From an optimization exercise on the open Yosys and OpenROAD flow, aimed at small area; shortcuts taken in it are not production practice.
Where RTL was checked, it was by simulation tests only, not by an equivalence proof against the original.
The series may have gaps, and a smaller design here may also do less where the tests do not look.
Only the layout flow was run in run 5; the RTL was not checked for function there.

==> config.mk <==
export PLATFORM = sky130hd
export DESIGN_NAME = Router_top
export DESIGN_NICKNAME = Router_top
export VERILOG_FILES = /design/flow/design.v
export SDC_FILE = /design/flow/constraint.sdc
export NUM_CORES = 4
export LEC_CHECK = 0
export CAP_MARGIN = 20
export CORE_MARGIN = 2
export CORE_UTILIZATION = 40
export SLEW_MARGIN = 20
==> constraint.sdc <==
create_clock -name core_clock -period 10.0 [get_ports {clock}]
set_input_delay 2.0000 -clock core_clock [delete_from_list [all_inputs] [get_ports {clock}]]
set_output_delay 2.0000 -clock core_clock [all_outputs]
set_load 0.01 [all_outputs]
==> design.v <==
module router_fifo(clock, resetn,write_enb,read_enb, soft_reset,data_in,lfd_state,empty,full,data_out);
      input clock,resetn,write_enb,read_enb,soft_reset,lfd_state;
      input [7:0]data_in;
      output empty,full;
      output reg[7:0]data_out;
      integer i;
      reg lfd_state_s;
      reg[8:0]mem[63:0];
      reg [6:0]wr_ptr ;
      reg [6:0]rd_ptr;
      reg [7:0]fifo_cntr;  
always@(posedge clock)
   begin
   if(~resetn)
     begin
       wr_ptr<=7'b0000000;
       rd_ptr<=7'b0000000;
     end
   else if(soft_reset==1'b1)
   begin
       wr_ptr<=7'b0000000;
       rd_ptr<=7'b0000000;
    end
   else
   begin
    if(write_enb && !full)
    wr_ptr<= wr_ptr + 1'b1;
    else
    wr_ptr<=wr_ptr;
   if(read_enb && !empty)
    rd_ptr<=rd_ptr + 1'b1;
   else
    rd_ptr<=rd_ptr;
   end
  end
 always@(posedge clock)
   begin
     if(~resetn) 
     begin
      for(i=0;i<64;i=i+1)
        mem[i]<=9'b0;
      end
     else if(soft_reset==1'b1)
     begin
      for(i=0;i<64;i=i+1)
         mem[i]<=9'b0;
     end
    else 
    begin 
    if(write_enb && !full)
      {mem[wr_ptr[5:0]][8],mem[wr_ptr[5:0]][7:0] }<= {lfd_state_s,data_in};
      end
   end
always@(posedge clock)
  begin
  if(~resetn)
   fifo_cntr<=8'b0;
  else if(soft_reset==1'b1)
   fifo_cntr<=8'b0;
  else if(read_enb && ~empty)
   begin
    if(mem[rd_ptr[5:0]][8] == 1'b1)
      fifo_cntr <= mem[ rd_ptr[5:0]][7:2] + 1'b1;
    else if(fifo_cntr!=0)
      fifo_cntr <= fifo_cntr - 1'b1;
   end
  end 
wire w1= ((fifo_cntr==0) && (data_out!=0)) ? 1'b1 : 1'b0;
always@(posedge clock)
  begin
     if(~resetn)
       data_out<=8'b00000000;
     else if(soft_reset==1'b1)
       data_out<=8'b0; 
     else
      begin
       if(w1)
          data_out<= 8'b0;
       else if(read_enb && !empty)
         data_out<= mem[rd_ptr[5:0]];
      end  
   end      
always@(posedge clock)
begin
if(~resetn)
  lfd_state_s<=0;
else 
  lfd_state_s<=lfd_state;
end
  assign full= (wr_ptr == {~rd_ptr[6],rd_ptr[5:0]}) ? 1'b1 : 1'b0 ;
  assign empty=  (wr_ptr==rd_ptr)?1'b1:1'b0;   
endmodule
module router_FSM(clock, resetn,pkt_valid,parity_done,data_in,soft_reset_0,soft_reset_1,soft_reset_2,
               fifo_full,low_pkt_valid,fifo_empty_0,fifo_empty_1,fifo_empty_2,detect_add,ld_state,
               laf_state,full_state,
                write_enb_reg,rst_int_reg,lfd_state,busy);
 input clock,resetn,pkt_valid,parity_done ,soft_reset_0,soft_reset_1,soft_reset_2,
          fifo_full,low_pkt_valid,fifo_empty_0,fifo_empty_1,fifo_empty_2;
 input [1:0]data_in;
 output detect_add,ld_state,laf_state,full_state,write_enb_reg,rst_int_reg,lfd_state,busy;
parameter DECODE_ADDRESS=3'b000,
          LOAD_FIRST_DATA=3'b001,
          LOAD_DATA=3'b010,
          FIFO_FULL_STATE=3'b011,
          LOAD_AFTER_FULL=3'b100,
          LOAD_PARITY=3'b101,
          CHECK_PARITY_ERROR=3'b110,
          WAIT_TILL_EMPTY=3'b111;
reg [2:0] p_state ,n_state ;
always@(posedge clock)
 begin
 if(~resetn)
     p_state<=DECODE_ADDRESS;
 else if((soft_reset_0 && data_in==2'b00)||(soft_reset_1 && data_in==2'b01)||(soft_reset_2 && data_in==2'b10))
     p_state<=DECODE_ADDRESS;
 else 
     p_state<=n_state;
 end
always@(*)
begin
if(data_in!=2'b11)
begin
case(p_state)
DECODE_ADDRESS: 
 begin
if((pkt_valid && (data_in[1:0]==2'b00) && fifo_empty_0)
  |(pkt_valid && (data_in[1:0]==2'b01) && fifo_empty_1) 
  |(pkt_valid && (data_in[1:0]==2'b10) && fifo_empty_2))
          n_state= LOAD_FIRST_DATA; 
else if((pkt_valid && (data_in[1:0]==2'b00) && (~fifo_empty_0)) 
       |(pkt_valid && (data_in[1:0]==2'b01) && (~fifo_empty_1))
       |(pkt_valid && (data_in[1:0]==2'b10) && (~fifo_empty_2))) 
          n_state= WAIT_TILL_EMPTY; 
else
          n_state= DECODE_ADDRESS; 
end
WAIT_TILL_EMPTY:begin 
    if((data_in[1:0]==2'b00) && (fifo_empty_0) 
       |((data_in[1:0]==2'b01) && (fifo_empty_1)
       |(data_in[1:0]==2'b10) && (fifo_empty_2)))
      n_state=LOAD_FIRST_DATA; 
    else 
    n_state=WAIT_TILL_EMPTY; 
  end 
LOAD_FIRST_DATA: begin 
         n_state= LOAD_DATA; 
         end
LOAD_DATA : begin 
       if(fifo_full)
       n_state= FIFO_FULL_STATE; 
       else if (!fifo_full && !pkt_valid)
       n_state= LOAD_PARITY; 
       else
       n_state= LOAD_DATA; 
   end
FIFO_FULL_STATE: begin 
      if(!fifo_full)
      n_state=LOAD_AFTER_FULL; 
      else
      n_state=FIFO_FULL_STATE; 
     end
LOAD_AFTER_FULL: begin 
      if(!parity_done && !low_pkt_valid)
      n_state=LOAD_DATA; 
      else if(!parity_done && low_pkt_valid)
      n_state=LOAD_PARITY; 
     else if(parity_done)
      n_state=DECODE_ADDRESS; 
      else 
      n_state=LOAD_AFTER_FULL; 
    end
LOAD_PARITY: begin 
     n_state=CHECK_PARITY_ERROR; 
     end
CHECK_PARITY_ERROR: begin 
    if(fifo_full)
    n_state=FIFO_FULL_STATE; 
    else if(!fifo_full)
    n_state=DECODE_ADDRESS; 
    else
    n_state=CHECK_PARITY_ERROR; 
   end
default : n_state=DECODE_ADDRESS; 
endcase
end
else 
begin
	n_state=DECODE_ADDRESS;
end	
end
assign detect_add     = (p_state==DECODE_ADDRESS) ? 1'b1 : 1'b0 ;
assign lfd_state      = (p_state== LOAD_FIRST_DATA) ? 1'b1 : 1'b0 ;
assign ld_state       = (p_state== LOAD_DATA) ? 1'b1 : 1'b0 ;
assign full_state     = (p_state== FIFO_FULL_STATE) ? 1'b1 : 1'b0 ;
assign laf_state      = (p_state== LOAD_AFTER_FULL) ? 1'b1 : 1'b0 ;
assign rst_int_reg    = (p_state== CHECK_PARITY_ERROR) ? 1'b1 : 1'b0 ;
assign write_enb_reg  = (p_state== LOAD_DATA|p_state== LOAD_AFTER_FULL|p_state== LOAD_PARITY) ? 1'b1 : 1'b0 ;
assign busy  = (p_state== LOAD_FIRST_DATA| p_state== LOAD_AFTER_FULL| p_state== FIFO_FULL_STATE| 
                 p_state== LOAD_PARITY| p_state== CHECK_PARITY_ERROR| p_state== WAIT_TILL_EMPTY) ? 1'b1 : 1'b0 ;
endmodule
module router_reg(clock,resetn,pkt_valid,data_in,fifo_full,rst_int_reg,detect_add,ld_state,laf_state,full_state,lfd_state,parity_done,low_pkt_valid,err,dout);
   input clock,resetn,pkt_valid,fifo_full,rst_int_reg,detect_add,ld_state,laf_state,full_state,lfd_state;
   input [7:0]data_in;
   output reg parity_done,low_pkt_valid,err;
   output reg [7:0]dout;
reg [7:0] header_byte, FIFO_full_state_byte,internal_parity,packet_parity;
always@(posedge clock )
begin
if(~resetn)
   dout<=0;
else if(lfd_state)
   dout<=header_byte;
else if(ld_state && ~fifo_full)
   dout<=data_in;
else if(laf_state)
   dout<=FIFO_full_state_byte;
end
always@(posedge clock)
begin
if(~resetn)
   {header_byte,FIFO_full_state_byte}<=0;
else if(pkt_valid && detect_add)
   header_byte<=data_in;
else if(ld_state && fifo_full)
   FIFO_full_state_byte<=data_in;
end
always@(posedge clock)
begin
if(~resetn)
    parity_done<=0;
else 
begin 
if(ld_state && ~fifo_full && ~pkt_valid)
    parity_done<=1'b1;
else if(laf_state && ~parity_done && low_pkt_valid)
    parity_done<=1'b1;
else
   begin
     if(detect_add)
    parity_done<=0;
   end
end
end
always@(posedge clock)
begin
  if(~resetn)
  low_pkt_valid<=0;
  else
     begin
        if(~pkt_valid && ld_state)
         low_pkt_valid<=1'b1;
        else if(rst_int_reg)
         low_pkt_valid<=0;
     end
end
always@(posedge clock)
begin
 if(~resetn)
 packet_parity<=0;
 else if((ld_state && ~pkt_valid && ~fifo_full)|| (laf_state && low_pkt_valid && ~parity_done))
 packet_parity<=data_in;
 else if(~pkt_valid && rst_int_reg)
 packet_parity<=0;
 else 
  begin
   if(detect_add)
   packet_parity<=0;
  end
end
always@(posedge clock)
begin
  if(~resetn)
  internal_parity<=0;
  else if(detect_add)
  internal_parity<=0;
  else if(lfd_state)
  internal_parity<=internal_parity^header_byte;
  else if(ld_state && pkt_valid && ~full_state)
  internal_parity<=internal_parity^data_in;
  else if(~pkt_valid && rst_int_reg)
  internal_parity<=0;
end
always@(posedge clock)
begin
  if(~resetn)
  err<=0;
 else
  begin
   if(parity_done==1'b1 &&(internal_parity!=packet_parity))
   err<=1'b1;
   else
   err<=1'b0;
  end
end
endmodule
module router_synch(clock,resetn, detect_add, data_in,write_enb_reg, read_enb_0,read_enb_1,read_enb_2,empty_0,empty_1,empty_2,
                     full_0,full_1,full_2 ,fifo_full, soft_reset_0 , soft_reset_1, soft_reset_2, valid_out_0 ,valid_out_1, valid_out_2,
                      write_enb);
input clock,resetn, detect_add,write_enb_reg;
input [1:0] data_in; 
input  read_enb_0,read_enb_1,read_enb_2,empty_0,empty_1,empty_2,
                     full_0,full_1,full_2 ;
output reg soft_reset_0 , soft_reset_1, soft_reset_2;
output reg [2:0] write_enb ;
output reg fifo_full;
output  valid_out_0 , valid_out_1, valid_out_2;
reg [1:0] int_add_reg; 
reg [4:0]timer0;
reg [4:0]timer1;
reg [4:0]timer2;
wire w0 = (timer0==5'd29) ? 1'b1: 1'b0;
wire w1 = (timer1==5'd29) ? 1'b1: 1'b0;
wire w2 = (timer2==5'd29) ? 1'b1: 1'b0;
always@(posedge clock)
begin
   if(~resetn)
       int_add_reg<=0;
   else if(detect_add)
     int_add_reg<= data_in;
end
always@(* )
begin
   write_enb<=3'b000;
  if(write_enb_reg)
    begin
    case(int_add_reg)
    2'b00 :  write_enb <= 3'b001;
    2'b01 :  write_enb <= 3'b010;
    2'b10 :  write_enb <= 3'b100;
    default : write_enb <= 3'b000;
    endcase
    end
end
always@(*)
begin
   case(int_add_reg)
   2'b00 :  fifo_full <= full_0;
   2'b01 :  fifo_full <= full_1;
   2'b10 :  fifo_full <= full_2;
   default :  fifo_full <= 0;
   endcase
end
assign valid_out_0=~empty_0;
assign valid_out_1=~empty_1;
assign valid_out_2=~empty_2;
always@(posedge clock)
begin
 if(~resetn)
    begin
    timer0<=0;
    soft_reset_0 <=0;
    end
 else if(valid_out_0)
      begin
        if(!read_enb_0)
         begin
             if(w0)
               begin
               soft_reset_0<=1'b1;
               timer0<=5'd0;
               end
             else 
                begin
                soft_reset_0<=1'b0;
                timer0<= timer0 + 5'd1;
                end
          end
       end
end
always@(posedge clock)
begin
 if(~resetn)
    begin
    timer1<=0;
    soft_reset_1<=0;
    end
 else if(valid_out_1)
      begin
        if(!read_enb_1)
         begin
             if(w1)
               begin
               soft_reset_1<=1'b1;
               timer1<=5'd0;
               end
             else 
                begin
                soft_reset_1<=1'b0;
                timer1<= timer1 + 5'd1;
                end
          end
       end
end
always@(posedge clock)
begin
 if(~resetn)
    begin
    timer2<=0;
    soft_reset_2<=0;
    end
 else if(valid_out_2)
      begin
        if(!read_enb_2)
         begin
             if(w2)
               begin
               soft_reset_2<=1'b1;
               timer2<=5'd0;
               end
             else 
                begin
                soft_reset_2<=1'b0;
                timer2<= timer2 + 5'd1;
                end
          end
       end
end
endmodule
module Router_top(clock,resetn,read_enb_0,read_enb_1,read_enb_2,pkt_valid,data_in,data_out_0,data_out_1,data_out_2,valid_out_0,valid_out_1,valid_out_2,error,busy);
input clock,resetn,read_enb_0,read_enb_1,read_enb_2,pkt_valid;
input [7:0]data_in;
output  [7:0]data_out_0,data_out_1,data_out_2;
output  busy,error,valid_out_0,valid_out_1,valid_out_2;
wire empty0,empty1,empty2;
wire full0,full1,full2;
wire [7:0]d_out;
wire lfd;
wire softr0,softr1,softr2;
wire [2:0]wr_enb;
wire par_dn;
wire f_full;
wire lp_valid;
wire ld;
wire laf;
wire full_s;
wire wr_en_reg;
wire rst_reg;
wire d_add;
router_fifo rtr_fifo1(.clock(clock), .resetn(resetn),.write_enb(wr_enb[0]),.read_enb(read_enb_0), .soft_reset(softr0),.data_in(d_out),.lfd_state(lfd),.empty(empty0)
                                       ,.full(full0),.data_out(data_out_0));
router_fifo rtr_fifo2(.clock(clock), .resetn(resetn),.write_enb(wr_enb[1]),.read_enb(read_enb_1), .soft_reset(softr1),.data_in(d_out),.lfd_state(lfd),.empty(empty1)
                                      ,.full(full1),.data_out(data_out_1));
router_fifo rtr_fifo3(.clock(clock), .resetn(resetn),.write_enb(wr_enb[2]),.read_enb(read_enb_2), .soft_reset(softr2),.data_in(d_out),.lfd_state(lfd),.empty(empty2)
                                        ,.full(full2),.data_out(data_out_2));
router_FSM rtr_fsm(.clock(clock), .resetn(resetn),.pkt_valid(pkt_valid),.parity_done(par_dn),.data_in(data_in[1:0]),.soft_reset_0(softr0),.soft_reset_1(softr1),.soft_reset_2(softr2),
               .fifo_full(f_full),.low_pkt_valid(lp_valid),.fifo_empty_0(empty0),.fifo_empty_1(empty1),.fifo_empty_2(empty2),.detect_add(d_add),.ld_state(ld),
               .laf_state(laf),.full_state(full_s),
                .write_enb_reg(wr_en_reg),.rst_int_reg(rst_reg),.lfd_state(lfd),.busy(busy));
router_reg rtr_reg(.clock(clock),.resetn(resetn),.pkt_valid(pkt_valid),.data_in(data_in),.fifo_full(f_full),.rst_int_reg(rst_reg),.detect_add(d_add),.ld_state(ld),
                 .laf_state(laf),.full_state(full_s),.lfd_state(lfd),.parity_done(par_dn),.low_pkt_valid(lp_valid),.err(error),.dout(d_out));
router_synch rtr_synch(.clock(clock),.resetn(resetn), .detect_add(d_add), .data_in(data_in[1:0]),.write_enb_reg(wr_en_reg), .read_enb_0(read_enb_0),.read_enb_1(read_enb_1),
                      .read_enb_2(read_enb_2),.empty_0(empty0) ,.empty_1(empty1),.empty_2(empty2), .full_0(full0),.full_1(full1),.full_2(full2) ,
                       .fifo_full(f_full), .soft_reset_0(softr0) , .soft_reset_1(softr1), 
                      .soft_reset_2(softr2), .valid_out_0(valid_out_0) ,.valid_out_1(valid_out_1), .valid_out_2(valid_out_2),.write_enb(wr_enb));
endmodule
==> run.sh <==
#!/bin/bash
# synth_recipe.tcl (not shown) runs the flow's synth.tcl, then flattens the netlist and writes it again
# the make line also repeats each setting of config.mk as NAME=value (left out here)
make -C /OpenROAD-flow-scripts/flow DESIGN_CONFIG=/design/flow/config.mk WORK_HOME=/design/flow/orfs CLKGATE_MAP_FILE= SYNTH_SCRIPT=/design/flow/synth_recipe.tcl finish
**Run 1: signal wires on met1**

Supply wires on this layer in gray. Cells faint in the background.
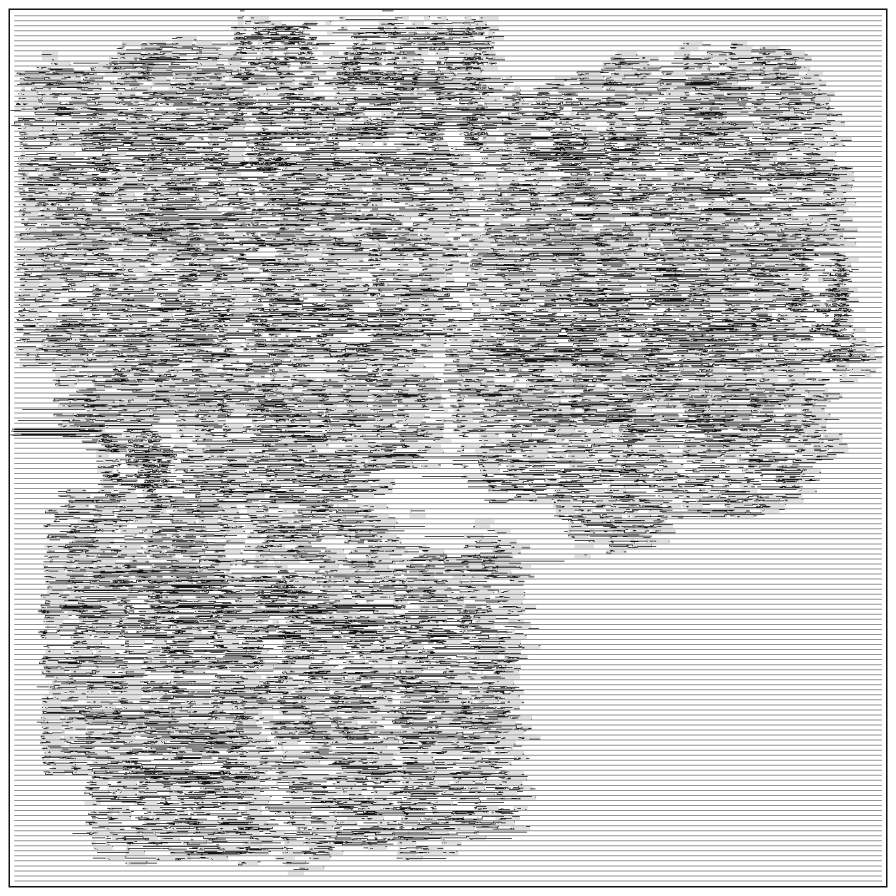
main direction: horizontal
share of all routed wire: 42%
nets with wire on the layer: 5,971
longest straight run: 102 um
wire length on this layer: 97.4 mm
Routed WL: 231,000 um
met1 Use GR: 27.9%

**Run 1: M2 wires**

Cells faint in the background.
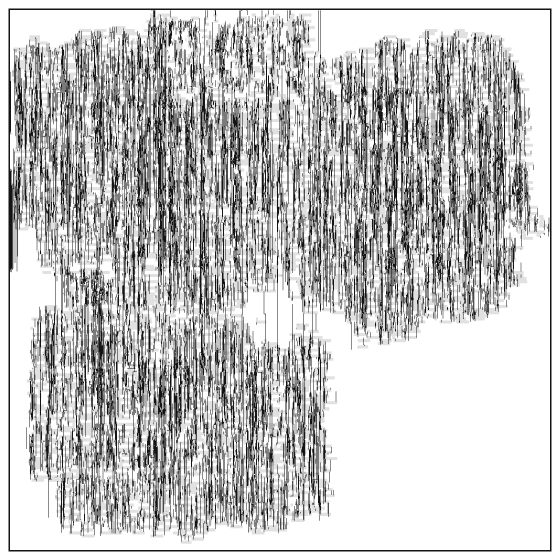
nets with wire on the layer: 5,084
main direction: vertical
wire length on this layer: 112 mm
share of all routed wire: 48%
Vias: 49,970
met2 GRT Util: 33.5%

**Run 1: M3 wires**

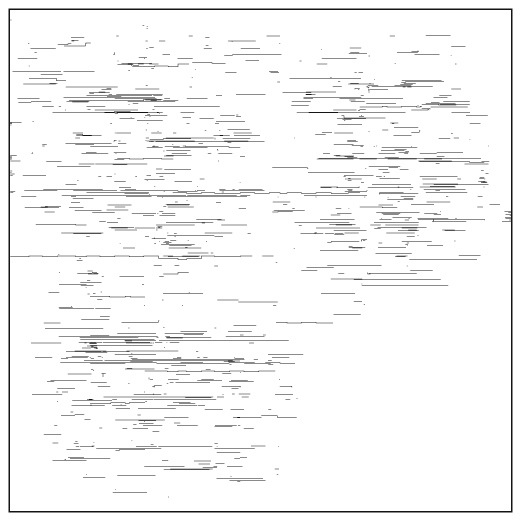
longest straight run: 153 um
share of all routed wire: 6.3%
main direction: horizontal
nets with wire on the layer: 491

**Run 1: the metal 4 layer**

Scale bar: 100 um. Supply wires on this layer in gray. Cells faint in the background.
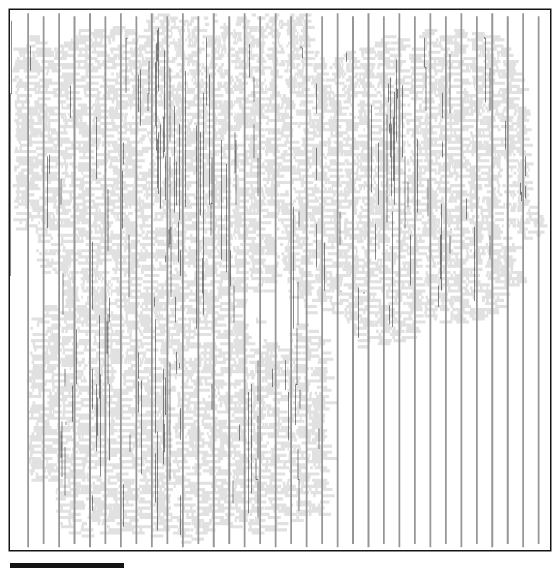
longest straight run: 195 um
share of all routed wire: 3.2%
nets with wire on the layer: 89

==> key figures, run 1 <==
Synthesis
  – Library cells used by synthesis: 86
  – Main flop type after synthesis: edfxtp_1

STA
  – Fmax: 0.184 GHz
  – Least-Margin Pin Slew: ~1.2 ns
  – Layout Skew: 0.0667 ns
  – Hold Vio Cnt, Final: 0
  – Post-route clock period utilization: between 50% and 60%

Run
  – Max Cap Viol: 0

Die
  – Initial Utilization: 40.2%

Routing
  – Pre-antenna DRT Iters: 6
  – DRC: 0
  – Drt via density: approximately 5.5

Run status
  – Status: finished clean

Clocking
  – Latest clock arrival within the worst-skew pair: 0.86 ns
  – Root buf cell: clkbuf_16
  – Cts bufs inserted: 200
  – H-tree levels: 4
  – Buffer depth of the longest clock path: 3
  – Cts-stage hold buffer count: 0

Critical path
  – Critical path class: in2reg
  – Crit path required time: between 10 and 15 ns
  – Worst EP arrival: 5.96 ns

GRT
  – Antenna violations before repair: 11
  – Largest net degree at the start of global routing: 153
  – First-pass GRT wire length: 342,000 um

Layout
  – Layout cells sized above 1: 17.7%
  – Post-layout util: 44.9%
  – Fin cells: 9,112

Place
  – Area after DPL: 0.0919 sq mm
  – Placed insts: 8,736
[run 1: final cells by class]
type | count | area [sq um]
Fill cell | 19329 | 121000
Inverter | 26 | 97.6
Sequential cell | 1903 | 55500
Clock buffer | 261 | 5340
Antenna cell | 2 | 5.00
Clock inverter | 112 | 1200
Timing Repair Buffer | 281 | 2250
Multi-Input combinational cell | 3656 | 30500
Tap cell | 2871 | 3590
[run 1: worst max-delay path: cells and delay by family]
family | cells | cell delay [ns]
compound gates | 1 | 0.57
buf+inv | 5 | 2.43
simple gates | 3 | 0.89
[run 1: placed cells by master, fill, tap and decap left out, types with 16 or more instances in the layout]
master	instances
clkinv_1	39
inv_1	25
a211oi_1	16
a21oi_1	86
ha_1	21
clkinv_2	32
nand4_1	22
clkbuf_1	54
nor2_1	338
dfxtp_4	18
o21ai_0	212
mux2i_1	85
and2_1	1739
nand2b_1	20
xor2_1	67
edfxtp_1	1728
dfxtp_1	153
nand2_1	182
clkdlybuf4s50_1	42
clkbuf_16	203
a22oi_1	21
nor2b_1	21
buf_4	236
or3_1	16
xnor2_1	30
nand3_1	43
o21ai_1	24
bufinv_16	18
mux4_2	507
[run 1: path summary, 6_finish.rpt]
| check | startpoint | endpoint | slack [ns] | depth (start not counted) |
|---|---|---|---|---|
| worst max-delay path | resetn | rtr_fifo3.mem[35][0] | 4.57 | 9 |
| worst min-delay path | rtr_reg.header_byte[5] | rtr_reg.header_byte[5] | 0.46 | 2 |
| worst max register to register | rtr_fifo3.wr_ptr[3] | rtr_fifo3.mem[54][0] | 5.22 | 9 |
| worst min register to register | rtr_reg.header_byte[5] | rtr_reg.header_byte[5] | 0.46 | 2 |
[run 1: layer usage]
metal / GRT usage (%) / wire length, um / part of all wire (%)
met4: 6.83 / 7360 / 3.2
met3: 3.70 / 14500 / 6.3
met5: 0 / 47 / 0.020
met2: 33.5 / 112000 / 48
met1: 27.9 / 97400 / 42
[run 1: cells by family after synthesis]
logic type               share of synthesized area [%]
AO/OA/AOI/OAI                                     2.92
XOR/XNOR                                         0.963
adder cells (fa/ha/maj)                          0.298
buffers and inverters                             2.61
flip-flops                                        62.8
multiplexers                                      14.1
AND/OR/NAND/NOR                                   16.3
[run 1: cell usage after synthesis (all sizes together), types with 43 or more instances]
cell type     n  area share, %
xor2         67           0.67
clkbuf      326            1.4
o21ai       236            1.3
nand2       183           0.78
edfxtp     1728             59
mux4        509             13
buf         143            1.1
nor2        345            1.5
and2       1739             12
a21oi        87           0.50
nand3        43           0.24
mux2i        85           0.96
dfxtp       175            4.0
**Run 1: the clock tree on the layout**

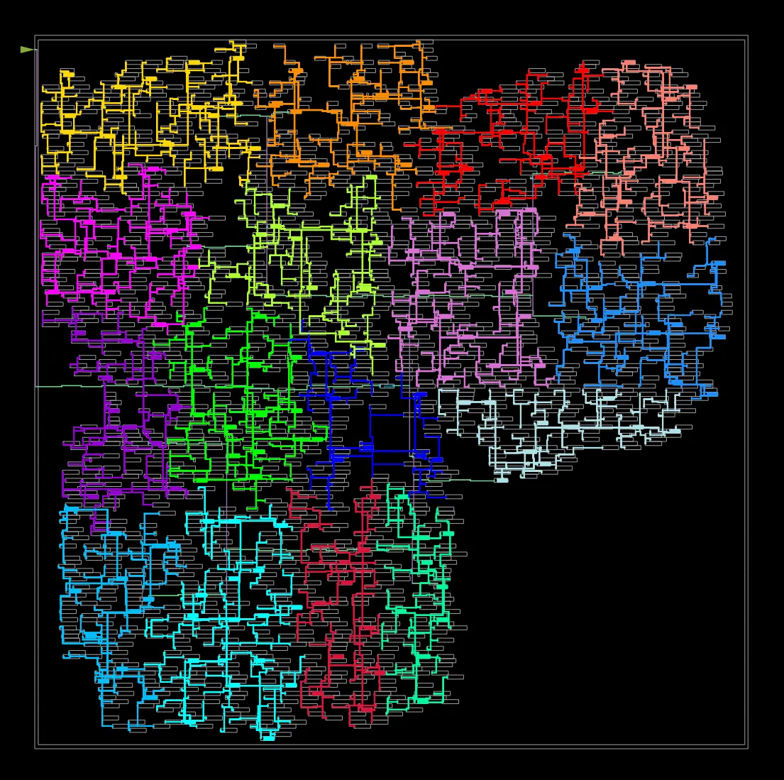

## Run 2: files that changed since run 1, shown whole
==> design.v <==
module router_fifo(clock, resetn, write_enb, read_enb, soft_reset, data_in, lfd_state, empty, data_out);
  input clock, resetn, write_enb, read_enb, soft_reset, lfd_state;
  input [7:0] data_in;
  output empty;
  output reg [7:0] data_out;
  localparam DEPTH = 30;
  reg [8:0] mem [0:DEPTH-1];
  reg [4:0] cnt;
  reg [6:0] fifo_cntr;
  wire rd = read_enb & ~empty;
  wire [4:0] head_idx = cnt - 5'd1;
  wire [8:0] head = mem[head_idx];
  integer i;
  always @(posedge clock)
    if (write_enb) begin
      mem[0] <= {lfd_state, data_in};
      for (i = 1; i < DEPTH; i = i + 1)
        mem[i] <= mem[i-1];
    end
  always @(posedge clock)
    if (~resetn | soft_reset)
      cnt <= 5'd0;
    else if (write_enb & ~rd)
      cnt <= cnt + 5'd1;
    else if (~write_enb & rd)
      cnt <= cnt - 5'd1;
  always @(posedge clock)
    if (~resetn | soft_reset)
      fifo_cntr <= 7'd0;
    else if (rd) begin
      if (head[8])
        fifo_cntr <= {1'b0, head[7:2]} + 7'd1;
      else if (fifo_cntr != 7'd0)
        fifo_cntr <= fifo_cntr - 7'd1;
    end
  always @(posedge clock)
    if (~resetn | soft_reset)
      data_out <= 8'd0;
    else if ((fifo_cntr == 7'd0) && (data_out != 8'd0))
      data_out <= 8'd0;
    else if (rd)
      data_out <= head[7:0];
  assign empty = (cnt == 5'd0);
endmodule
module router_FSM(clock, resetn, pkt_valid, data_in, soft_reset_0, soft_reset_1, soft_reset_2,
                  fifo_empty_0, fifo_empty_1, fifo_empty_2, detect_add, ld_state, lfd_state,
                  write_enb_reg, rst_int_reg, busy);
  input clock, resetn, pkt_valid, soft_reset_0, soft_reset_1, soft_reset_2,
        fifo_empty_0, fifo_empty_1, fifo_empty_2;
  input [1:0] data_in;
  output detect_add, ld_state, lfd_state, write_enb_reg, rst_int_reg, busy;
  parameter DECODE_ADDRESS     = 3'b000,
            LOAD_FIRST_DATA    = 3'b001,
            LOAD_DATA          = 3'b010,
            LOAD_PARITY        = 3'b101,
            CHECK_PARITY_ERROR = 3'b110,
            WAIT_TILL_EMPTY    = 3'b111;
  reg [2:0] p_state, n_state;
  always @(posedge clock)
    if (~resetn)
      p_state <= DECODE_ADDRESS;
    else if ((soft_reset_0 && data_in==2'b00)||(soft_reset_1 && data_in==2'b01)||(soft_reset_2 && data_in==2'b10))
      p_state <= DECODE_ADDRESS;
    else
      p_state <= n_state;
  always @(*) begin
    n_state = DECODE_ADDRESS;
    if (data_in != 2'b11)
      case (p_state)
        DECODE_ADDRESS:
          if ((pkt_valid && (data_in[1:0]==2'b00) && fifo_empty_0)
             |(pkt_valid && (data_in[1:0]==2'b01) && fifo_empty_1)
             |(pkt_valid && (data_in[1:0]==2'b10) && fifo_empty_2))
            n_state = LOAD_FIRST_DATA;
          else if (pkt_valid)
            n_state = WAIT_TILL_EMPTY;
          else
            n_state = DECODE_ADDRESS;
        WAIT_TILL_EMPTY:
          if ((data_in[1:0]==2'b00) && (fifo_empty_0)
             |((data_in[1:0]==2'b01) && (fifo_empty_1)
             |(data_in[1:0]==2'b10) && (fifo_empty_2)))
            n_state = LOAD_FIRST_DATA;
          else
            n_state = WAIT_TILL_EMPTY;
        LOAD_FIRST_DATA:
          n_state = LOAD_DATA;
        LOAD_DATA:
          if (!pkt_valid)
            n_state = LOAD_PARITY;
          else
            n_state = LOAD_DATA;
        LOAD_PARITY:
          n_state = CHECK_PARITY_ERROR;
        default:
          n_state = DECODE_ADDRESS;
      endcase
  end
  assign detect_add    = (p_state == DECODE_ADDRESS);
  assign lfd_state     = (p_state == LOAD_FIRST_DATA);
  assign ld_state      = (p_state == LOAD_DATA);
  assign rst_int_reg   = (p_state == CHECK_PARITY_ERROR);
  assign write_enb_reg = (p_state == LOAD_DATA) | (p_state == LOAD_PARITY);
  assign busy          = ~((p_state == DECODE_ADDRESS) | (p_state == LOAD_DATA));
endmodule
module router_reg(clock, resetn, pkt_valid, data_in, rst_int_reg, detect_add, ld_state, lfd_state, err, dout);
  input clock, resetn, pkt_valid, rst_int_reg, detect_add, ld_state, lfd_state;
  input [7:0] data_in;
  output reg err;
  output reg [7:0] dout;
  reg [7:0] parity_diff;
  reg parity_done;
  always @(posedge clock)
    if (detect_add | ld_state)
      dout <= data_in;
  always @(posedge clock)
    if (detect_add)
      parity_diff <= 8'd0;
    else if (lfd_state)
      parity_diff <= parity_diff ^ dout;
    else if (ld_state)
      parity_diff <= parity_diff ^ data_in;
    else if (~pkt_valid && rst_int_reg)
      parity_diff <= 8'd0;
  always @(posedge clock)
    if (~resetn)
      parity_done <= 1'b0;
    else if (ld_state && ~pkt_valid)
      parity_done <= 1'b1;
    else if (detect_add)
      parity_done <= 1'b0;
  always @(posedge clock)
    if (~resetn)
      err <= 1'b0;
    else
      err <= parity_done && (parity_diff != 8'd0);
endmodule
module router_synch(clock, resetn, detect_add, data_in, write_enb_reg, read_enb_0, read_enb_1, read_enb_2,
                    empty_0, empty_1, empty_2, soft_reset_0, soft_reset_1, soft_reset_2, write_enb);
  input clock, resetn, detect_add, write_enb_reg;
  input [1:0] data_in;
  input read_enb_0, read_enb_1, read_enb_2, empty_0, empty_1, empty_2;
  output reg soft_reset_0, soft_reset_1, soft_reset_2;
  output [2:0] write_enb;
  reg [1:0] int_add_reg;
  reg [4:0] timer0, timer1, timer2;
  always @(posedge clock)
    if (detect_add)
      int_add_reg <= data_in;
  assign write_enb[0] = write_enb_reg & (int_add_reg == 2'b00);
  assign write_enb[1] = write_enb_reg & (int_add_reg == 2'b01);
  assign write_enb[2] = write_enb_reg & (int_add_reg == 2'b10);
  always @(posedge clock)
    if (~resetn) begin
      timer0 <= 5'd0;
      soft_reset_0 <= 1'b0;
    end else if (~empty_0 & ~read_enb_0) begin
      soft_reset_0 <= (timer0 == 5'd29);
      timer0 <= (timer0 == 5'd29) ? 5'd0 : timer0 + 5'd1;
    end
  always @(posedge clock)
    if (~resetn) begin
      timer1 <= 5'd0;
      soft_reset_1 <= 1'b0;
    end else if (~empty_1 & ~read_enb_1) begin
      soft_reset_1 <= (timer1 == 5'd29);
      timer1 <= (timer1 == 5'd29) ? 5'd0 : timer1 + 5'd1;
    end
  always @(posedge clock)
    if (~resetn) begin
      timer2 <= 5'd0;
      soft_reset_2 <= 1'b0;
    end else if (~empty_2 & ~read_enb_2) begin
      soft_reset_2 <= (timer2 == 5'd29);
      timer2 <= (timer2 == 5'd29) ? 5'd0 : timer2 + 5'd1;
    end
endmodule
module Router_top(clock, resetn, read_enb_0, read_enb_1, read_enb_2, pkt_valid, data_in,
                  data_out_0, data_out_1, data_out_2, valid_out_0, valid_out_1, valid_out_2, error, busy);
  input clock, resetn, read_enb_0, read_enb_1, read_enb_2, pkt_valid;
  input [7:0] data_in;
  output [7:0] data_out_0, data_out_1, data_out_2;
  output busy, error, valid_out_0, valid_out_1, valid_out_2;
  wire empty0, empty1, empty2;
  wire [7:0] d_out;
  wire lfd, ld, wr_en_reg, rst_reg, d_add;
  wire softr0, softr1, softr2;
  wire [2:0] wr_enb;
  reg lfd_s;
  always @(posedge clock)
    if (~resetn)
      lfd_s <= 1'b0;
    else
      lfd_s <= lfd;
  router_fifo rtr_fifo1(.clock(clock), .resetn(resetn), .write_enb(wr_enb[0]), .read_enb(read_enb_0),
                        .soft_reset(softr0), .data_in(d_out), .lfd_state(lfd_s), .empty(empty0), .data_out(data_out_0));
  router_fifo rtr_fifo2(.clock(clock), .resetn(resetn), .write_enb(wr_enb[1]), .read_enb(read_enb_1),
                        .soft_reset(softr1), .data_in(d_out), .lfd_state(lfd_s), .empty(empty1), .data_out(data_out_1));
  router_fifo rtr_fifo3(.clock(clock), .resetn(resetn), .write_enb(wr_enb[2]), .read_enb(read_enb_2),
                        .soft_reset(softr2), .data_in(d_out), .lfd_state(lfd_s), .empty(empty2), .data_out(data_out_2));
  router_FSM rtr_fsm(.clock(clock), .resetn(resetn), .pkt_valid(pkt_valid), .data_in(data_in[1:0]),
                     .soft_reset_0(softr0), .soft_reset_1(softr1), .soft_reset_2(softr2),
                     .fifo_empty_0(empty0), .fifo_empty_1(empty1), .fifo_empty_2(empty2),
                     .detect_add(d_add), .ld_state(ld), .lfd_state(lfd),
                     .write_enb_reg(wr_en_reg), .rst_int_reg(rst_reg), .busy(busy));
  router_reg rtr_reg(.clock(clock), .resetn(resetn), .pkt_valid(pkt_valid), .data_in(data_in),
                     .rst_int_reg(rst_reg), .detect_add(d_add), .ld_state(ld), .lfd_state(lfd),
                     .err(error), .dout(d_out));
  router_synch rtr_synch(.clock(clock), .resetn(resetn), .detect_add(d_add), .data_in(data_in[1:0]),
                         .write_enb_reg(wr_en_reg), .read_enb_0(read_enb_0), .read_enb_1(read_enb_1), .read_enb_2(read_enb_2),
                         .empty_0(empty0), .empty_1(empty1), .empty_2(empty2),
                         .soft_reset_0(softr0), .soft_reset_1(softr1), .soft_reset_2(softr2), .write_enb(wr_enb));
  assign valid_out_0 = ~empty0;
  assign valid_out_1 = ~empty1;
  assign valid_out_2 = ~empty2;
endmodule
**Run 2: the clock tree on the layout**

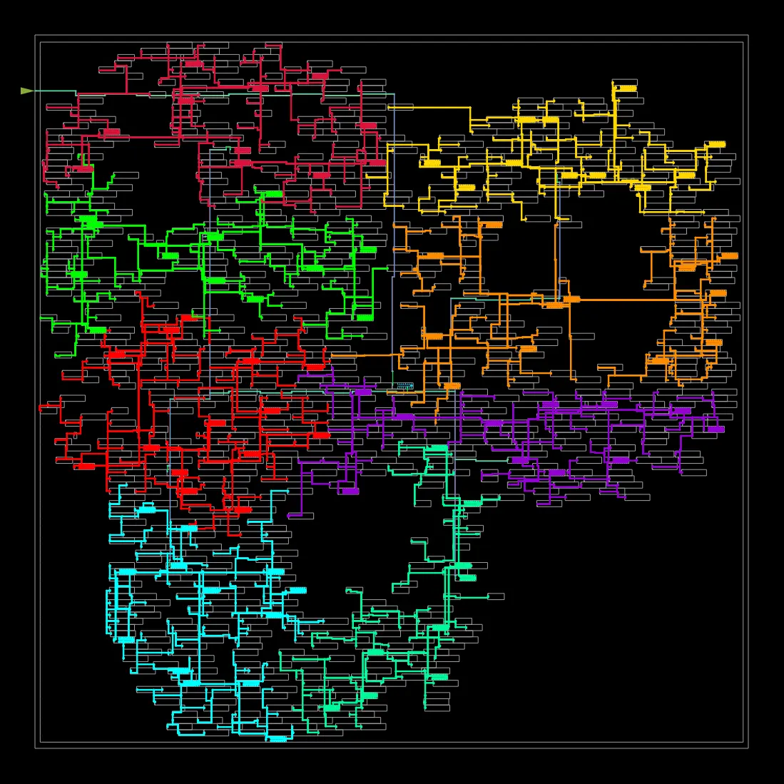
cts bufs inserted: 94
Clock Sinks: 912
root buf cell: clkbuf_16

**Run 2: M3 wires**

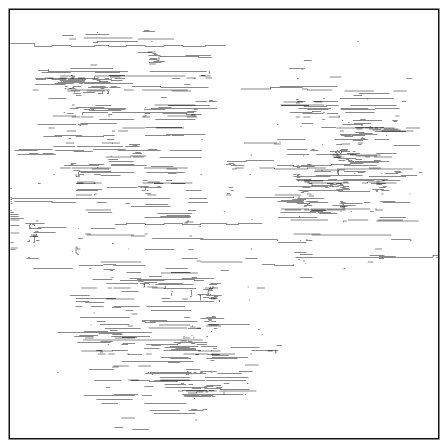
nets with wire on the layer: 478
share of all routed wire: 9.0%
wire length on this layer: 9,960 um

==> run 2 against run 1 <==
Net effect:
- still clean
- routed wire length down 52%
- fmax shrank 2.4%
- area after synthesis decreased by 57%
- cell area shrank 56%
- clock skew down 0.032 ns
- critical path depth fell by 2
- core utilization increased by 0.78 points
- non-clock buffer count is 164 lower
- via count fell by 47%
==> key figures, run 2 <==
Synthesis
  – Most frequent cell after synthesis: edfxtp_1
  – Top cells by area, synth: edfxtp_1 64%, dfxtp_1 4.8%, a22oi_1 2.2%
  – Main flop type after synthesis: edfxtp_1
  – Synth cell count leaders: 820 x edfxtp_1, 164 x nand2_1, 158 x a21oi_1
  – Top cell type's share of synthesized area: 64.4% (+5.6 points)
  – Synth area leader: edfxtp_1

Clocking
  – H-tree levels: 3 (-1)
  – Latest clock arrival within the worst-skew pair: 0.68 ns (-0.18 ns)
  – Buffer depth of the longest clock path: 3 (unchanged)

GRT
  – Antenna violations before repair: 1 (-10)
  – Largest net degree at the start of global routing: 186 (+22%)
  – First-pass GRT wire length: 163,000 um (-52%)

Critical path
  – Reg-to-reg endpoint: rtr_fifo1.fifo_cntr[6]
  – Worst-case reg-to-reg path depth: 13 (+4)
  – Crit path to: valid_out_2
  – Crit path required time: 8.00 ns (-2.54 ns)
  – WP buf/inv: 4 (-1)

STA
  – Post-route clock period utilization: 55.6% (+1.4 points)
  – Fmax: 0.180 GHz (-2.4%)
  – Least-Margin Pin Slew: 1.16 ns (-0.0202 ns)

Routing
  – DRC: 0 (unchanged)
  – Routed WL: 111,000 um (-52%)
  – Pre-antenna DRT Iters: 7 (+1)

Layout
  – Filler instances: 8,338 (-57%)
  – Layout cells sized above 1: 10.0% (-7.7 points)
  – Most common cell after layout, fill and taps aside: edfxtp_1

Place
  – Area after DPL: 0.0402 sq mm (-56%)

Die
  – Initial Utilization: 40.3% (+0.13 points)

Run status
  – Status: finished clean
**Run 2: signal wires on met1**

Supply wires on this layer in gray. Cells faint in the background.
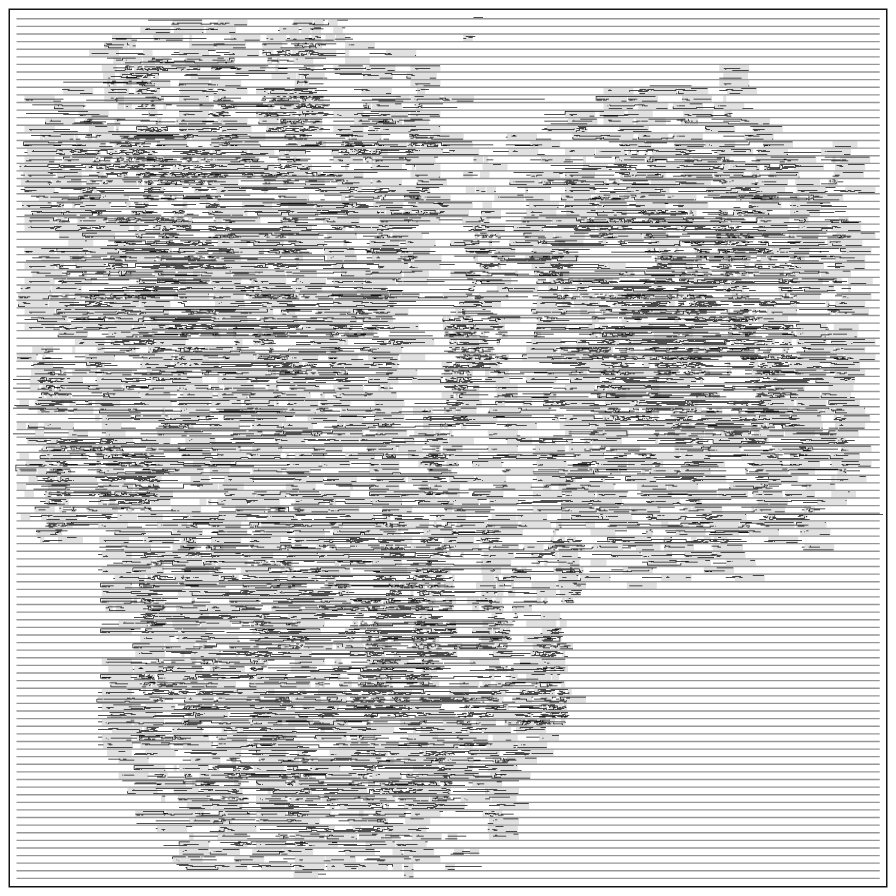
longest straight run: 94.8 um
wire length on this layer: 46.6 mm
nets with wire on the layer: 2,747
main direction: horizontal
share of all routed wire: 42%

## run 2: worst register-to-register path, stage by stage, from the launching register on
cell,delay (ns)
dfxtp_1,0.61
inv_1,0.17
ha_1,0.53
nor2_1,0.81
o21ai_1,0.33
nand2_1,0.65
mux2i_1,0.14
a21boi_0,0.24
nor4_2,0.09
buf_4,0.21
mux2i_1,0.68
a21oi_1,0.22
o21ai_0,0.21
a31oi_1,0.06
## run 2: cell families after synthesis
group | synth area share (%)
flops | 69.2
compound gates | 15.4
simple gates | 9.52
buf+inv | 2.26
mux | 1.55
xor+xnor | 0.916
fa+ha+maj | 1.18
## run 2: cell type report
type | instances | area, sq um | area share (%)
flip-flops and latches | 912 | 26500 | 61.1
multi-input cells | 1626 | 11000 | 25.4
clock buffers | 123 | 2520 | 5.82
well taps | 1265 | 1580 | 3.65
repair buffers | 117 | 1000 | 2.31
clock inverters | 52 | 563 | 1.30
inverters | 48 | 180 | 0.416
## run 2: routing by layer
metal  up-vias  share of wire [%]  GRT usage (%)
met5         -              0.012              0
li1      11192                  -              -
met3       273                9.0           3.70
met4         2                3.4           8.20
met1     13353                 42           31.2
met2      1538                 46           33.6
## run 2: per-stage QoR
step | instances | utilization, %
6_report | 4143 | 45.7
5_1_grt | 4143 | 45.7
4_1_cts | 4143 | 45.7
3_5_place_dp | 3968 | 42.4
3_3_place_gp | 3968 | 42.4
2_1_floorplan | 2744 | -
## run 2: worst min-delay path by stage
stage / from / to / slack [ns] / cells past startpoint
after floorplan: rtr_reg.parity_done / rtr_reg.err / 0.41 / 2
after global placement: rtr_fifo1.mem[28][3] / rtr_fifo1.mem[29][3] / 0.43 / 0
after detailed placement: rtr_fifo2.mem[28][3] / rtr_fifo2.mem[29][3] / 0.43 / 0
after CTS: rtr_fifo1.mem[25][4] / rtr_fifo1.mem[26][4] / 0.43 / 0
after global routing: rtr_fifo2.mem[28][3] / rtr_fifo2.mem[29][3] / 0.45 / 0
final: rtr_fifo1.mem[25][4] / rtr_fifo1.mem[26][4] / 0.44 / 0
**Run 2: M2 wires**

Cells faint in the background.
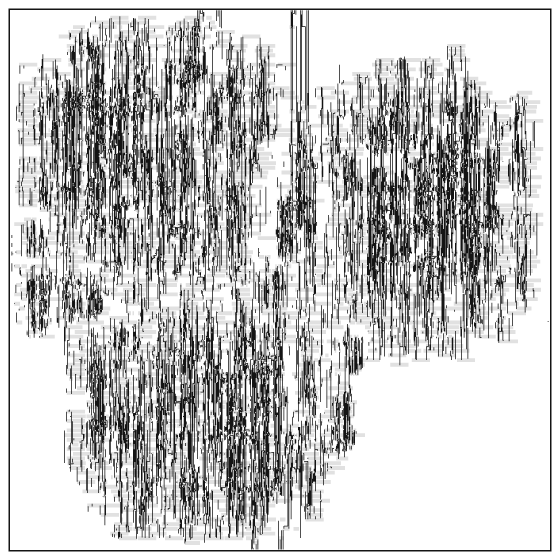

==> run 3: changes to the inputs <==
--- a/design.v
+++ b/design.v
@@ -1,22 +1,57 @@
-module router_fifo(clock, resetn, write_enb, read_enb, soft_reset, data_in, lfd_state, empty, data_out);
-  input clock, resetn, write_enb, read_enb, soft_reset, lfd_state;
+module router_line(clock, write_tag, data_in, lfd_state, line_data, line_tag);
+  parameter DEPTH = 30;
+  input clock, lfd_state;
+  input [1:0] write_tag;
   input [7:0] data_in;
+  output [9*DEPTH-1:0] line_data;
+  output [2*DEPTH-1:0] line_tag;
+  reg [8:0] data [0:DEPTH-1];
+  reg [1:0] tag [0:DEPTH-1];
+  integer i;
+  always @(posedge clock) begin
+    data[0] <= {lfd_state, data_in};
+    tag[0] <= write_tag;
+    for (i = 1; i < DEPTH; i = i + 1) begin
+      data[i] <= data[i-1];
+      tag[i] <= tag[i-1];
+    end
+  end
+  genvar g;
+  generate
+    for (g = 0; g < DEPTH; g = g + 1) begin : flat
+      assign line_data[9*g +: 9] = data[g];
+      assign line_tag[2*g +: 2] = tag[g];
+    end
+  endgenerate
+endmodule
+module router_fifo(clock, resetn, write_enb, read_enb, soft_reset, line_data, line_tag, empty, data_out);
+  parameter DEPTH = 30;
+  parameter [1:0] ID = 2'd0;
+  input clock, resetn, write_enb, read_enb, soft_reset;
+  input [9*DEPTH-1:0] line_data;
+  input [2*DEPTH-1:0] line_tag;
   output empty;
   output reg [7:0] data_out;
-  localparam DEPTH = 30;
-  reg [8:0] mem [0:DEPTH-1];
   reg [4:0] cnt;
+  reg [4:0] head_idx;
   reg [6:0] fifo_cntr;
   wire rd = read_enb & ~empty;
-  wire [4:0] head_idx = cnt - 5'd1;
-  wire [8:0] head = mem[head_idx];
-  integer i;
-  always @(posedge clock)
-    if (write_enb) begin
-      mem[0] <= {lfd_state, data_in};
-      for (i = 1; i < DEPTH; i = i + 1)
-        mem[i] <= mem[i-1];
-    end
+  wire [8:0] head = line_data[9*head_idx +: 9];
+  reg [4:0] next_idx;
+  integer j;
+  always @(*) begin
+    next_idx = 5'd0;
+    for (j = 0; j < DEPTH; j = j + 1)
+      if (line_tag[2*j +: 2] == ID && j < head_idx)
+        next_idx = j + 1;
+  end
+  always @(posedge clock)
+    if (empty)
+      head_idx <= 5'd0;
+    else if (rd)
+      head_idx <= next_idx;
+    else
+      head_idx <= head_idx + 5'd1;
   always @(posedge clock)
     if (~resetn | soft_reset)
       cnt <= 5'd0;
@@ -136,17 +171,19 @@
       err <= parity_done && (parity_diff != 8'd0);
 endmodule
 module router_synch(clock, resetn, detect_add, data_in, write_enb_reg, read_enb_0, read_enb_1, read_enb_2,
-                    empty_0, empty_1, empty_2, soft_reset_0, soft_reset_1, soft_reset_2, write_enb);
+                    empty_0, empty_1, empty_2, soft_reset_0, soft_reset_1, soft_reset_2, write_enb, write_tag);
   input clock, resetn, detect_add, write_enb_reg;
   input [1:0] data_in;
   input read_enb_0, read_enb_1, read_enb_2, empty_0, empty_1, empty_2;
   output reg soft_reset_0, soft_reset_1, soft_reset_2;
   output [2:0] write_enb;
+  output [1:0] write_tag;
   reg [1:0] int_add_reg;
   reg [4:0] timer0, timer1, timer2;
   always @(posedge clock)
     if (detect_add)
       int_add_reg <= data_in;
+  assign write_tag = write_enb_reg ? int_add_reg : 2'b11;
   assign write_enb[0] = write_enb_reg & (int_add_reg == 2'b00);
   assign write_enb[1] = write_enb_reg & (int_add_reg == 2'b01);
   assign write_enb[2] = write_enb_reg & (int_add_reg == 2'b10);
@@ -186,18 +223,23 @@
   wire lfd, ld, wr_en_reg, rst_reg, d_add;
   wire softr0, softr1, softr2;
   wire [2:0] wr_enb;
+  wire [1:0] wr_tag;
+  wire [9*30-1:0] line_data;
+  wire [2*30-1:0] line_tag;
   reg lfd_s;
   always @(posedge clock)
     if (~resetn)
       lfd_s <= 1'b0;
     else
       lfd_s <= lfd;
-  router_fifo rtr_fifo1(.clock(clock), .resetn(resetn), .write_enb(wr_enb[0]), .read_enb(read_enb_0),
-                        .soft_reset(softr0), .data_in(d_out), .lfd_state(lfd_s), .empty(empty0), .data_out(data_out_0));
-  router_fifo rtr_fifo2(.clock(clock), .resetn(resetn), .write_enb(wr_enb[1]), .read_enb(read_enb_1),
-                        .soft_reset(softr1), .data_in(d_out), .lfd_state(lfd_s), .empty(empty1), .data_out(data_out_1));
-  router_fifo rtr_fifo3(.clock(clock), .resetn(resetn), .write_enb(wr_enb[2]), .read_enb(read_enb_2),
-                        .soft_reset(softr2), .data_in(d_out), .lfd_state(lfd_s), .empty(empty2), .data_out(data_out_2));
+  router_line rtr_line(.clock(clock), .write_tag(wr_tag), .data_in(d_out), .lfd_state(lfd_s),
+                       .line_data(line_data), .line_tag(line_tag));
+  router_fifo #(.ID(2'd0)) rtr_fifo1(.clock(clock), .resetn(resetn), .write_enb(wr_enb[0]), .read_enb(read_enb_0),
+                        .soft_reset(softr0), .line_data(line_data), .line_tag(line_tag), .empty(empty0), .data_out(data_out_0));
+  router_fifo #(.ID(2'd1)) rtr_fifo2(.clock(clock), .resetn(resetn), .write_enb(wr_enb[1]), .read_enb(read_enb_1),
+                        .soft_reset(softr1), .line_data(line_data), .line_tag(line_tag), .empty(empty1), .data_out(data_out_1));
+  router_fifo #(.ID(2'd2)) rtr_fifo3(.clock(clock), .resetn(resetn), .write_enb(wr_enb[2]), .read_enb(read_enb_2),
+                        .soft_reset(softr2), .line_data(line_data), .line_tag(line_tag), .empty(empty2), .data_out(data_out_2));
   router_FSM rtr_fsm(.clock(clock), .resetn(resetn), .pkt_valid(pkt_valid), .data_in(data_in[1:0]),
                      .soft_reset_0(softr0), .soft_reset_1(softr1), .soft_reset_2(softr2),
                      .fifo_empty_0(empty0), .fifo_empty_1(empty1), .fifo_empty_2(empty2),
@@ -209,7 +251,8 @@
   router_synch rtr_synch(.clock(clock), .resetn(resetn), .detect_add(d_add), .data_in(data_in[1:0]),
                          .write_enb_reg(wr_en_reg), .read_enb_0(read_enb_0), .read_enb_1(read_enb_1), .read_enb_2(read_enb_2),
                          .empty_0(empty0), .empty_1(empty1), .empty_2(empty2),
-                         .soft_reset_0(softr0), .soft_reset_1(softr1), .soft_reset_2(softr2), .write_enb(wr_enb));
+                         .soft_reset_0(softr0), .soft_reset_1(softr1), .soft_reset_2(softr2),
+                         .write_enb(wr_enb), .write_tag(wr_tag));
   assign valid_out_0 = ~empty0;
   assign valid_out_1 = ~empty1;
   assign valid_out_2 = ~empty2;
**Run 3: M2 wires**

Cells faint in the background.
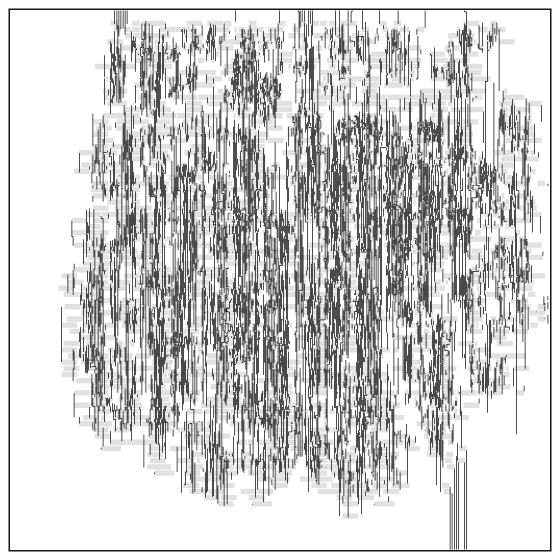
longest straight run: 119 um
wire length on this layer: 30.3 mm
met2 GRT Util: 37.1%
Vias: 17,029
Routed WL: 67,200 um

**Run 3: the clock tree on the layout**

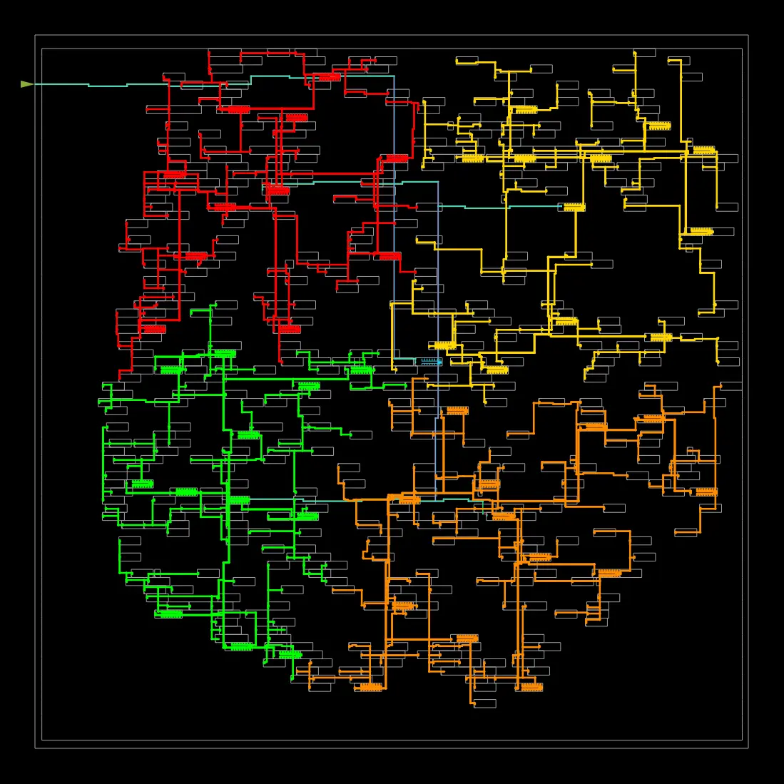
cts bufs inserted: 49
H-tree levels: 2
Clock Sinks: 447
seq_cells: 447

**Run 3: the whole layout, all layers**

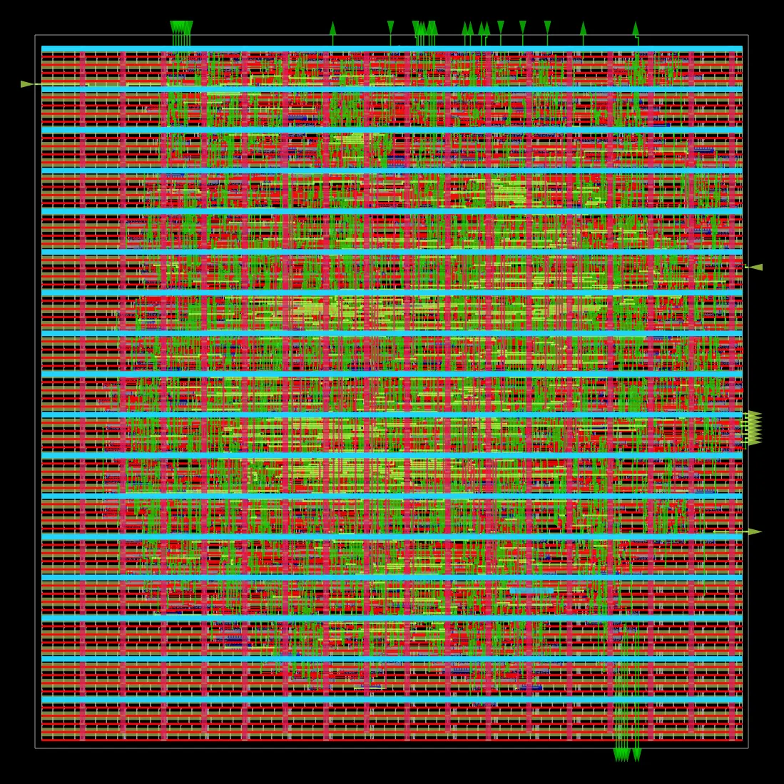
die width: 238 um
post-layout util: 45.1%
fin area: 0.0244 sq mm

==> run 3 against run 2 <==
Net effect:
- sequential share of layout area decreased by 24 points
- count of clock-buffer cells in the layout decreased by 59
- synthesized cell count decreased by 27%
- setup slack improved by 0.70 ns
- final cell count decreased by 34%
- cell area decreased by 44%
- critical path depth increased by 4
- non-clock buffer count decreased by 46
- largest cell class is now multi-input gates
- sequential cell count decreased by 465
- die area decreased by 42%
- global-route usage increased by 1.7 points
==> key figures, run 3 <==
Clocking
  – Root buf cell: clkbuf_16
  – Buffer depth of the longest clock path: 3 (unchanged)
  – Postcts setup bufs: 0
  – Clock transition at path regs: 0.06 ns
  – Latest clock arrival within the worst-skew pair: 0.60 ns (-0.08 ns)
  – Post_cts resized: 0

GRT
  – Largest net degree at the start of global routing: 52 (-72%)
  – Total GRT Usage: 23.6%
  – Antenna violations before repair: 1 (unchanged)
  – First-pass GRT wire length: 103,000 um (-37%)

Die
  – Ports: 43
  – Initial Utilization: 40.6% (+0.31 points)
  – Core area: 0.0541 sq mm

Synthesis
  – Synth area leader: dfxtp_1
  – Top cells by area, synth: dfxtp_1 40%, mux4_2 15%, nor2_1 2.9%
  – Yosys warning total: 10
  – Cells after synthesis: 2,012
  – Library cells used by synthesis: 102
  – Net Count, Synth: roughly 2,100
  – Most frequent cell after synthesis: dfxtp_1
  – Main flop type after synthesis: dfxtp_1
  – Post-synth EDFFs: 10
  – Syn_area_per_cell: 10.9 sq um
  – Area of the mapped netlist: 0.0220 sq mm
  – Synth cell count leaders: 437 x dfxtp_1, 168 x nor2_1, 144 x mux4_2
  – Top cell type's share of synthesized area: 39.8% (-25 points)

STA
  – Setup_tns: 0 ns
  – Least-Margin Pin Slew: 1.28 ns (+0.117 ns)
  – Fin. max-slew vios: 0
  – Post-route clock period utilization: 48.7% (-7.0 points)
  – Fmax: 0.205 GHz (+14%)

Critical path
  – Endpoint class of the critical path: register
  – Crit path required time: 10.52 ns (+2.52 ns)
  – Reg-to-Reg Start: rtr_fifo2.head_idx[0]
  – Reg-to-reg endpoint: rtr_fifo2.fifo_cntr[5]
  – Crit path to: rtr_fifo1.cnt[4]
  – Worst-case reg-to-reg path depth: 8 (-5)

Layout
  – Layout cells sized above 1: 17.6% (+7.6 points)
  – Fin cells: 2,742 (-34%)
  – Area grow syn2layout: 11.1%
  – Commonest cells after routing, fill and taps aside: 428 x dfxtp_1, 168 x nor2_1, 144 x mux4_2, 137 x nand2_1, 123 x a21oi_1
  – Most common cell after layout, fill and taps aside: dfxtp_1

Run status
  – Status: finished clean

Routing
  – DRC: 0 (unchanged)
  – Pre-antenna DRT Iters: 6 (-1)
  – Per-cell routed wire length: 24.5 um

Worst hold path
  – Hold Startpoint: lfd_s
  – Hold crit path type: reg2reg

Place
  – Placed insts: 2,651 (-33%)

Run
  – Max Cap Viol: 0
[run 3: cells by family (layout without fill, tap and decap cells)]
logic type / after synthesis / count (layout) / share of synthesized area (%)
adder cells (fa/ha/maj): 33 / 33 / 1.98
flip-flops: 447 / 447 / 41.1
AND/OR/NAND/NOR: 581 / 581 / 13.3
multiplexers: 265 / 265 / 22.5
buffers and inverters: 177 / 211 / 4.75
AO/OA/AOI/OAI: 464 / 464 / 14.5
XOR/XNOR: 45 / 45 / 1.79
[run 3: final cells by class]
cell class | count | area [sq um]
clock buffer | 64 | 1420
clock inverter | 26 | 339
fill | 4881 | 29700
inverter | 50 | 188
multi-input combinational | 1388 | 11900
sequential | 447 | 9070
tap | 696 | 871
timing repair buffer | 71 | 638
[run 3: per-layer routing]
metal	track usage, %	vias up	share of wire, %
li1	-	7639	-
met1	31.3	8490	42
met2	37.1	744	45
met3	5.26	154	8.4
met4	10.1	2	4.6
met5	0	-	0.018
[run 3: worst max-delay path, stage by stage]
cell,delay [ns]
clkdlybuf4s50_1,0.76
and2_1,0.56
inv_1,0.38
ha_1,0.32
inv_1,0.15
ha_1,0.29
a21o_1,0.19
a21oi_1,0.18
xnor2_1,0.09
or3_1,0.30
a21oi_1,0.14
[run 3: worst min path at each step]
stage,end,slack (ns),depth (start not counted)
after floorplan,rtr_line.data[0][8],0.31,0
after global placement,rtr_line.data[0][8],0.32,0
after detailed placement,rtr_line.data[0][8],0.32,0
after CTS,rtr_line.data[0][8],0.33,0
after global routing,rtr_line.data[0][8],0.34,0
final,rtr_line.data[0][8],0.33,0
[run 3: per-stage QoR]
step           cell area [sq um]  setup WS (ns)  hold slack, ns  utilization, %
2_1_floorplan              22000           5.51           0.310               -
3_3_place_gp               22700           4.67           0.321            41.8
3_5_place_dp               22700           4.57           0.319            41.9
4_1_cts                    24400           5.21           0.331            45.1
5_1_grt                    24400           4.97           0.338            45.1
6_report                   24400           5.13           0.329            45.1
**Run 3: the metal 4 layer**

Scale bar: 50 um. Supply wires on this layer in gray. Cells faint in the background.
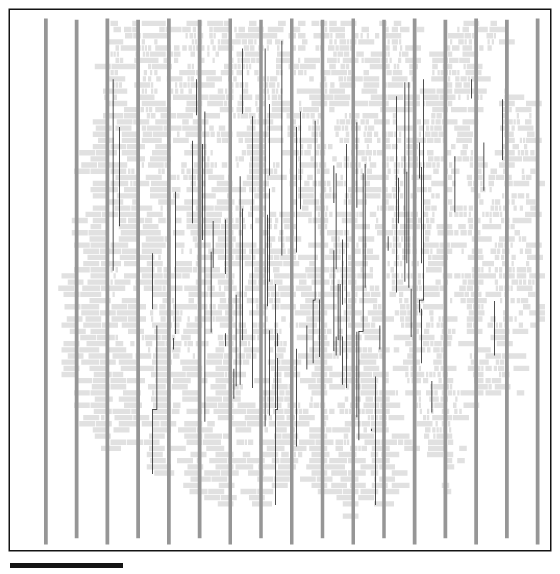

==> run 4: changes to the inputs <==
--- a/design.v
+++ b/design.v
@@ -1,25 +1,31 @@
-module router_line(clock, write_tag, data_in, lfd_state, line_data, line_tag);
+module router_line(clock, write_tag, data_in, line_data, line_tag);
   parameter DEPTH = 30;
-  input clock, lfd_state;
+  input clock;
   input [1:0] write_tag;
   input [7:0] data_in;
   output [9*DEPTH-1:0] line_data;
   output [2*DEPTH-1:0] line_tag;
-  reg [8:0] data [0:DEPTH-1];
+  reg [7:0] data [0:DEPTH-1];
   reg [1:0] tag [0:DEPTH-1];
+  reg last_written;
   integer i;
   always @(posedge clock) begin
-    data[0] <= {lfd_state, data_in};
+    data[0] <= data_in;
     tag[0] <= write_tag;
     for (i = 1; i < DEPTH; i = i + 1) begin
       data[i] <= data[i-1];
       tag[i] <= tag[i-1];
     end
+    last_written <= (tag[DEPTH-1] != 2'b11);
   end
   genvar g;
   generate
     for (g = 0; g < DEPTH; g = g + 1) begin : flat
-      assign line_data[9*g +: 9] = data[g];
+      if (g == DEPTH-1) begin : oldest
+        assign line_data[9*g +: 9] = {~last_written, data[g]};
+      end else begin : younger
+        assign line_data[9*g +: 9] = {tag[g+1] == 2'b11, data[g]};
+      end
       assign line_tag[2*g +: 2] = tag[g];
     end
   endgenerate
@@ -32,21 +38,32 @@
   input [2*DEPTH-1:0] line_tag;
   output empty;
   output reg [7:0] data_out;
-  reg [4:0] cnt;
+  reg held;
   reg [4:0] head_idx;
-  reg [6:0] fifo_cntr;
-  wire rd = read_enb & ~empty;
-  wire [8:0] head = line_data[9*head_idx +: 9];
+  reg cntr_zero;
+  reg [5:0] cntr_left;
+  wire rd = read_enb & held;
+  reg [8:0] head;
+  integer k;
+  always @(*) begin
+    head = 9'd0;
+    for (k = 0; k < DEPTH; k = k + 1)
+      head = head | (line_data[9*k +: 9] & {9{head_idx == k}});
+  end
   reg [4:0] next_idx;
+  reg found;
   integer j;
   always @(*) begin
     next_idx = 5'd0;
+    found = 1'b0;
     for (j = 0; j < DEPTH; j = j + 1)
-      if (line_tag[2*j +: 2] == ID && j < head_idx)
+      if (line_tag[2*j +: 2] == ID && j < head_idx) begin
         next_idx = j + 1;
-  end
-  always @(posedge clock)
-    if (empty)
+        found = 1'b1;
+      end
+  end
+  always @(posedge clock)
+    if (~held)
       head_idx <= 5'd0;
     else if (rd)
       head_idx <= next_idx;
@@ -54,28 +71,32 @@
       head_idx <= head_idx + 5'd1;
   always @(posedge clock)
     if (~resetn | soft_reset)
-      cnt <= 5'd0;
-    else if (write_enb & ~rd)
-      cnt <= cnt + 5'd1;
-    else if (~write_enb & rd)
-      cnt <= cnt - 5'd1;
+      held <= 1'b0;
+    else if (~held)
+      held <= write_enb;
+    else if (rd)
+      held <= found | write_enb;
   always @(posedge clock)
     if (~resetn | soft_reset)
-      fifo_cntr <= 7'd0;
+      cntr_zero <= 1'b1;
     else if (rd) begin
-      if (head[8])
-        fifo_cntr <= {1'b0, head[7:2]} + 7'd1;
-      else if (fifo_cntr != 7'd0)
-        fifo_cntr <= fifo_cntr - 7'd1;
+      if (head[8]) begin
+        cntr_zero <= 1'b0;
+        cntr_left <= head[7:2];
+      end else if (~cntr_zero) begin
+        if (cntr_left == 6'd0)
+          cntr_zero <= 1'b1;
+        cntr_left <= cntr_left - 6'd1;
+      end
     end
   always @(posedge clock)
     if (~resetn | soft_reset)
       data_out <= 8'd0;
-    else if ((fifo_cntr == 7'd0) && (data_out != 8'd0))
+    else if (cntr_zero && (data_out != 8'd0))
       data_out <= 8'd0;
     else if (rd)
       data_out <= head[7:0];
-  assign empty = (cnt == 5'd0);
+  assign empty = ~held;
 endmodule
 module router_FSM(clock, resetn, pkt_valid, data_in, soft_reset_0, soft_reset_1, soft_reset_2,
                   fifo_empty_0, fifo_empty_1, fifo_empty_2, detect_add, ld_state, lfd_state,
@@ -138,8 +159,8 @@
   assign write_enb_reg = (p_state == LOAD_DATA) | (p_state == LOAD_PARITY);
   assign busy          = ~((p_state == DECODE_ADDRESS) | (p_state == LOAD_DATA));
 endmodule
-module router_reg(clock, resetn, pkt_valid, data_in, rst_int_reg, detect_add, ld_state, lfd_state, err, dout);
-  input clock, resetn, pkt_valid, rst_int_reg, detect_add, ld_state, lfd_state;
+module router_reg(clock, resetn, pkt_valid, data_in, rst_int_reg, detect_add, ld_state, err, dout);
+  input clock, resetn, pkt_valid, rst_int_reg, detect_add, ld_state;
   input [7:0] data_in;
   output reg err;
   output reg [7:0] dout;
@@ -149,12 +170,8 @@
     if (detect_add | ld_state)
       dout <= data_in;
   always @(posedge clock)
-    if (detect_add)
-      parity_diff <= 8'd0;
-    else if (lfd_state)
-      parity_diff <= parity_diff ^ dout;
-    else if (ld_state)
-      parity_diff <= parity_diff ^ data_in;
+    if (detect_add | ld_state)
+      parity_diff <= (detect_add ? 8'd0 : parity_diff) ^ data_in;
     else if (~pkt_valid && rst_int_reg)
       parity_diff <= 8'd0;
   always @(posedge clock)
@@ -226,13 +243,7 @@
   wire [1:0] wr_tag;
   wire [9*30-1:0] line_data;
   wire [2*30-1:0] line_tag;
-  reg lfd_s;
-  always @(posedge clock)
-    if (~resetn)
-      lfd_s <= 1'b0;
-    else
-      lfd_s <= lfd;
-  router_line rtr_line(.clock(clock), .write_tag(wr_tag), .data_in(d_out), .lfd_state(lfd_s),
+  router_line rtr_line(.clock(clock), .write_tag(wr_tag), .data_in(d_out),
                        .line_data(line_data), .line_tag(line_tag));
   router_fifo #(.ID(2'd0)) rtr_fifo1(.clock(clock), .resetn(resetn), .write_enb(wr_enb[0]), .read_enb(read_enb_0),
                         .soft_reset(softr0), .line_data(line_data), .line_tag(line_tag), .empty(empty0), .data_out(data_out_0));
@@ -246,7 +257,7 @@
                      .detect_add(d_add), .ld_state(ld), .lfd_state(lfd),
                      .write_enb_reg(wr_en_reg), .rst_int_reg(rst_reg), .busy(busy));
   router_reg rtr_reg(.clock(clock), .resetn(resetn), .pkt_valid(pkt_valid), .data_in(data_in),
-                     .rst_int_reg(rst_reg), .detect_add(d_add), .ld_state(ld), .lfd_state(lfd),
+                     .rst_int_reg(rst_reg), .detect_add(d_add), .ld_state(ld),
                      .err(error), .dout(d_out));
   router_synch rtr_synch(.clock(clock), .resetn(resetn), .detect_add(d_add), .data_in(data_in[1:0]),
                          .write_enb_reg(wr_en_reg), .read_enb_0(read_enb_0), .read_enb_1(read_enb_1), .read_enb_2(read_enb_2),
--- a/config.mk
+++ b/config.mk
@@ -5,6 +5,7 @@
 export SDC_FILE = /design/flow/constraint.sdc
 export NUM_CORES = 4
 export LEC_CHECK = 0
+export ABC_AREA = 1
 export CAP_MARGIN = 20
 export CORE_MARGIN = 2
 export CORE_UTILIZATION = 40
**Run 4: the metal 4 layer**

Scale bar: 50 um. Supply wires on this layer in gray. Cells faint in the background.
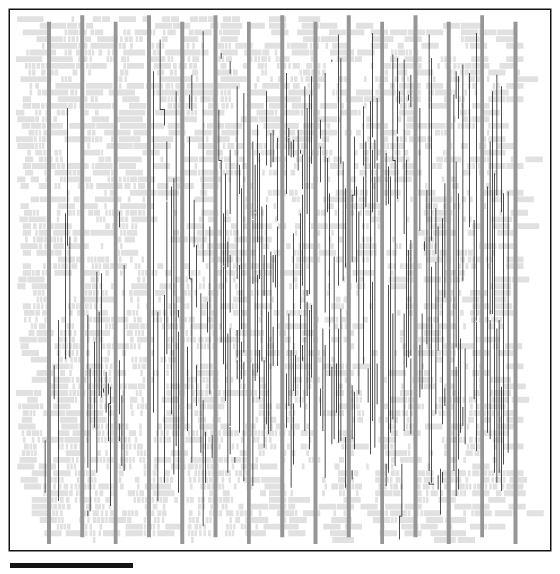
wire length on this layer: 9,860 um
nets with wire on the layer: 168

**Run 4: M3 wires**

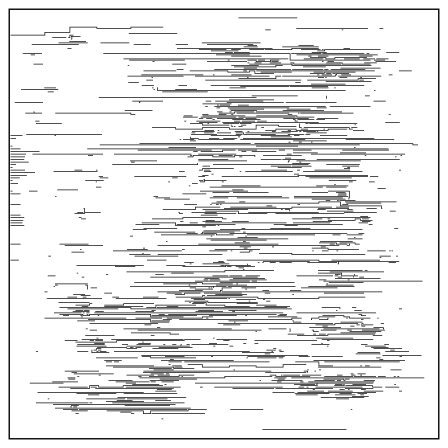
main direction: horizontal
share of all routed wire: 13%
nets with wire on the layer: 525
longest straight run: 155 um

==> run 4 against run 3 <==
Net effect:
- non-clock buffer count grew 26
- clock skew grew 0.012 ns
- sequential share of layout area grew 2.0 points
- setup slack gained 0.35 ns
- die area shrank 15%
- fmax grew 7.7%
- register-to-register slack lost 0.11 ns
- synthesized cell count grew 22%
- area after synthesis shrank 15%
- critical path type is now reg2reg
- highest routed layer unchanged
==> key figures, run 4 <==
Run status
  – Status: finished clean

STA
  – Post-route clock period utilization: 45.2% (-3.5 points)
  – Fmax: 0.221 GHz (+7.7%)
  – Setup_tns: 0 ns (unchanged)
  – Fin. max-slew vios: 0 (unchanged)
  – Least-Margin Pin Slew: 1.22 ns (-0.0621 ns)
  – Final setup vio count: 0

Synthesis
  – Top cells by area, synth: dfxtp_1 40%, nand2_1 11%, inv_1 7.9%
  – Top cell type's share of synthesized area: 39.6% (-0.18 points)
  – Yosys warning total: 9 (-1)
  – Synth area leader: dfxtp_1
  – Syn_area_per_cell: 7.60 sq um (-30%)
  – Main flop type after synthesis: dfxtp_1
  – Library cells used by synthesis: 59 (-42%)
  – Post-synth EDFFs: 36 (+26)
  – Most frequent cell after synthesis: nand2_1
  – Cells after synthesis: 2,453 (+22%)
  – Synth cell count leaders: 523 x nand2_1, 392 x inv_1, 369 x dfxtp_1

Critical path
  – CP Cell Sequence: nor2_1 -> inv_1 -> nor2_1 -> nand2_1 -> inv_1 -> a221oi_1 -> o21ai_0 -> a2111oi_0 -> nand4_1 -> nand2_1 -> o21ai_1
  – Crit path required time: 10.35 ns (-0.17 ns)
  – CP max stage cell: a2111oi_0
  – Endpoint class of the critical path: register
  – Worst path max stage delay: 0.79 ns (+0.03 ns)

Die
  – Initial Utilization: 40.3% (-0.30 points)
  – Core area: 0.0463 sq mm (-15%)
  – Die width: 220 um (-7.8%)
  – Ports: 43 (unchanged)

GRT
  – Total GRT Usage: 42.8% (+19 points)
  – First-pass GRT wire length: 143,000 um (+39%)
  – Largest net degree at the start of global routing: 27 (-48%)

Routing
  – Per-cell routed wire length: 32.3 um (+32%)
  – Pre-antenna DRT Iters: 9 (+3)
  – Vias: 20,404 (+20%)
  – DRC: 0 (unchanged)
  – Routed WL: 104,000 um (+55%)

Layout
  – Commonest cells after routing, fill and taps aside: 523 x nand2_1, 392 x inv_1, 369 x dfxtp_1, 262 x nor2_1, 97 x o22ai_1
  – Fin cells: 3,218 (+17%)
  – Most common cell after layout, fill and taps aside: nand2_1
  – Layout cells sized above 1: 7.75% (-9.9 points)
  – Area grow syn2layout: 15.9%

Place
  – Placed insts: 3,134 (+18%)

Clocking
  – H-tree levels: 2 (unchanged)
  – Clock Sinks: 405 (-9.4%)
  – Latest clock arrival within the worst-skew pair: 0.64 ns (+0.04 ns)
  – Buffer depth of the longest clock path: 3 (unchanged)
  – Clock transition at path regs: 0.06 ns (about the same)
  – Postcts setup bufs: 0 (unchanged)

Worst hold path
  – Hold crit path type: reg2reg
**Run 4: the whole layout, all layers**

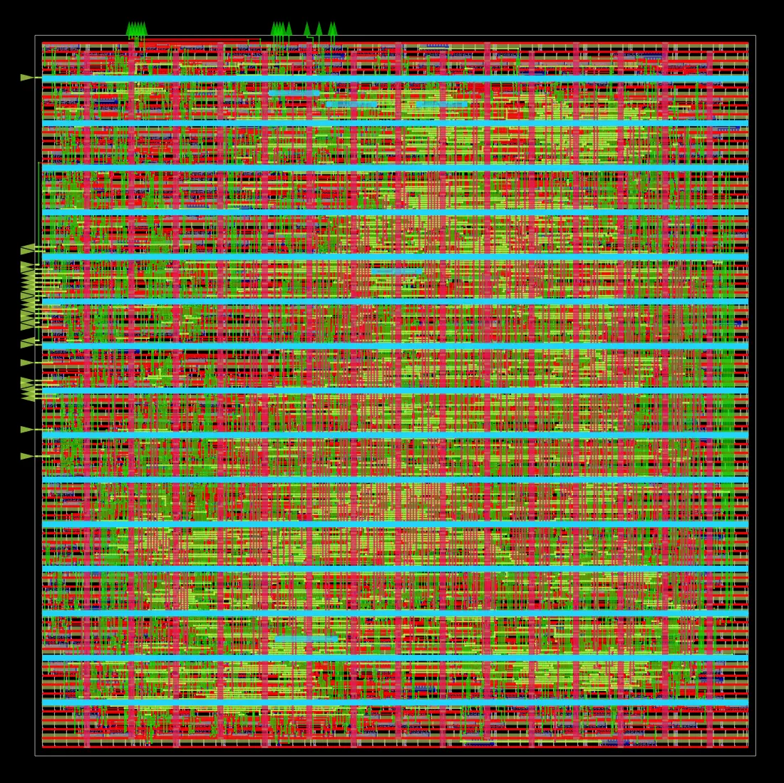
Die ar.: 0.0484 sq mm
post-layout util: 46.7%
# rows: 79

[run 4: cell types whose count changed after synthesis, sizes merged, moves of 49 or more]
cell / before / now
a221oi: 17 / 78
buf: 85 / 14
dfxtp: 437 / 369
inv: 45 / 431
mux2i: 58 / 0
mux4: 172 / 0
nand2: 137 / 530
nor2: 168 / 276
o2111ai: 4 / 53
o22ai: 13 / 97
[run 4: cell type report]
cell class                      instances  area [sq um]
Timing Repair Buffer                   97           836
Inverter                              436          1640
Sequential cell                       405          8470
Fill cell                            4649         24600
Tap cell                              607           759
Clock buffer                           63          1250
Multi-Input combinational cell       1589          8460
Antenna cell                            3          7.51
Clock inverter                         18           199
[run 4: cell families after synthesis]
| group | share of synthesized area [%] |
|---|---|
| buffers and inverters | 9.51 |
| xor gates and xnor gates | 0.704 |
| and+or+nand+nor | 23.1 |
| AOI/OAI and AO/OA | 19.9 |
| DFF | 45.4 |
| adders and majority gates | 1.41 |
[run 4: final timing paths]
| path | start | end | slack [ns] | cells past startpoint |
|---|---|---|---|---|
| setup / recovery | rtr_fifo3.head_idx[4] | rtr_fifo3.cntr_left[5] | 5.48 | 11 |
| hold / removal | rtr_line.data[10][0] | rtr_line.data[11][0] | 0.34 | 0 |
| setup reg to reg | rtr_fifo3.head_idx[4] | rtr_fifo3.cntr_left[5] | 5.48 | 11 |
| hold reg to reg | rtr_line.data[10][0] | rtr_line.data[11][0] | 0.34 | 0 |
[run 4: per-stage QoR]
step	hold WS, ns	area (sq um)	util, %	setup slack [ns]
global placement	0.326	20100	43.5	5.29
CTS	0.341	21600	46.7	5.85
finish	0.341	21600	46.7	5.48
floorplan	0.323	18700	-	6.55
global route	0.350	21600	46.7	5.49
detailed placement	0.327	20200	43.6	5.52
[run 4: metal layers]
metal / vias up / GRT usage, % / wire (um)
met2: 1656 / 62.2 / 42600
met4: 10 / 31.7 / 9860
met3: 495 / 16.5 / 13900
met5: - / 0 / 72
li1: 8671 / - / -
met1: 9572 / 51.0 / 37400
[run 4: critical path: cells and delay by family (launching register included)]
kind | cells | cell delay (ns)
compound gates | 4 | 1.36
buf+inv | 2 | 0.63
flops | 1 | 0.73
simple gates | 5 | 1.52
**Run 4: M2 wires**

Cells faint in the background.
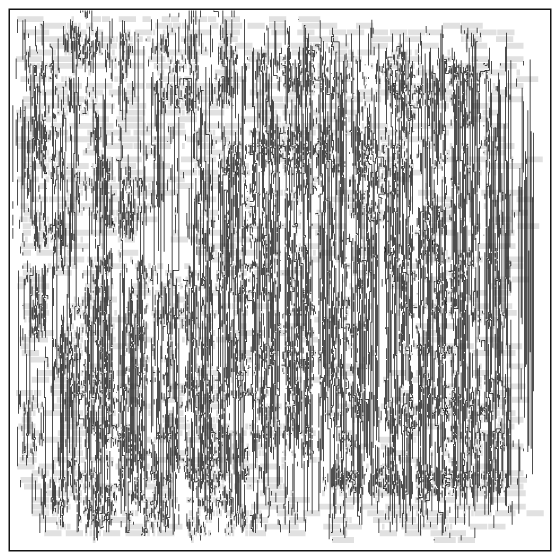

==> run 5: changes to the inputs <==
--- a/design.v
+++ b/design.v
@@ -10,7 +10,7 @@
   reg last_written;
   integer i;
   always @(posedge clock) begin
-    data[0] <= data_in;
+    data[0] <= ~data_in;
     tag[0] <= write_tag;
     for (i = 1; i < DEPTH; i = i + 1) begin
       data[i] <= data[i-1];
@@ -22,9 +22,9 @@
   generate
     for (g = 0; g < DEPTH; g = g + 1) begin : flat
       if (g == DEPTH-1) begin : oldest
-        assign line_data[9*g +: 9] = {~last_written, data[g]};
+        assign line_data[9*g +: 9] = {~last_written, ~data[g]};
       end else begin : younger
-        assign line_data[9*g +: 9] = {tag[g+1] == 2'b11, data[g]};
+        assign line_data[9*g +: 9] = {tag[g+1] == 2'b11, ~data[g]};
       end
       assign line_tag[2*g +: 2] = tag[g];
     end
==> flow/run.sh (new file) <==
#!/bin/bash
# Layout flow: the standard ORFS flow with two changes.
#  - synthesis maps the logic with flow/abc_area.script (area-oriented ABC
#    mapping) instead of ORFS's abc_area.script; the flip-flops and their
#    names are those of the standard synthesis;
#  - CTS runs without dummy loads and with larger sink clusters.
set -euo pipefail
W=$(pwd)
F=$W/flow

# synthesis script: the standard flow's, with the abc override inserted after its first line
{ head -n 1 "$W/synth_recipe.tcl"; cat "$F/synth_pre.tcl"; tail -n +2 "$W/synth_recipe.tcl"; } > "$W/flow_synth.tcl"
sed "s#$W/synth_recipe.tcl#$W/flow_synth.tcl#g" "$W/standard.sh" > "$W/flow_standard.sh"
grep -q flow_synth.tcl "$W/flow_standard.sh"

export FLOW_ABC_SCRIPT=$F/abc_area.script
export CTS_ARGS="-sink_clustering_enable -repair_clock_nets -dont_use_dummy_load -sink_clustering_size 30 -sink_clustering_max_diameter 100"
export BUFFER_PORTS_ARGS="-buffer_cell sky130_fd_sc_hd__buf_1"

bash "$W/flow_standard.sh" finish > "$W/flow_make.log" 2>&1
==> flow/abc_area.script (new file) <==
strash
dc2
&get -n
&dch -f
&nf -a -R 1000
&put
mfs2
strash
&get -n
&dch -f
&nf -a -R 1000
&put
mfs2
strash
&get -n
&dch -f
&nf -a -R 1000
&put
topo
==> flow/synth_pre.tcl (new file) <==
# Run Yosys's abc with an area-oriented mapping script (flow/abc_area.script)
# in place of the script ORFS passes; everything else in the synthesis is the
# standard one, so the registers are the same.
proc abc {args} {
  set i [lsearch -exact $args -script]
  if { $i >= 0 } {
    lset args [expr {$i + 1}] $::env(FLOW_ABC_SCRIPT)
  }
  yosys abc {*}$args
}
==> standard.sh (new file) <==
#!/bin/bash
# synth_recipe.tcl (not shown) runs the flow's synth.tcl, then flattens the netlist and writes it again
# the make line also repeats each setting of config.mk as NAME=value (left out here)
make -C /OpenROAD-flow-scripts/flow DESIGN_CONFIG=/design/flow/config.mk WORK_HOME=/design/flow/orfs CLKGATE_MAP_FILE= SYNTH_SCRIPT=/design/flow/synth_recipe.tcl "${@:-finish}"
--- a/config.mk
+++ b/config.mk
@@ -5,7 +5,6 @@
 export SDC_FILE = /design/flow/constraint.sdc
 export NUM_CORES = 4
 export LEC_CHECK = 0
-export ABC_AREA = 1
 export CAP_MARGIN = 20
 export CORE_MARGIN = 2
 export CORE_UTILIZATION = 40
removed: run.sh
**Run 5: M2 wires**

Cells faint in the background.
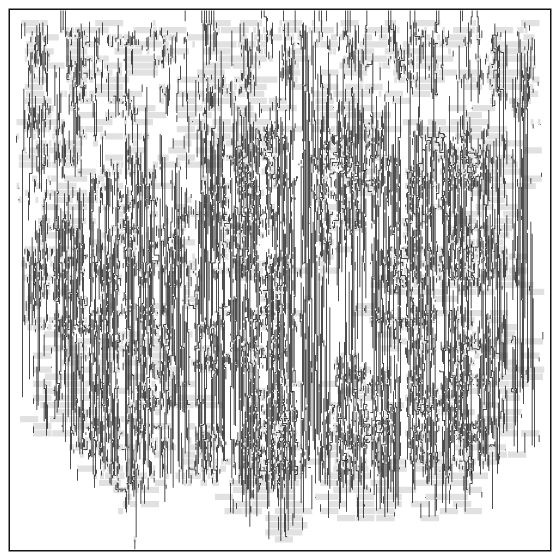
main direction: vertical
longest straight run: 136 um
share of all routed wire: 40%
wire length on this layer: 34.5 mm
nets with wire on the layer: 1,626
Vias: 18,221
met2 GRT Util: 54.8%
Routed WL: 87,400 um

**Run 5: signal wires on met1**

Supply wires on this layer in gray. Cells faint in the background.
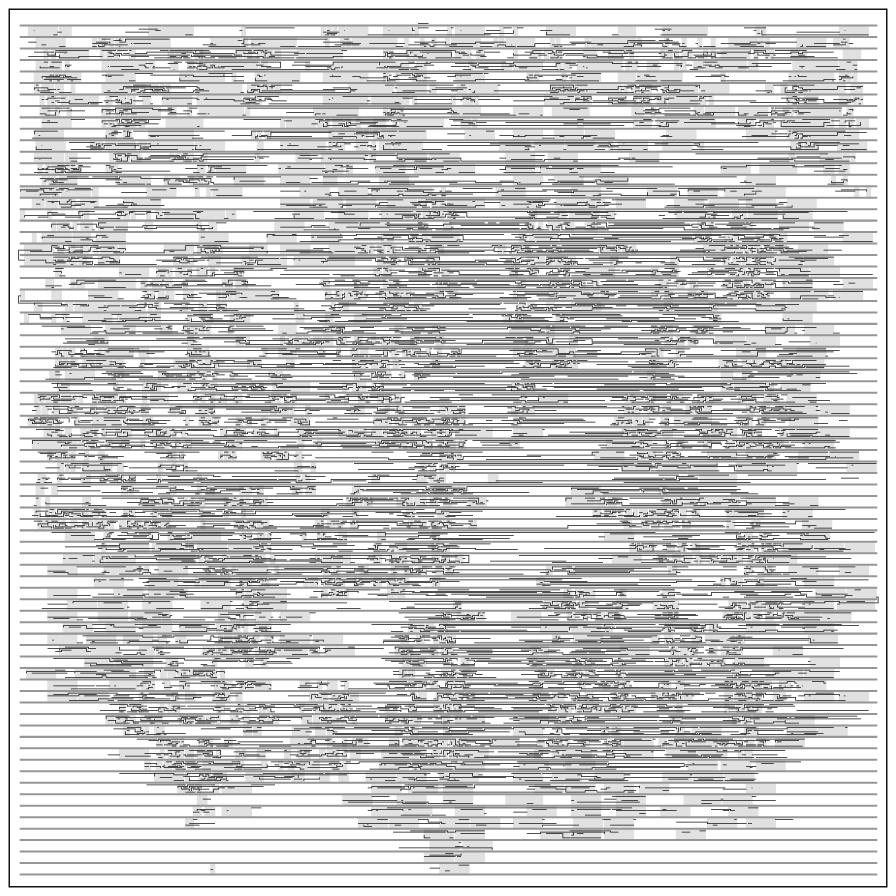
wire length on this layer: 31.8 mm
share of all routed wire: 36%
met1 Use GR: 48.0%

==> run 5 against run 4 <==
Net effect:
- fmax rose by 0.94%
- still clean on timing, DRC and antenna
- die area shrank 11%
- sequential cell count did not move
- first-iteration DRC count is 33% higher
- via count down 11%
- clock skew fell by 0.019 ns
- core utilization fell by 2.5 points
==> key figures, run 5 <==
STA
  – Post-route clock period utilization: 44.8% (-0.42 points)
  – Final setup vio count: 0 (unchanged)
  – Slew HR: between 10% and 20%
  – Fmax: 0.223 GHz (+0.94%)
  – Worst Slack Setup Final: 5.52 ns (+0.0423 ns)

Synthesis
  – Top cells by area, synth: dfxtp_1 45%, o22ai_1 14%, edfxtp_1 6.5%
  – Library cells used by synthesis: 49 (-17%)
  – Yosys warning total: 9 (unchanged)
  – Post-synth EDFFs: 36 (unchanged)
  – Synth cell count leaders: 369 x dfxtp_1, 362 x o22ai_1, 187 x nand2_1
  – Cells after synthesis: 1,852 (-25%)
  – Most frequent cell after synthesis: dfxtp_1
  – Top cell type's share of synthesized area: 44.5% (+4.9 points)
  – Syn_area_per_cell: 8.96 sq um (+18%)

Routing
  – Per-cell routed wire length: 35.3 um (+9.4%)
  – DR iter-0 viols: 4,123
  – Pre-antenna DRT Iters: 14 (+5)

Place
  – Area after DPL: 0.0177 sq mm (-12%)
  – Pre-CTS setup slack: 5.64 ns (+0.121 ns)

Clocking
  – Postcts setup bufs: 0 (unchanged)
  – Latest clock arrival within the worst-skew pair: 0.56 ns (-0.08 ns)
  – H-tree levels: 1 (-1)

Layout
  – Area occupied by multi-input gates: 0.00802 sq mm (-5.2%)
  – Layout cells sized above 1: 2.68% (-5.1 points)
  – Reg area: 0.00847 sq mm (unchanged)
  – Commonest cells after routing, fill and taps aside: 369 x dfxtp_1, 362 x o22ai_1, 187 x nand2_1, 175 x nor2_1, 108 x nor3_1
  – Area grow syn2layout: 9.09%
  – Fin cells: 2,476 (-23%)

GRT
  – Largest net degree at the start of global routing: 31 (+15%)
  – Total GRT Usage: 39.0% (-3.8 points)
  – GRT busiest layer: met2
  – First-pass GRT wire length: 122,000 um (-15%)

Die
  – Die width: 208 um (-5.6%)
  – Ports: 43 (unchanged)
  – # rows: 74 (-6.3%)
  – Die ar.: 0.0431 sq mm (-11%)
  – Core area: 0.0409 sq mm (-12%)
  – Initial Utilization: 40.6% (+0.24 points)

Critical path
  – Endpoint class of the critical path: output port
  – Startpoint types: register
  – CP delay by family, top: buffers and inverters
  – Worst path max stage delay: 0.72 ns (-0.07 ns)
  – CP max stage cell: nor2_1

Worst hold path
  – Hold crit path type: reg2reg

Run status
  – Status: finished clean
**Run 5: the clock tree on the layout**

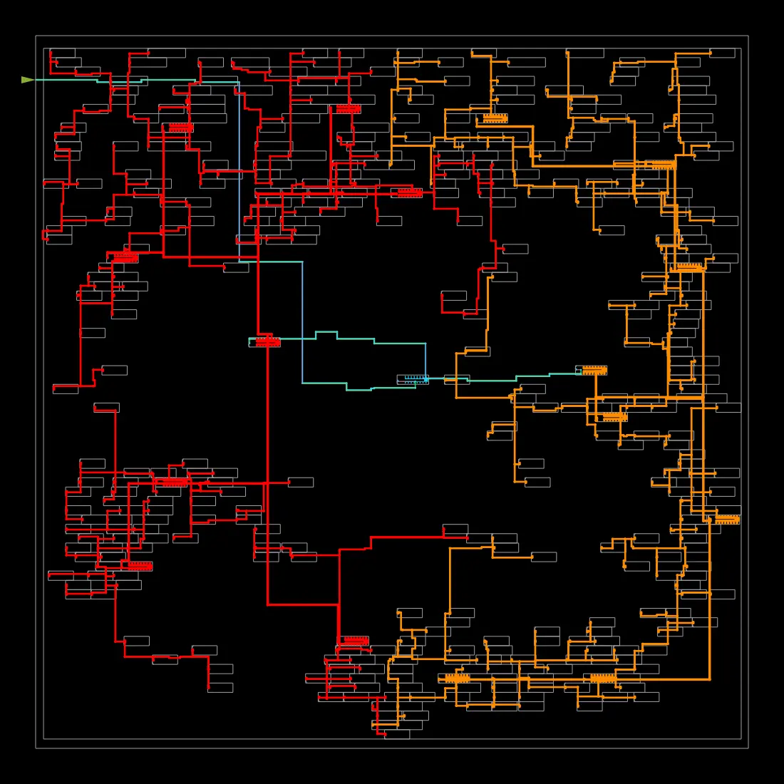
seq_cells: 405
Clock Sinks: 405
cts bufs inserted: 17

==> run 5: changes by cell type in the layout (fill, tap and decap cells not counted), sizes merged, moves of 42 or more <==
cell	delta
inv	-433
nand2	-343
o22ai	+265
nor2	-101
a221oi	-78
nor3	+63
o2111ai	-52
clkbuf	-46
clkdlybuf4s50	-42
==> run 5: final cells by class <==
class,count,share of cell area (%)
Inverter,36,0.746
Tap cell,532,3.68
Timing Repair Buffer,73,2.16
Multi-Input combinational cell,1411,44.3
Antenna cell,2,0.0276
Sequential cell,405,46.8
Clock buffer,17,2.35
==> run 5: logic make-up after synthesis <==
kind of cell | share of synthesized area, %
AO/OA/AOI/OAI | 24.2
XOR/XNOR | 1.16
adder cells (fa/ha/maj) | 1.58
buffers and inverters | 0.814
flip-flops | 51.0
multiplexers | 0.362
AND/OR/NAND/NOR | 20.9
==> run 5: worst paths after layout <==
check                             start                     end  slack, ns  cells past startpoint
setup / recovery     rtr_fsm.p_state[2]                    busy       5.52                      3
hold / removal     rtr_line.data[22][7]    rtr_line.data[23][7]       0.39                      0
setup reg to reg  rtr_fifo3.head_idx[4]  rtr_fifo3.cntr_left[5]       5.62                      8
hold reg to reg    rtr_line.data[22][7]    rtr_line.data[23][7]       0.39                      0
==> run 5: stage by stage <==
step	hold WS, ns	utilization [%]
6_report	0.390	44.2
5_1_grt	0.386	44.2
4_1_cts	0.392	44.2
3_5_place_dp	0.376	43.2
3_3_place_gp	0.378	43.2
2_1_floorplan	0.361	-
==> run 5: routing by layer <==
metal,part of all wire [%],wire length [um]
met1,36,31800
met2,40,34500
met3,15,13500
met4,8.7,7610
met5,0,0
**Run 5: the whole layout, all layers**

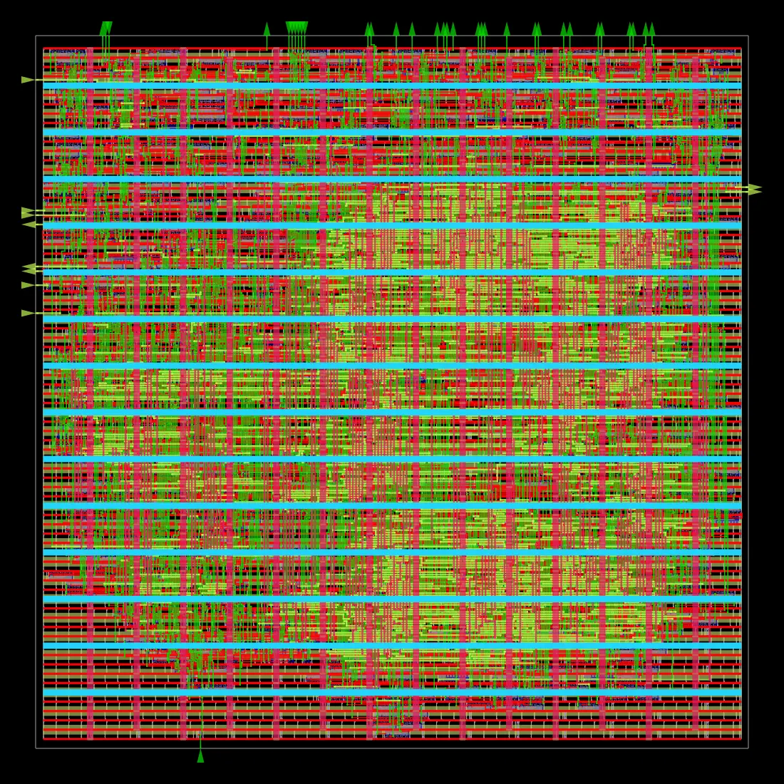

==> run 6: changes to the inputs <==
--- a/design.v
+++ b/design.v
@@ -204,29 +204,41 @@
   assign write_enb[0] = write_enb_reg & (int_add_reg == 2'b00);
   assign write_enb[1] = write_enb_reg & (int_add_reg == 2'b01);
   assign write_enb[2] = write_enb_reg & (int_add_reg == 2'b10);
+  function [4:0] timer_step(input [4:0] t);
+    timer_step = {t[3:0], ~(t[4] ^ t[2])};
+  endfunction
+  function [4:0] timer_after(input integer n);
+    integer m;
+    begin
+      timer_after = 5'd0;
+      for (m = 0; m < n; m = m + 1)
+        timer_after = timer_step(timer_after);
+    end
+  endfunction
+  localparam [4:0] TIMER_LAST = timer_after(29);
   always @(posedge clock)
     if (~resetn) begin
       timer0 <= 5'd0;
       soft_reset_0 <= 1'b0;
     end else if (~empty_0 & ~read_enb_0) begin
-      soft_reset_0 <= (timer0 == 5'd29);
-      timer0 <= (timer0 == 5'd29) ? 5'd0 : timer0 + 5'd1;
+      soft_reset_0 <= (timer0 == TIMER_LAST);
+      timer0 <= (timer0 == TIMER_LAST) ? 5'd0 : timer_step(timer0);
     end
   always @(posedge clock)
     if (~resetn) begin
       timer1 <= 5'd0;
       soft_reset_1 <= 1'b0;
     end else if (~empty_1 & ~read_enb_1) begin
-      soft_reset_1 <= (timer1 == 5'd29);
-      timer1 <= (timer1 == 5'd29) ? 5'd0 : timer1 + 5'd1;
+      soft_reset_1 <= (timer1 == TIMER_LAST);
+      timer1 <= (timer1 == TIMER_LAST) ? 5'd0 : timer_step(timer1);
     end
   always @(posedge clock)
     if (~resetn) begin
       timer2 <= 5'd0;
       soft_reset_2 <= 1'b0;
     end else if (~empty_2 & ~read_enb_2) begin
-      soft_reset_2 <= (timer2 == 5'd29);
-      timer2 <= (timer2 == 5'd29) ? 5'd0 : timer2 + 5'd1;
+      soft_reset_2 <= (timer2 == TIMER_LAST);
+      timer2 <= (timer2 == TIMER_LAST) ? 5'd0 : timer_step(timer2);
     end
 endmodule
 module Router_top(clock, resetn, read_enb_0, read_enb_1, read_enb_2, pkt_valid, data_in,
--- a/flow/run.sh
+++ b/flow/run.sh
@@ -14,7 +14,7 @@
 grep -q flow_synth.tcl "$W/flow_standard.sh"
 
 export FLOW_ABC_SCRIPT=$F/abc_area.script
-export CTS_ARGS="-sink_clustering_enable -repair_clock_nets -dont_use_dummy_load -sink_clustering_size 30 -sink_clustering_max_diameter 100"
+export CTS_ARGS="-sink_clustering_enable -repair_clock_nets -dont_use_dummy_load -sink_clustering_size 24 -sink_clustering_max_diameter 80"
 export BUFFER_PORTS_ARGS="-buffer_cell sky130_fd_sc_hd__buf_1"
 
 bash "$W/flow_standard.sh" finish > "$W/flow_make.log" 2>&1
**Run 6: the whole layout, all layers**

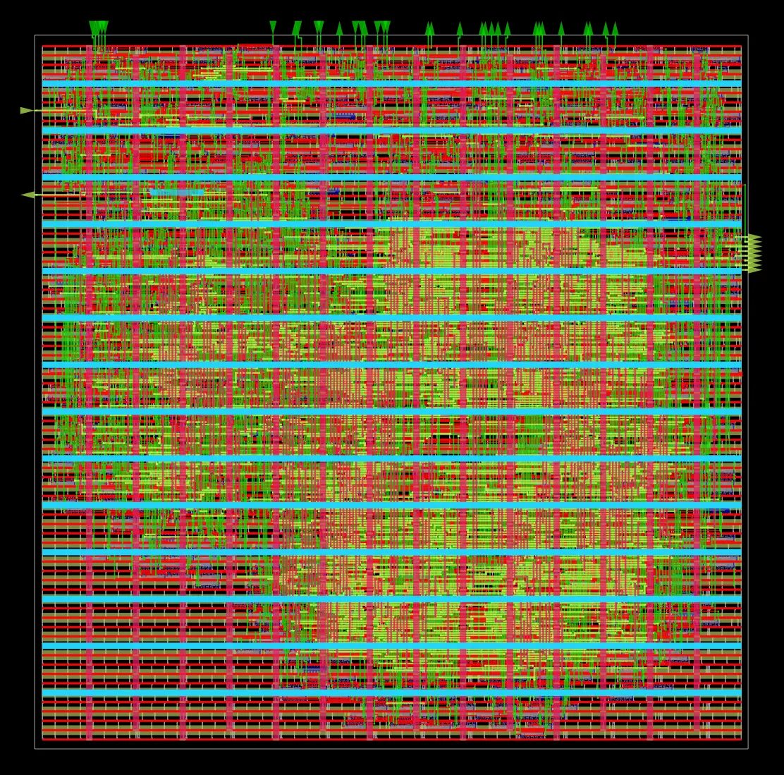
fin cells: 2,480
Routed WL: 86,200 um

**Run 6: M2 wires**

Cells faint in the background.
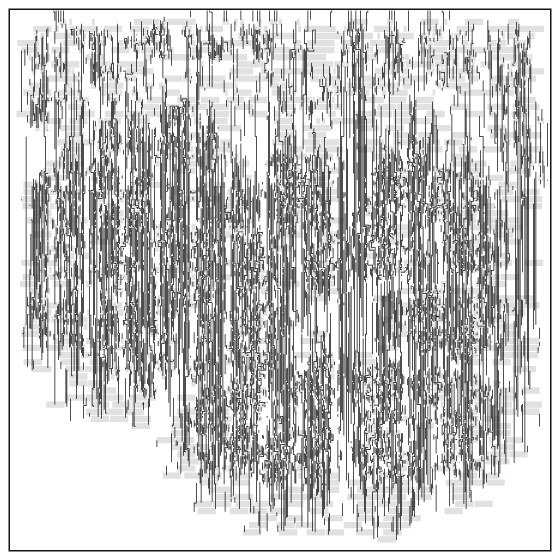
share of all routed wire: 39%
nets with wire on the layer: 1,669

==> run 6 against run 5 <==
Net effect:
- still clean
- sequential cell count did not move
- setup slack got worse by 0.029 ns
- global-route usage fell by 0.49 points
- fmax fell by 0.65%
- register-to-register slack got worse by 0.13 ns
- area after synthesis fell by 0.51%
- sequential share of layout area fell by 0.31 points
- first-iteration DRC count rose by 2.0%
- worst hold slack got worse by 0.033 ns
- critical endpoint is now rtr_fifo1.cntr_left[5]
- largest cell class unchanged
- highest routed layer is now met5
==> key figures, run 6 <==
Run status
  – Status: finished clean

Place
  – Pre-CTS setup slack: 5.77 ns (+0.128 ns)

Layout
  – Reg area: 0.00847 sq mm (unchanged)
  – Layout cells sized above 1: 2.98% (+0.30 points)
  – Area grow syn2layout: 10.4%
  – Area occupied by multi-input gates: 0.00796 sq mm (-0.73%)
  – Fin area: 0.0182 sq mm
  – Commonest cells after routing, fill and taps aside: 369 x dfxtp_1, 358 x o22ai_1, 204 x nor2_1, 157 x nand2_1, 111 x nor3_1
  – Most common cell after layout, fill and taps aside: dfxtp_1

Worst hold path
  – Hold crit path type: reg2reg
  – Hold Startpoint: rtr_line.data[2][3]

Synthesis
  – Most frequent cell after synthesis: dfxtp_1
  – Top cell type's share of synthesized area: 44.7% (+0.23 points)
  – Library cells used by synthesis: 50 (+2.0%)
  – Syn_area_per_cell: 8.93 sq um (-0.35%)
  – Yosys warning total: 9 (unchanged)
  – Synth cell count leaders: 369 x dfxtp_1, 358 x o22ai_1, 204 x nor2_1
  – Top cells by area, synth: dfxtp_1 45%, o22ai_1 14%, edfxtp_1 6.5%
  – Post-synth EDFFs: 36 (unchanged)
  – Cells after synthesis: 1,849 (-0.16%)

Routing
  – Pre-antenna DRT Iters: 13 (-1)
  – Per-cell routed wire length: 34.8 um (-1.5%)

Clocking
  – Cts bufs inserted: 26 (+9)
  – Root buf cell: clkbuf_16
  – Postcts setup bufs: 0 (unchanged)
  – H-tree levels: 1 (unchanged)
  – Latest clock arrival within the worst-skew pair: 0.60 ns (+0.04 ns)
  – Clock Sinks: 405 (unchanged)

Die
  – Die ar.: 0.0429 sq mm (-0.50%)
  – Ports: 43 (unchanged)
  – Initial Utilization: 40.4% (-0.12 points)
  – # rows: 74 (unchanged)
  – Core area: 0.0408 sq mm (-0.23%)

GRT
  – Antenna violations before repair: 2
  – Vias in the first global route: 17,007
  – First-pass GRT wire length: 121,000 um (-0.98%)
  – Largest net degree at the start of global routing: 31 (unchanged)

Critical path
  – Reg-to-Reg Start: rtr_fifo1.head_idx[4]
  – Worst setup path startpoint: rtr_fifo1.head_idx[4]
  – Endpoint class of the critical path: register
  – Startpoint types: register

STA
  – Worst Slack Setup Final: 5.49 ns (-0.0293 ns)
  – Slew HR: 13.5% (-0.53 points)
  – Fmax: 0.222 GHz (-0.65%)
  – Final setup vio count: 0 (unchanged)
**Run 6: M3 wires**

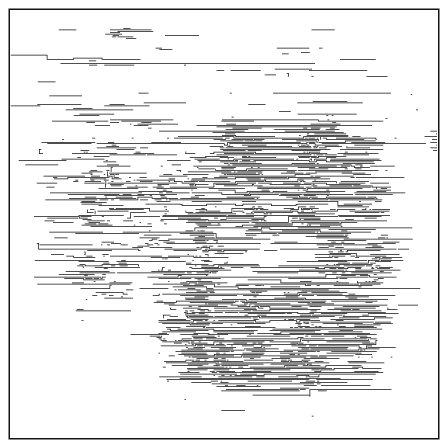
longest straight run: 123 um
main direction: horizontal
nets with wire on the layer: 448
wire length on this layer: 14,000 um
share of all routed wire: 16%
M3 GR Usage: 19.2%
Vias: 18,459

-- run 6: changes by cell type in the layout (fill, tap and decap cells not counted), moves of 8 or more --
cell,before,now
nand2_1,187,157
nor2_1,175,204
nand3_1,77,95
o21ai_0,70,80
clkbuf_16,17,26
a211oi_1,30,22
clkinv_1,36,28
o221ai_1,38,30
-- run 6: cell type report --
type	instances	area share [%]
multi-input cells	1416	43.7
flip-flops and latches	405	46.5
clock buffers	26	3.57
inverters	28	0.577
diodes	2	0.0275
repair buffers	71	2.06
well taps	532	3.65
-- run 6: logic make-up after synthesis --
kind of cell | synth area share [%]
xor gates and xnor gates | 0.796
DFF | 51.3
AOI/OAI and AO/OA | 23.9
adders and majority gates | 1.14
and+or+nand+nor | 21.8
muxes | 0.364
buffers and inverters | 0.637
-- run 6: worst paths after layout --
kind / endpoint / slack [ns] / cells past startpoint
worst max register to register: rtr_fifo1.cntr_left[5] / 5.49 / 7
worst min-delay path: rtr_line.data[3][3] / 0.36 / 0
worst min register to register: rtr_line.data[3][3] / 0.36 / 0
worst max-delay path: rtr_fifo1.cntr_left[5] / 5.49 / 7
-- run 6: critical path: stages (launching register included) --
cell	delay, ns
dfxtp_1	0.83
nor2_1	0.36
nand3_1	0.95
o22ai_1	0.23
nor4_1	0.51
nand4_1	0.24
nor3_1	0.94
o21ai_0	0.18
-- run 6: stage by stage --
| stage | hold slack, ns | utilization, % |
|---|---|---|
| after floorplan | 0.361 | - |
| after global placement | 0.377 | 43.0 |
| after detailed placement | 0.377 | 43.0 |
| after CTS | 0.353 | 44.6 |
| after global routing | 0.349 | 44.6 |
| final | 0.357 | 44.6 |
-- run 6: layer usage --
layer / wire length (um) / global-route usage (%) / vias to the layer above
li1: - / - / 7415
met1: 30700 / 47.0 / 8558
met2: 33800 / 54.1 / 1855
met4: 7670 / 23.1 / 2
met3: 14000 / 19.2 / 629
met5: 13 / 0 / -
**Run 6: signal wires on met1**

Supply wires on this layer in gray. Cells faint in the background.
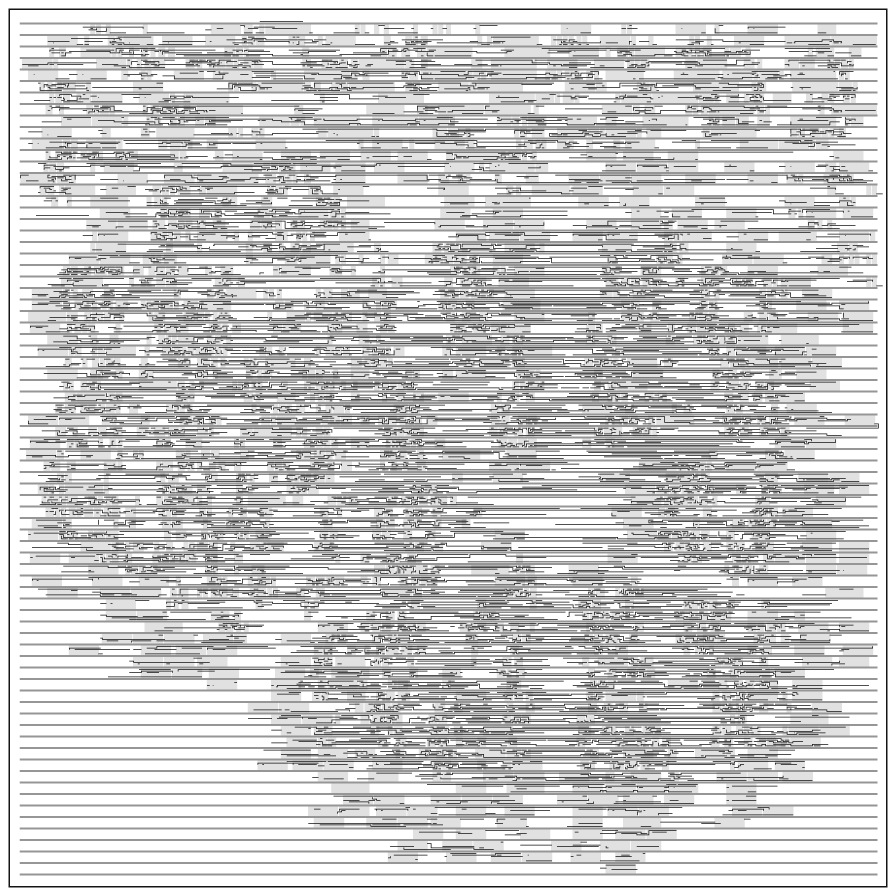

==> run 7: changes to the inputs <==
--- a/design.v
+++ b/design.v
@@ -4,28 +4,33 @@
   input [1:0] write_tag;
   input [7:0] data_in;
   output [9*DEPTH-1:0] line_data;
-  output [2*DEPTH-1:0] line_tag;
-  reg [7:0] data [0:DEPTH-1];
-  reg [1:0] tag [0:DEPTH-1];
-  reg last_written;
+  output [2*DEPTH-3:0] line_tag;
+  reg [7:0] data [0:DEPTH-1];           
+  reg [1:0] tag [0:DEPTH-2];
+  reg oldest_written, last_written;
   integer i;
   always @(posedge clock) begin
     data[0] <= ~data_in;
     tag[0] <= write_tag;
-    for (i = 1; i < DEPTH; i = i + 1) begin
+    for (i = 1; i < DEPTH; i = i + 1)
       data[i] <= data[i-1];
+    for (i = 1; i < DEPTH-1; i = i + 1)
       tag[i] <= tag[i-1];
-    end
-    last_written <= (tag[DEPTH-1] != 2'b11);
+    oldest_written <= (tag[DEPTH-2] != 2'b11);
+    last_written <= oldest_written;
   end
   genvar g;
   generate
     for (g = 0; g < DEPTH; g = g + 1) begin : flat
       if (g == DEPTH-1) begin : oldest
         assign line_data[9*g +: 9] = {~last_written, ~data[g]};
+      end else if (g == DEPTH-2) begin : second
+        assign line_data[9*g +: 9] = {~oldest_written, ~data[g]};
       end else begin : younger
         assign line_data[9*g +: 9] = {tag[g+1] == 2'b11, ~data[g]};
       end
+    end
+    for (g = 0; g < DEPTH-1; g = g + 1) begin : tags
       assign line_tag[2*g +: 2] = tag[g];
     end
   endgenerate
@@ -35,7 +40,7 @@
   parameter [1:0] ID = 2'd0;
   input clock, resetn, write_enb, read_enb, soft_reset;
   input [9*DEPTH-1:0] line_data;
-  input [2*DEPTH-1:0] line_tag;
+  input [2*DEPTH-3:0] line_tag;
   output empty;
   output reg [7:0] data_out;
   reg held;
@@ -56,7 +61,7 @@
   always @(*) begin
     next_idx = 5'd0;
     found = 1'b0;
-    for (j = 0; j < DEPTH; j = j + 1)
+    for (j = 0; j < DEPTH-1; j = j + 1)
       if (line_tag[2*j +: 2] == ID && j < head_idx) begin
         next_idx = j + 1;
         found = 1'b1;
@@ -254,7 +259,7 @@
   wire [2:0] wr_enb;
   wire [1:0] wr_tag;
   wire [9*30-1:0] line_data;
-  wire [2*30-1:0] line_tag;
+  wire [2*30-3:0] line_tag;
   router_line rtr_line(.clock(clock), .write_tag(wr_tag), .data_in(d_out),
                        .line_data(line_data), .line_tag(line_tag));
   router_fifo #(.ID(2'd0)) rtr_fifo1(.clock(clock), .resetn(resetn), .write_enb(wr_enb[0]), .read_enb(read_enb_0),
--- a/flow/abc_area.script
+++ b/flow/abc_area.script
@@ -16,4 +16,10 @@
 &dch -f
 &nf -a -R 1000
 &put
+mfs2
+strash
+&get -n
+&dch -f
+&nf -a -R 1000
+&put
 topo
--- a/config.mk
+++ b/config.mk
@@ -5,7 +5,8 @@
 export SDC_FILE = /design/flow/constraint.sdc
 export NUM_CORES = 4
 export LEC_CHECK = 0
-export CAP_MARGIN = 20
+export CAP_MARGIN = 10
 export CORE_MARGIN = 2
 export CORE_UTILIZATION = 40
-export SLEW_MARGIN = 20
+export GPL_TIMING_DRIVEN = 0
+export SLEW_MARGIN = 10
**Run 7: signal wires on met1**

Supply wires on this layer in gray. Cells faint in the background.
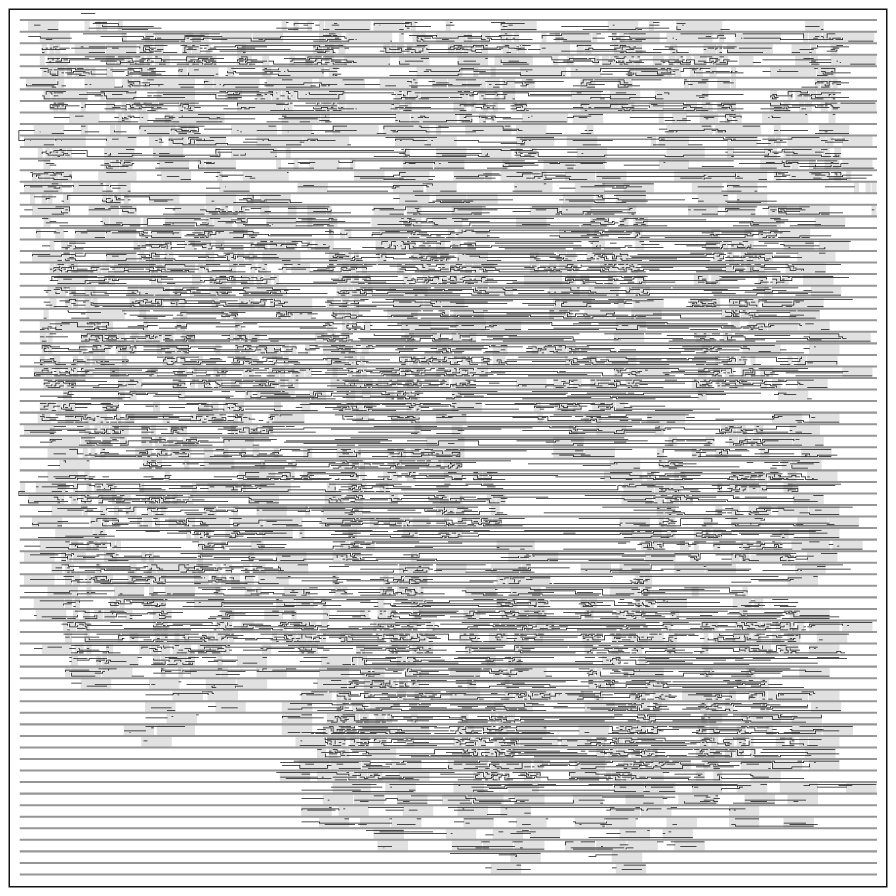
longest straight run: 81.6 um
share of all routed wire: 37%
nets with wire on the layer: 1,865

**Run 7: the whole layout, all layers**

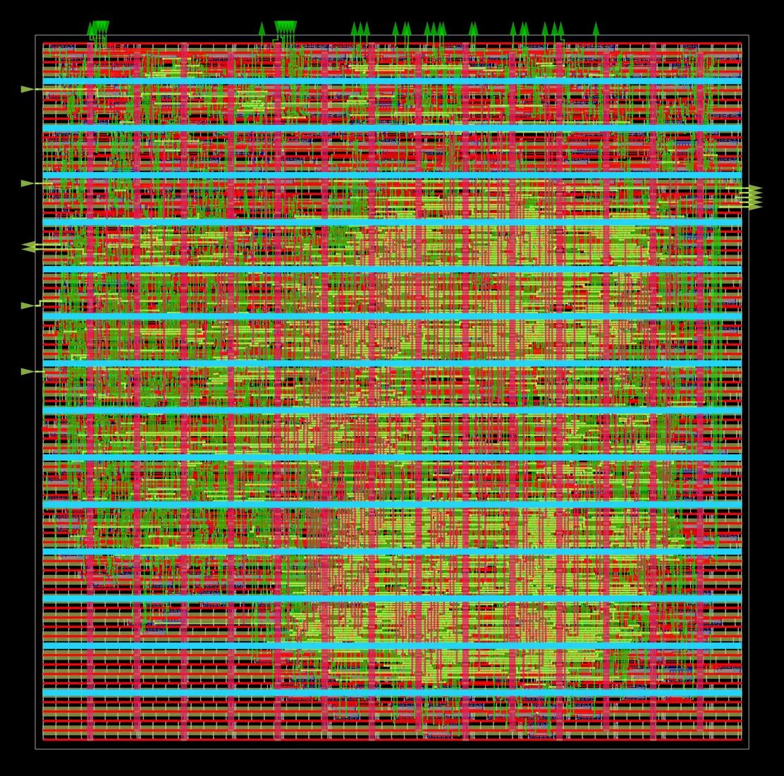
# rows: 74
fin area: 0.0180 sq mm
Ports: 43
post-layout util: 44.2%

==> run 7 against run 6 <==
Net effect:
- synthesized cell count is 0.59% lower
- register-to-register slack worse by 0.35 ns
- fmax is 7.3% lower
- sequential cell count is 1 lower
- non-clock buffer count is 24 lower
- final cell count is 1.3% lower
- die area is 0.77% lower
- worst hold slack better by 0.00089 ns
- count of clock-buffer cells in the layout is 1 higher
- critical endpoint is now rtr_fifo1.cntr_left[3]
- cell area is 1.4% lower
- setup slack worse by 0.35 ns
- still clean
==> key figures, run 7 <==
Clocking
  – H-tree levels: 1 (unchanged)
  – Root buf cell: clkbuf_16
  – Clock Sinks: 404 (-0.25%)
  – Postcts setup bufs: 0 (unchanged)
  – Latest clock arrival within the worst-skew pair: 0.61 ns (about the same)
  – Cts bufs inserted: 27 (+3.8%)

GRT
  – Total GRT Usage: 38.6%
  – Antenna violations before repair: 2 (unchanged)
  – First-pass GRT wire length: 117,000 um (-3.3%)
  – Vias in the first global route: 16,384 (-3.7%)

Die
  – Initial Utilization: 40.3% (-0.13 points)
  – Core area: 0.0406 sq mm (-0.45%)
  – Die ar.: 0.0426 sq mm (-0.77%)

Routing
  – Per-cell routed wire length: 34.4 um (-0.94%)
  – Pre-antenna DRT Iters: 12 (-1)

STA
  – Layout Skew: 0.0739 ns
  – Slew HR: 5.77% (-7.7 points)
  – Final setup vio count: 0 (unchanged)
  – Fmax: 0.206 GHz (-7.3%)

Critical path
  – Startpoint types: register
  – CP Cell Sequence: nor2b_1 -> nand4b_1 -> o22ai_1 -> nor4_1 -> nand2_1 -> nor4_2 -> buf_4 -> buf_4 -> a211oi_1
  – Worst-case reg-to-reg path depth: 9 (+2)
  – WP buf/inv: 2 (+2)
  – Worst path max stage delay: 1.04 ns (+0.09 ns)
  – Endpoint class of the critical path: register
  – R2r setup slk: 5.14 ns (-0.35 ns)
  – Reg-to-reg endpoint: rtr_fifo1.cntr_left[3]
  – CP max stage cell: nand4b_1
  – Critical path's most frequent cell: buf_4
  – CP delay by family, top: simple AND/OR/NAND/NOR gates

Synthesis
  – Yosys warning total: 9 (unchanged)
  – Syn_area_per_cell: 8.91 sq um (-0.19%)
  – Yosys reg bits: 404
  – Top cell type's share of synthesized area: 45.0% (+0.23 points)
  – Post-synth EDFFs: 36 (unchanged)
  – Top cells by area, synth: dfxtp_1 45%, o22ai_1 14%, edfxtp_1 6.6%
  – Synth cell count leaders: 368 x dfxtp_1, 360 x o22ai_1, 184 x nand2_1
  – Most frequent cell after synthesis: dfxtp_1
  – Cells after synthesis: 1,838 (-0.59%)
  – Library cells used by synthesis: 46 (-8.0%)

Layout
  – Most common cell after layout, fill and taps aside: dfxtp_1
  – Layout cells sized above 1: 1.99% (-0.99 points)
  – Area grow syn2layout: 9.65%
  – Most flop-heavy register: rtr_line.data
  – Commonest cells after routing, fill and taps aside: 368 x dfxtp_1, 360 x o22ai_1, 184 x nand2_1, 171 x nor2_1, 111 x nor3_1

Run status
  – Status: finished clean

Place
  – Detailed placement HPWL: 55,300 um

Worst hold path
  – Hold EP: rtr_line.data[28][0]
  – Hold depth: 0 (unchanged)
  – Hold Startpoint: rtr_line.data[27][0]
  – Hold crit path type: reg2reg
**Run 7: M2 wires**

Cells faint in the background.
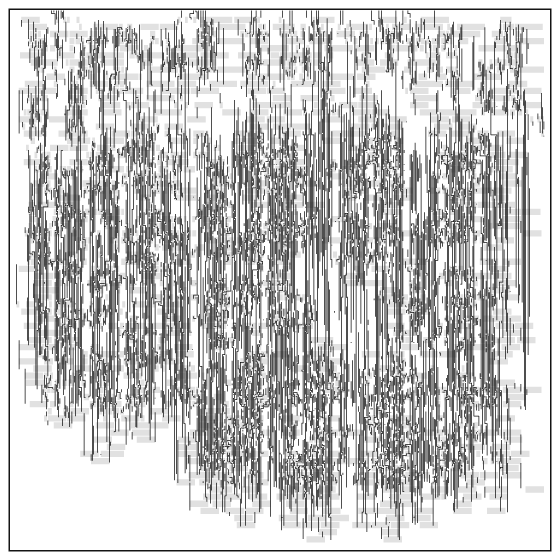
wire length on this layer: 33.3 mm
longest straight run: 121 um
share of all routed wire: 39%
main direction: vertical
nets with wire on the layer: 1,621
Routed WL: 84,300 um
Vias: 17,940
met2 GRT Util: 53.8%

## run 7: cell count changes in the layout (fill, tap and decap cells not counted), moves of 5 or more
cell	previous run	this run
buf_4	29	3
nor2_1	204	171
nand3b_1	10	4
a21oi_1	71	93
or4_1	9	4
nand4_1	13	19
nand3_1	95	69
nand2_1	157	184
o221ai_1	30	38
a211oi_1	22	11
o21ai_0	80	100
and2_0	10	4
## run 7: area by class of cell
type	count	area [sq um]
repair buffers	47	196
clock buffers	27	676
multi-input cells	1405	7860
fillers	4014	22700
diodes	3	7.51
well taps	532	666
flip-flops and latches	404	8450
inverters	29	109
## run 7: cell families after synthesis
family	count (synthesis)	synth area share [%]
AOI/OAI and AO/OA	655	24.7
and+or+nand+nor	711	20.5
xor gates and xnor gates	15	0.802
muxes	6	0.367
adders and majority gates	18	1.37
DFF	404	51.6
buffers and inverters	29	0.664
## run 7: how the worst max path moves through the flow
| stage | from | to | slack (ns) | cells past startpoint |
|---|---|---|---|---|
| after floorplan | rtr_fifo1.head_idx[0] | rtr_fifo1.cntr_left[0] | 6.32 | 9 |
| after global placement | rtr_fifo1.head_idx[0] | rtr_fifo1.cntr_left[3] | 4.13 | 9 |
| after detailed placement | rtr_fifo1.head_idx[0] | rtr_fifo1.cntr_left[3] | 5.47 | 9 |
| after CTS | rtr_fsm.p_state[2] | busy | 5.43 | 3 |
| after global routing | rtr_fifo2.head_idx[1] | rtr_fifo2.head_idx[0] | 5.08 | 23 |
| final | rtr_fifo1.head_idx[3] | rtr_fifo1.cntr_left[3] | 5.14 | 9 |
## run 7: metrics by stage
| step | instances | utilization, % | setup WS, ns | hold WS [ns] |
|---|---|---|---|---|
| 2_1_floorplan | 1838 | - | 6.32 | 0.360 |
| 3_3_place_gp | 2412 | 42.3 | 4.13 | 0.372 |
| 3_5_place_dp | 2417 | 42.5 | 5.47 | 0.372 |
| 4_1_cts | 2444 | 44.2 | 5.43 | 0.358 |
| 5_1_grt | 2444 | 44.2 | 5.08 | 0.355 |
| 6_report | 2447 | 44.2 | 5.14 | 0.358 |
## run 7: layer usage
metal	wire length, um	global-route usage, %	vias to the layer above
li1	-	-	7345
met1	31300	49.0	8362
met2	33300	53.8	1710
met3	12800	16.6	523
met4	6900	23.0	0
met5	0	0.714	-

==> screenshots <==
M3 wires.
(a)
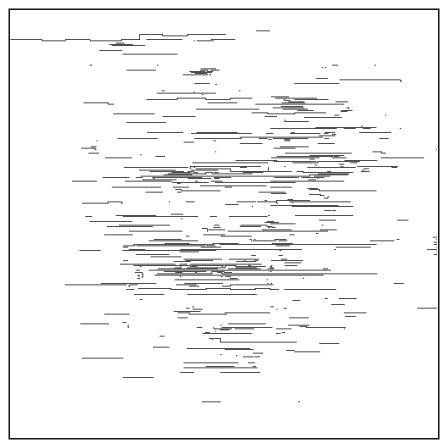
(b)
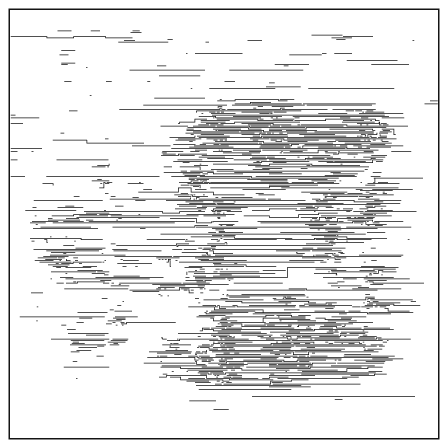
(a) comes from run 3.
(b) comes from run 5.

Key to (a):
longest straight run: 101 um
main direction: horizontal
nets with wire on the layer: 203
share of all routed wire: 8.4%
wire length on this layer: 5,640 um


==> notes/layouts.md <==
Pictures saved along the way, in no particular order.

The clock tree on the layout.
image #1
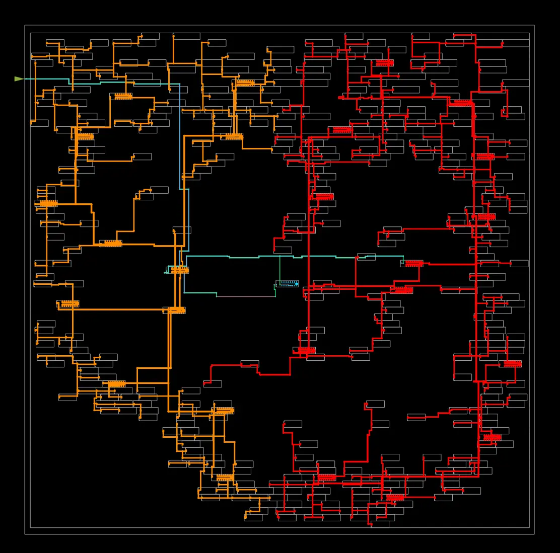
image #2
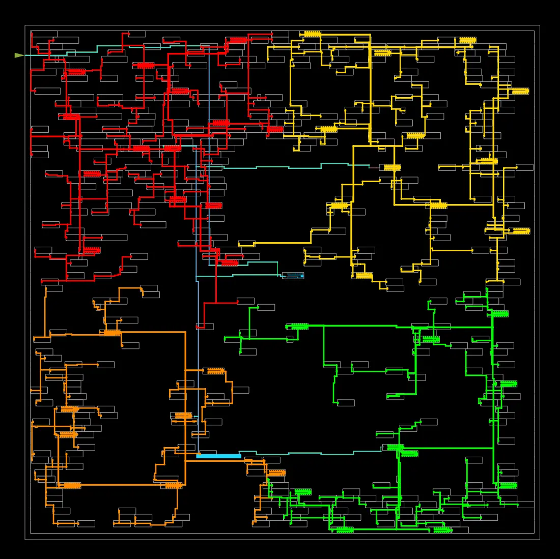
| from | picture |
|---|---|
| run 4 | image #2 |
| run 6 | image #1 |

## afterwards: timing with drivers on the ports
No port has a modelled driver above. Below, the same layouts with a new extraction and two added sets of constraints. Step 1 (the two cells are an assumption about what drives the block):
set clk [get_ports {clock}]
set_driving_cell -lib_cell sky130_fd_sc_hd__clkbuf_16 $clk
set_driving_cell -lib_cell sky130_fd_sc_hd__buf_2 [delete_from_list [all_inputs] $clk]
Step 2 adds t to the input delays and takes it off the output delays; t is the mean of the earliest and latest rising clock arrival at the registers after step 1. Input paths then give back, and output paths get back, about the clock's delay inside the block. Slacks: ideal / step 1 / step 2; pairs: ideal / step 1.
| run | t, ns | setup WS [ns] | worst setup path at the end |
|---|---|---|---|
| run 1 | 0.927 | 4.574 / 4.493 / 3.713 | input to register |
| run 2 | 0.730 | 4.438 / 4.370 / 4.858 | input to register |
| run 3 | 0.647 | 5.134 / 5.170 / 4.523 | input to register |
| run 4 | 0.677 | 5.480 / 5.480 / 5.346 | input to register |
| run 5 | 0.609 | 5.522 / 5.460 / 5.567 | input to register |
| run 6 | 0.634 | 5.493 / 5.490 / 5.493 | register to register |
| run 7 | 0.625 | 5.140 / 5.140 / 5.140 | register to register |
After both steps setup and hold are still met in every run listed. The setup slack of run 1, which loses most, moves by -0.081 ns with the drivers and by -0.861 ns with both steps.
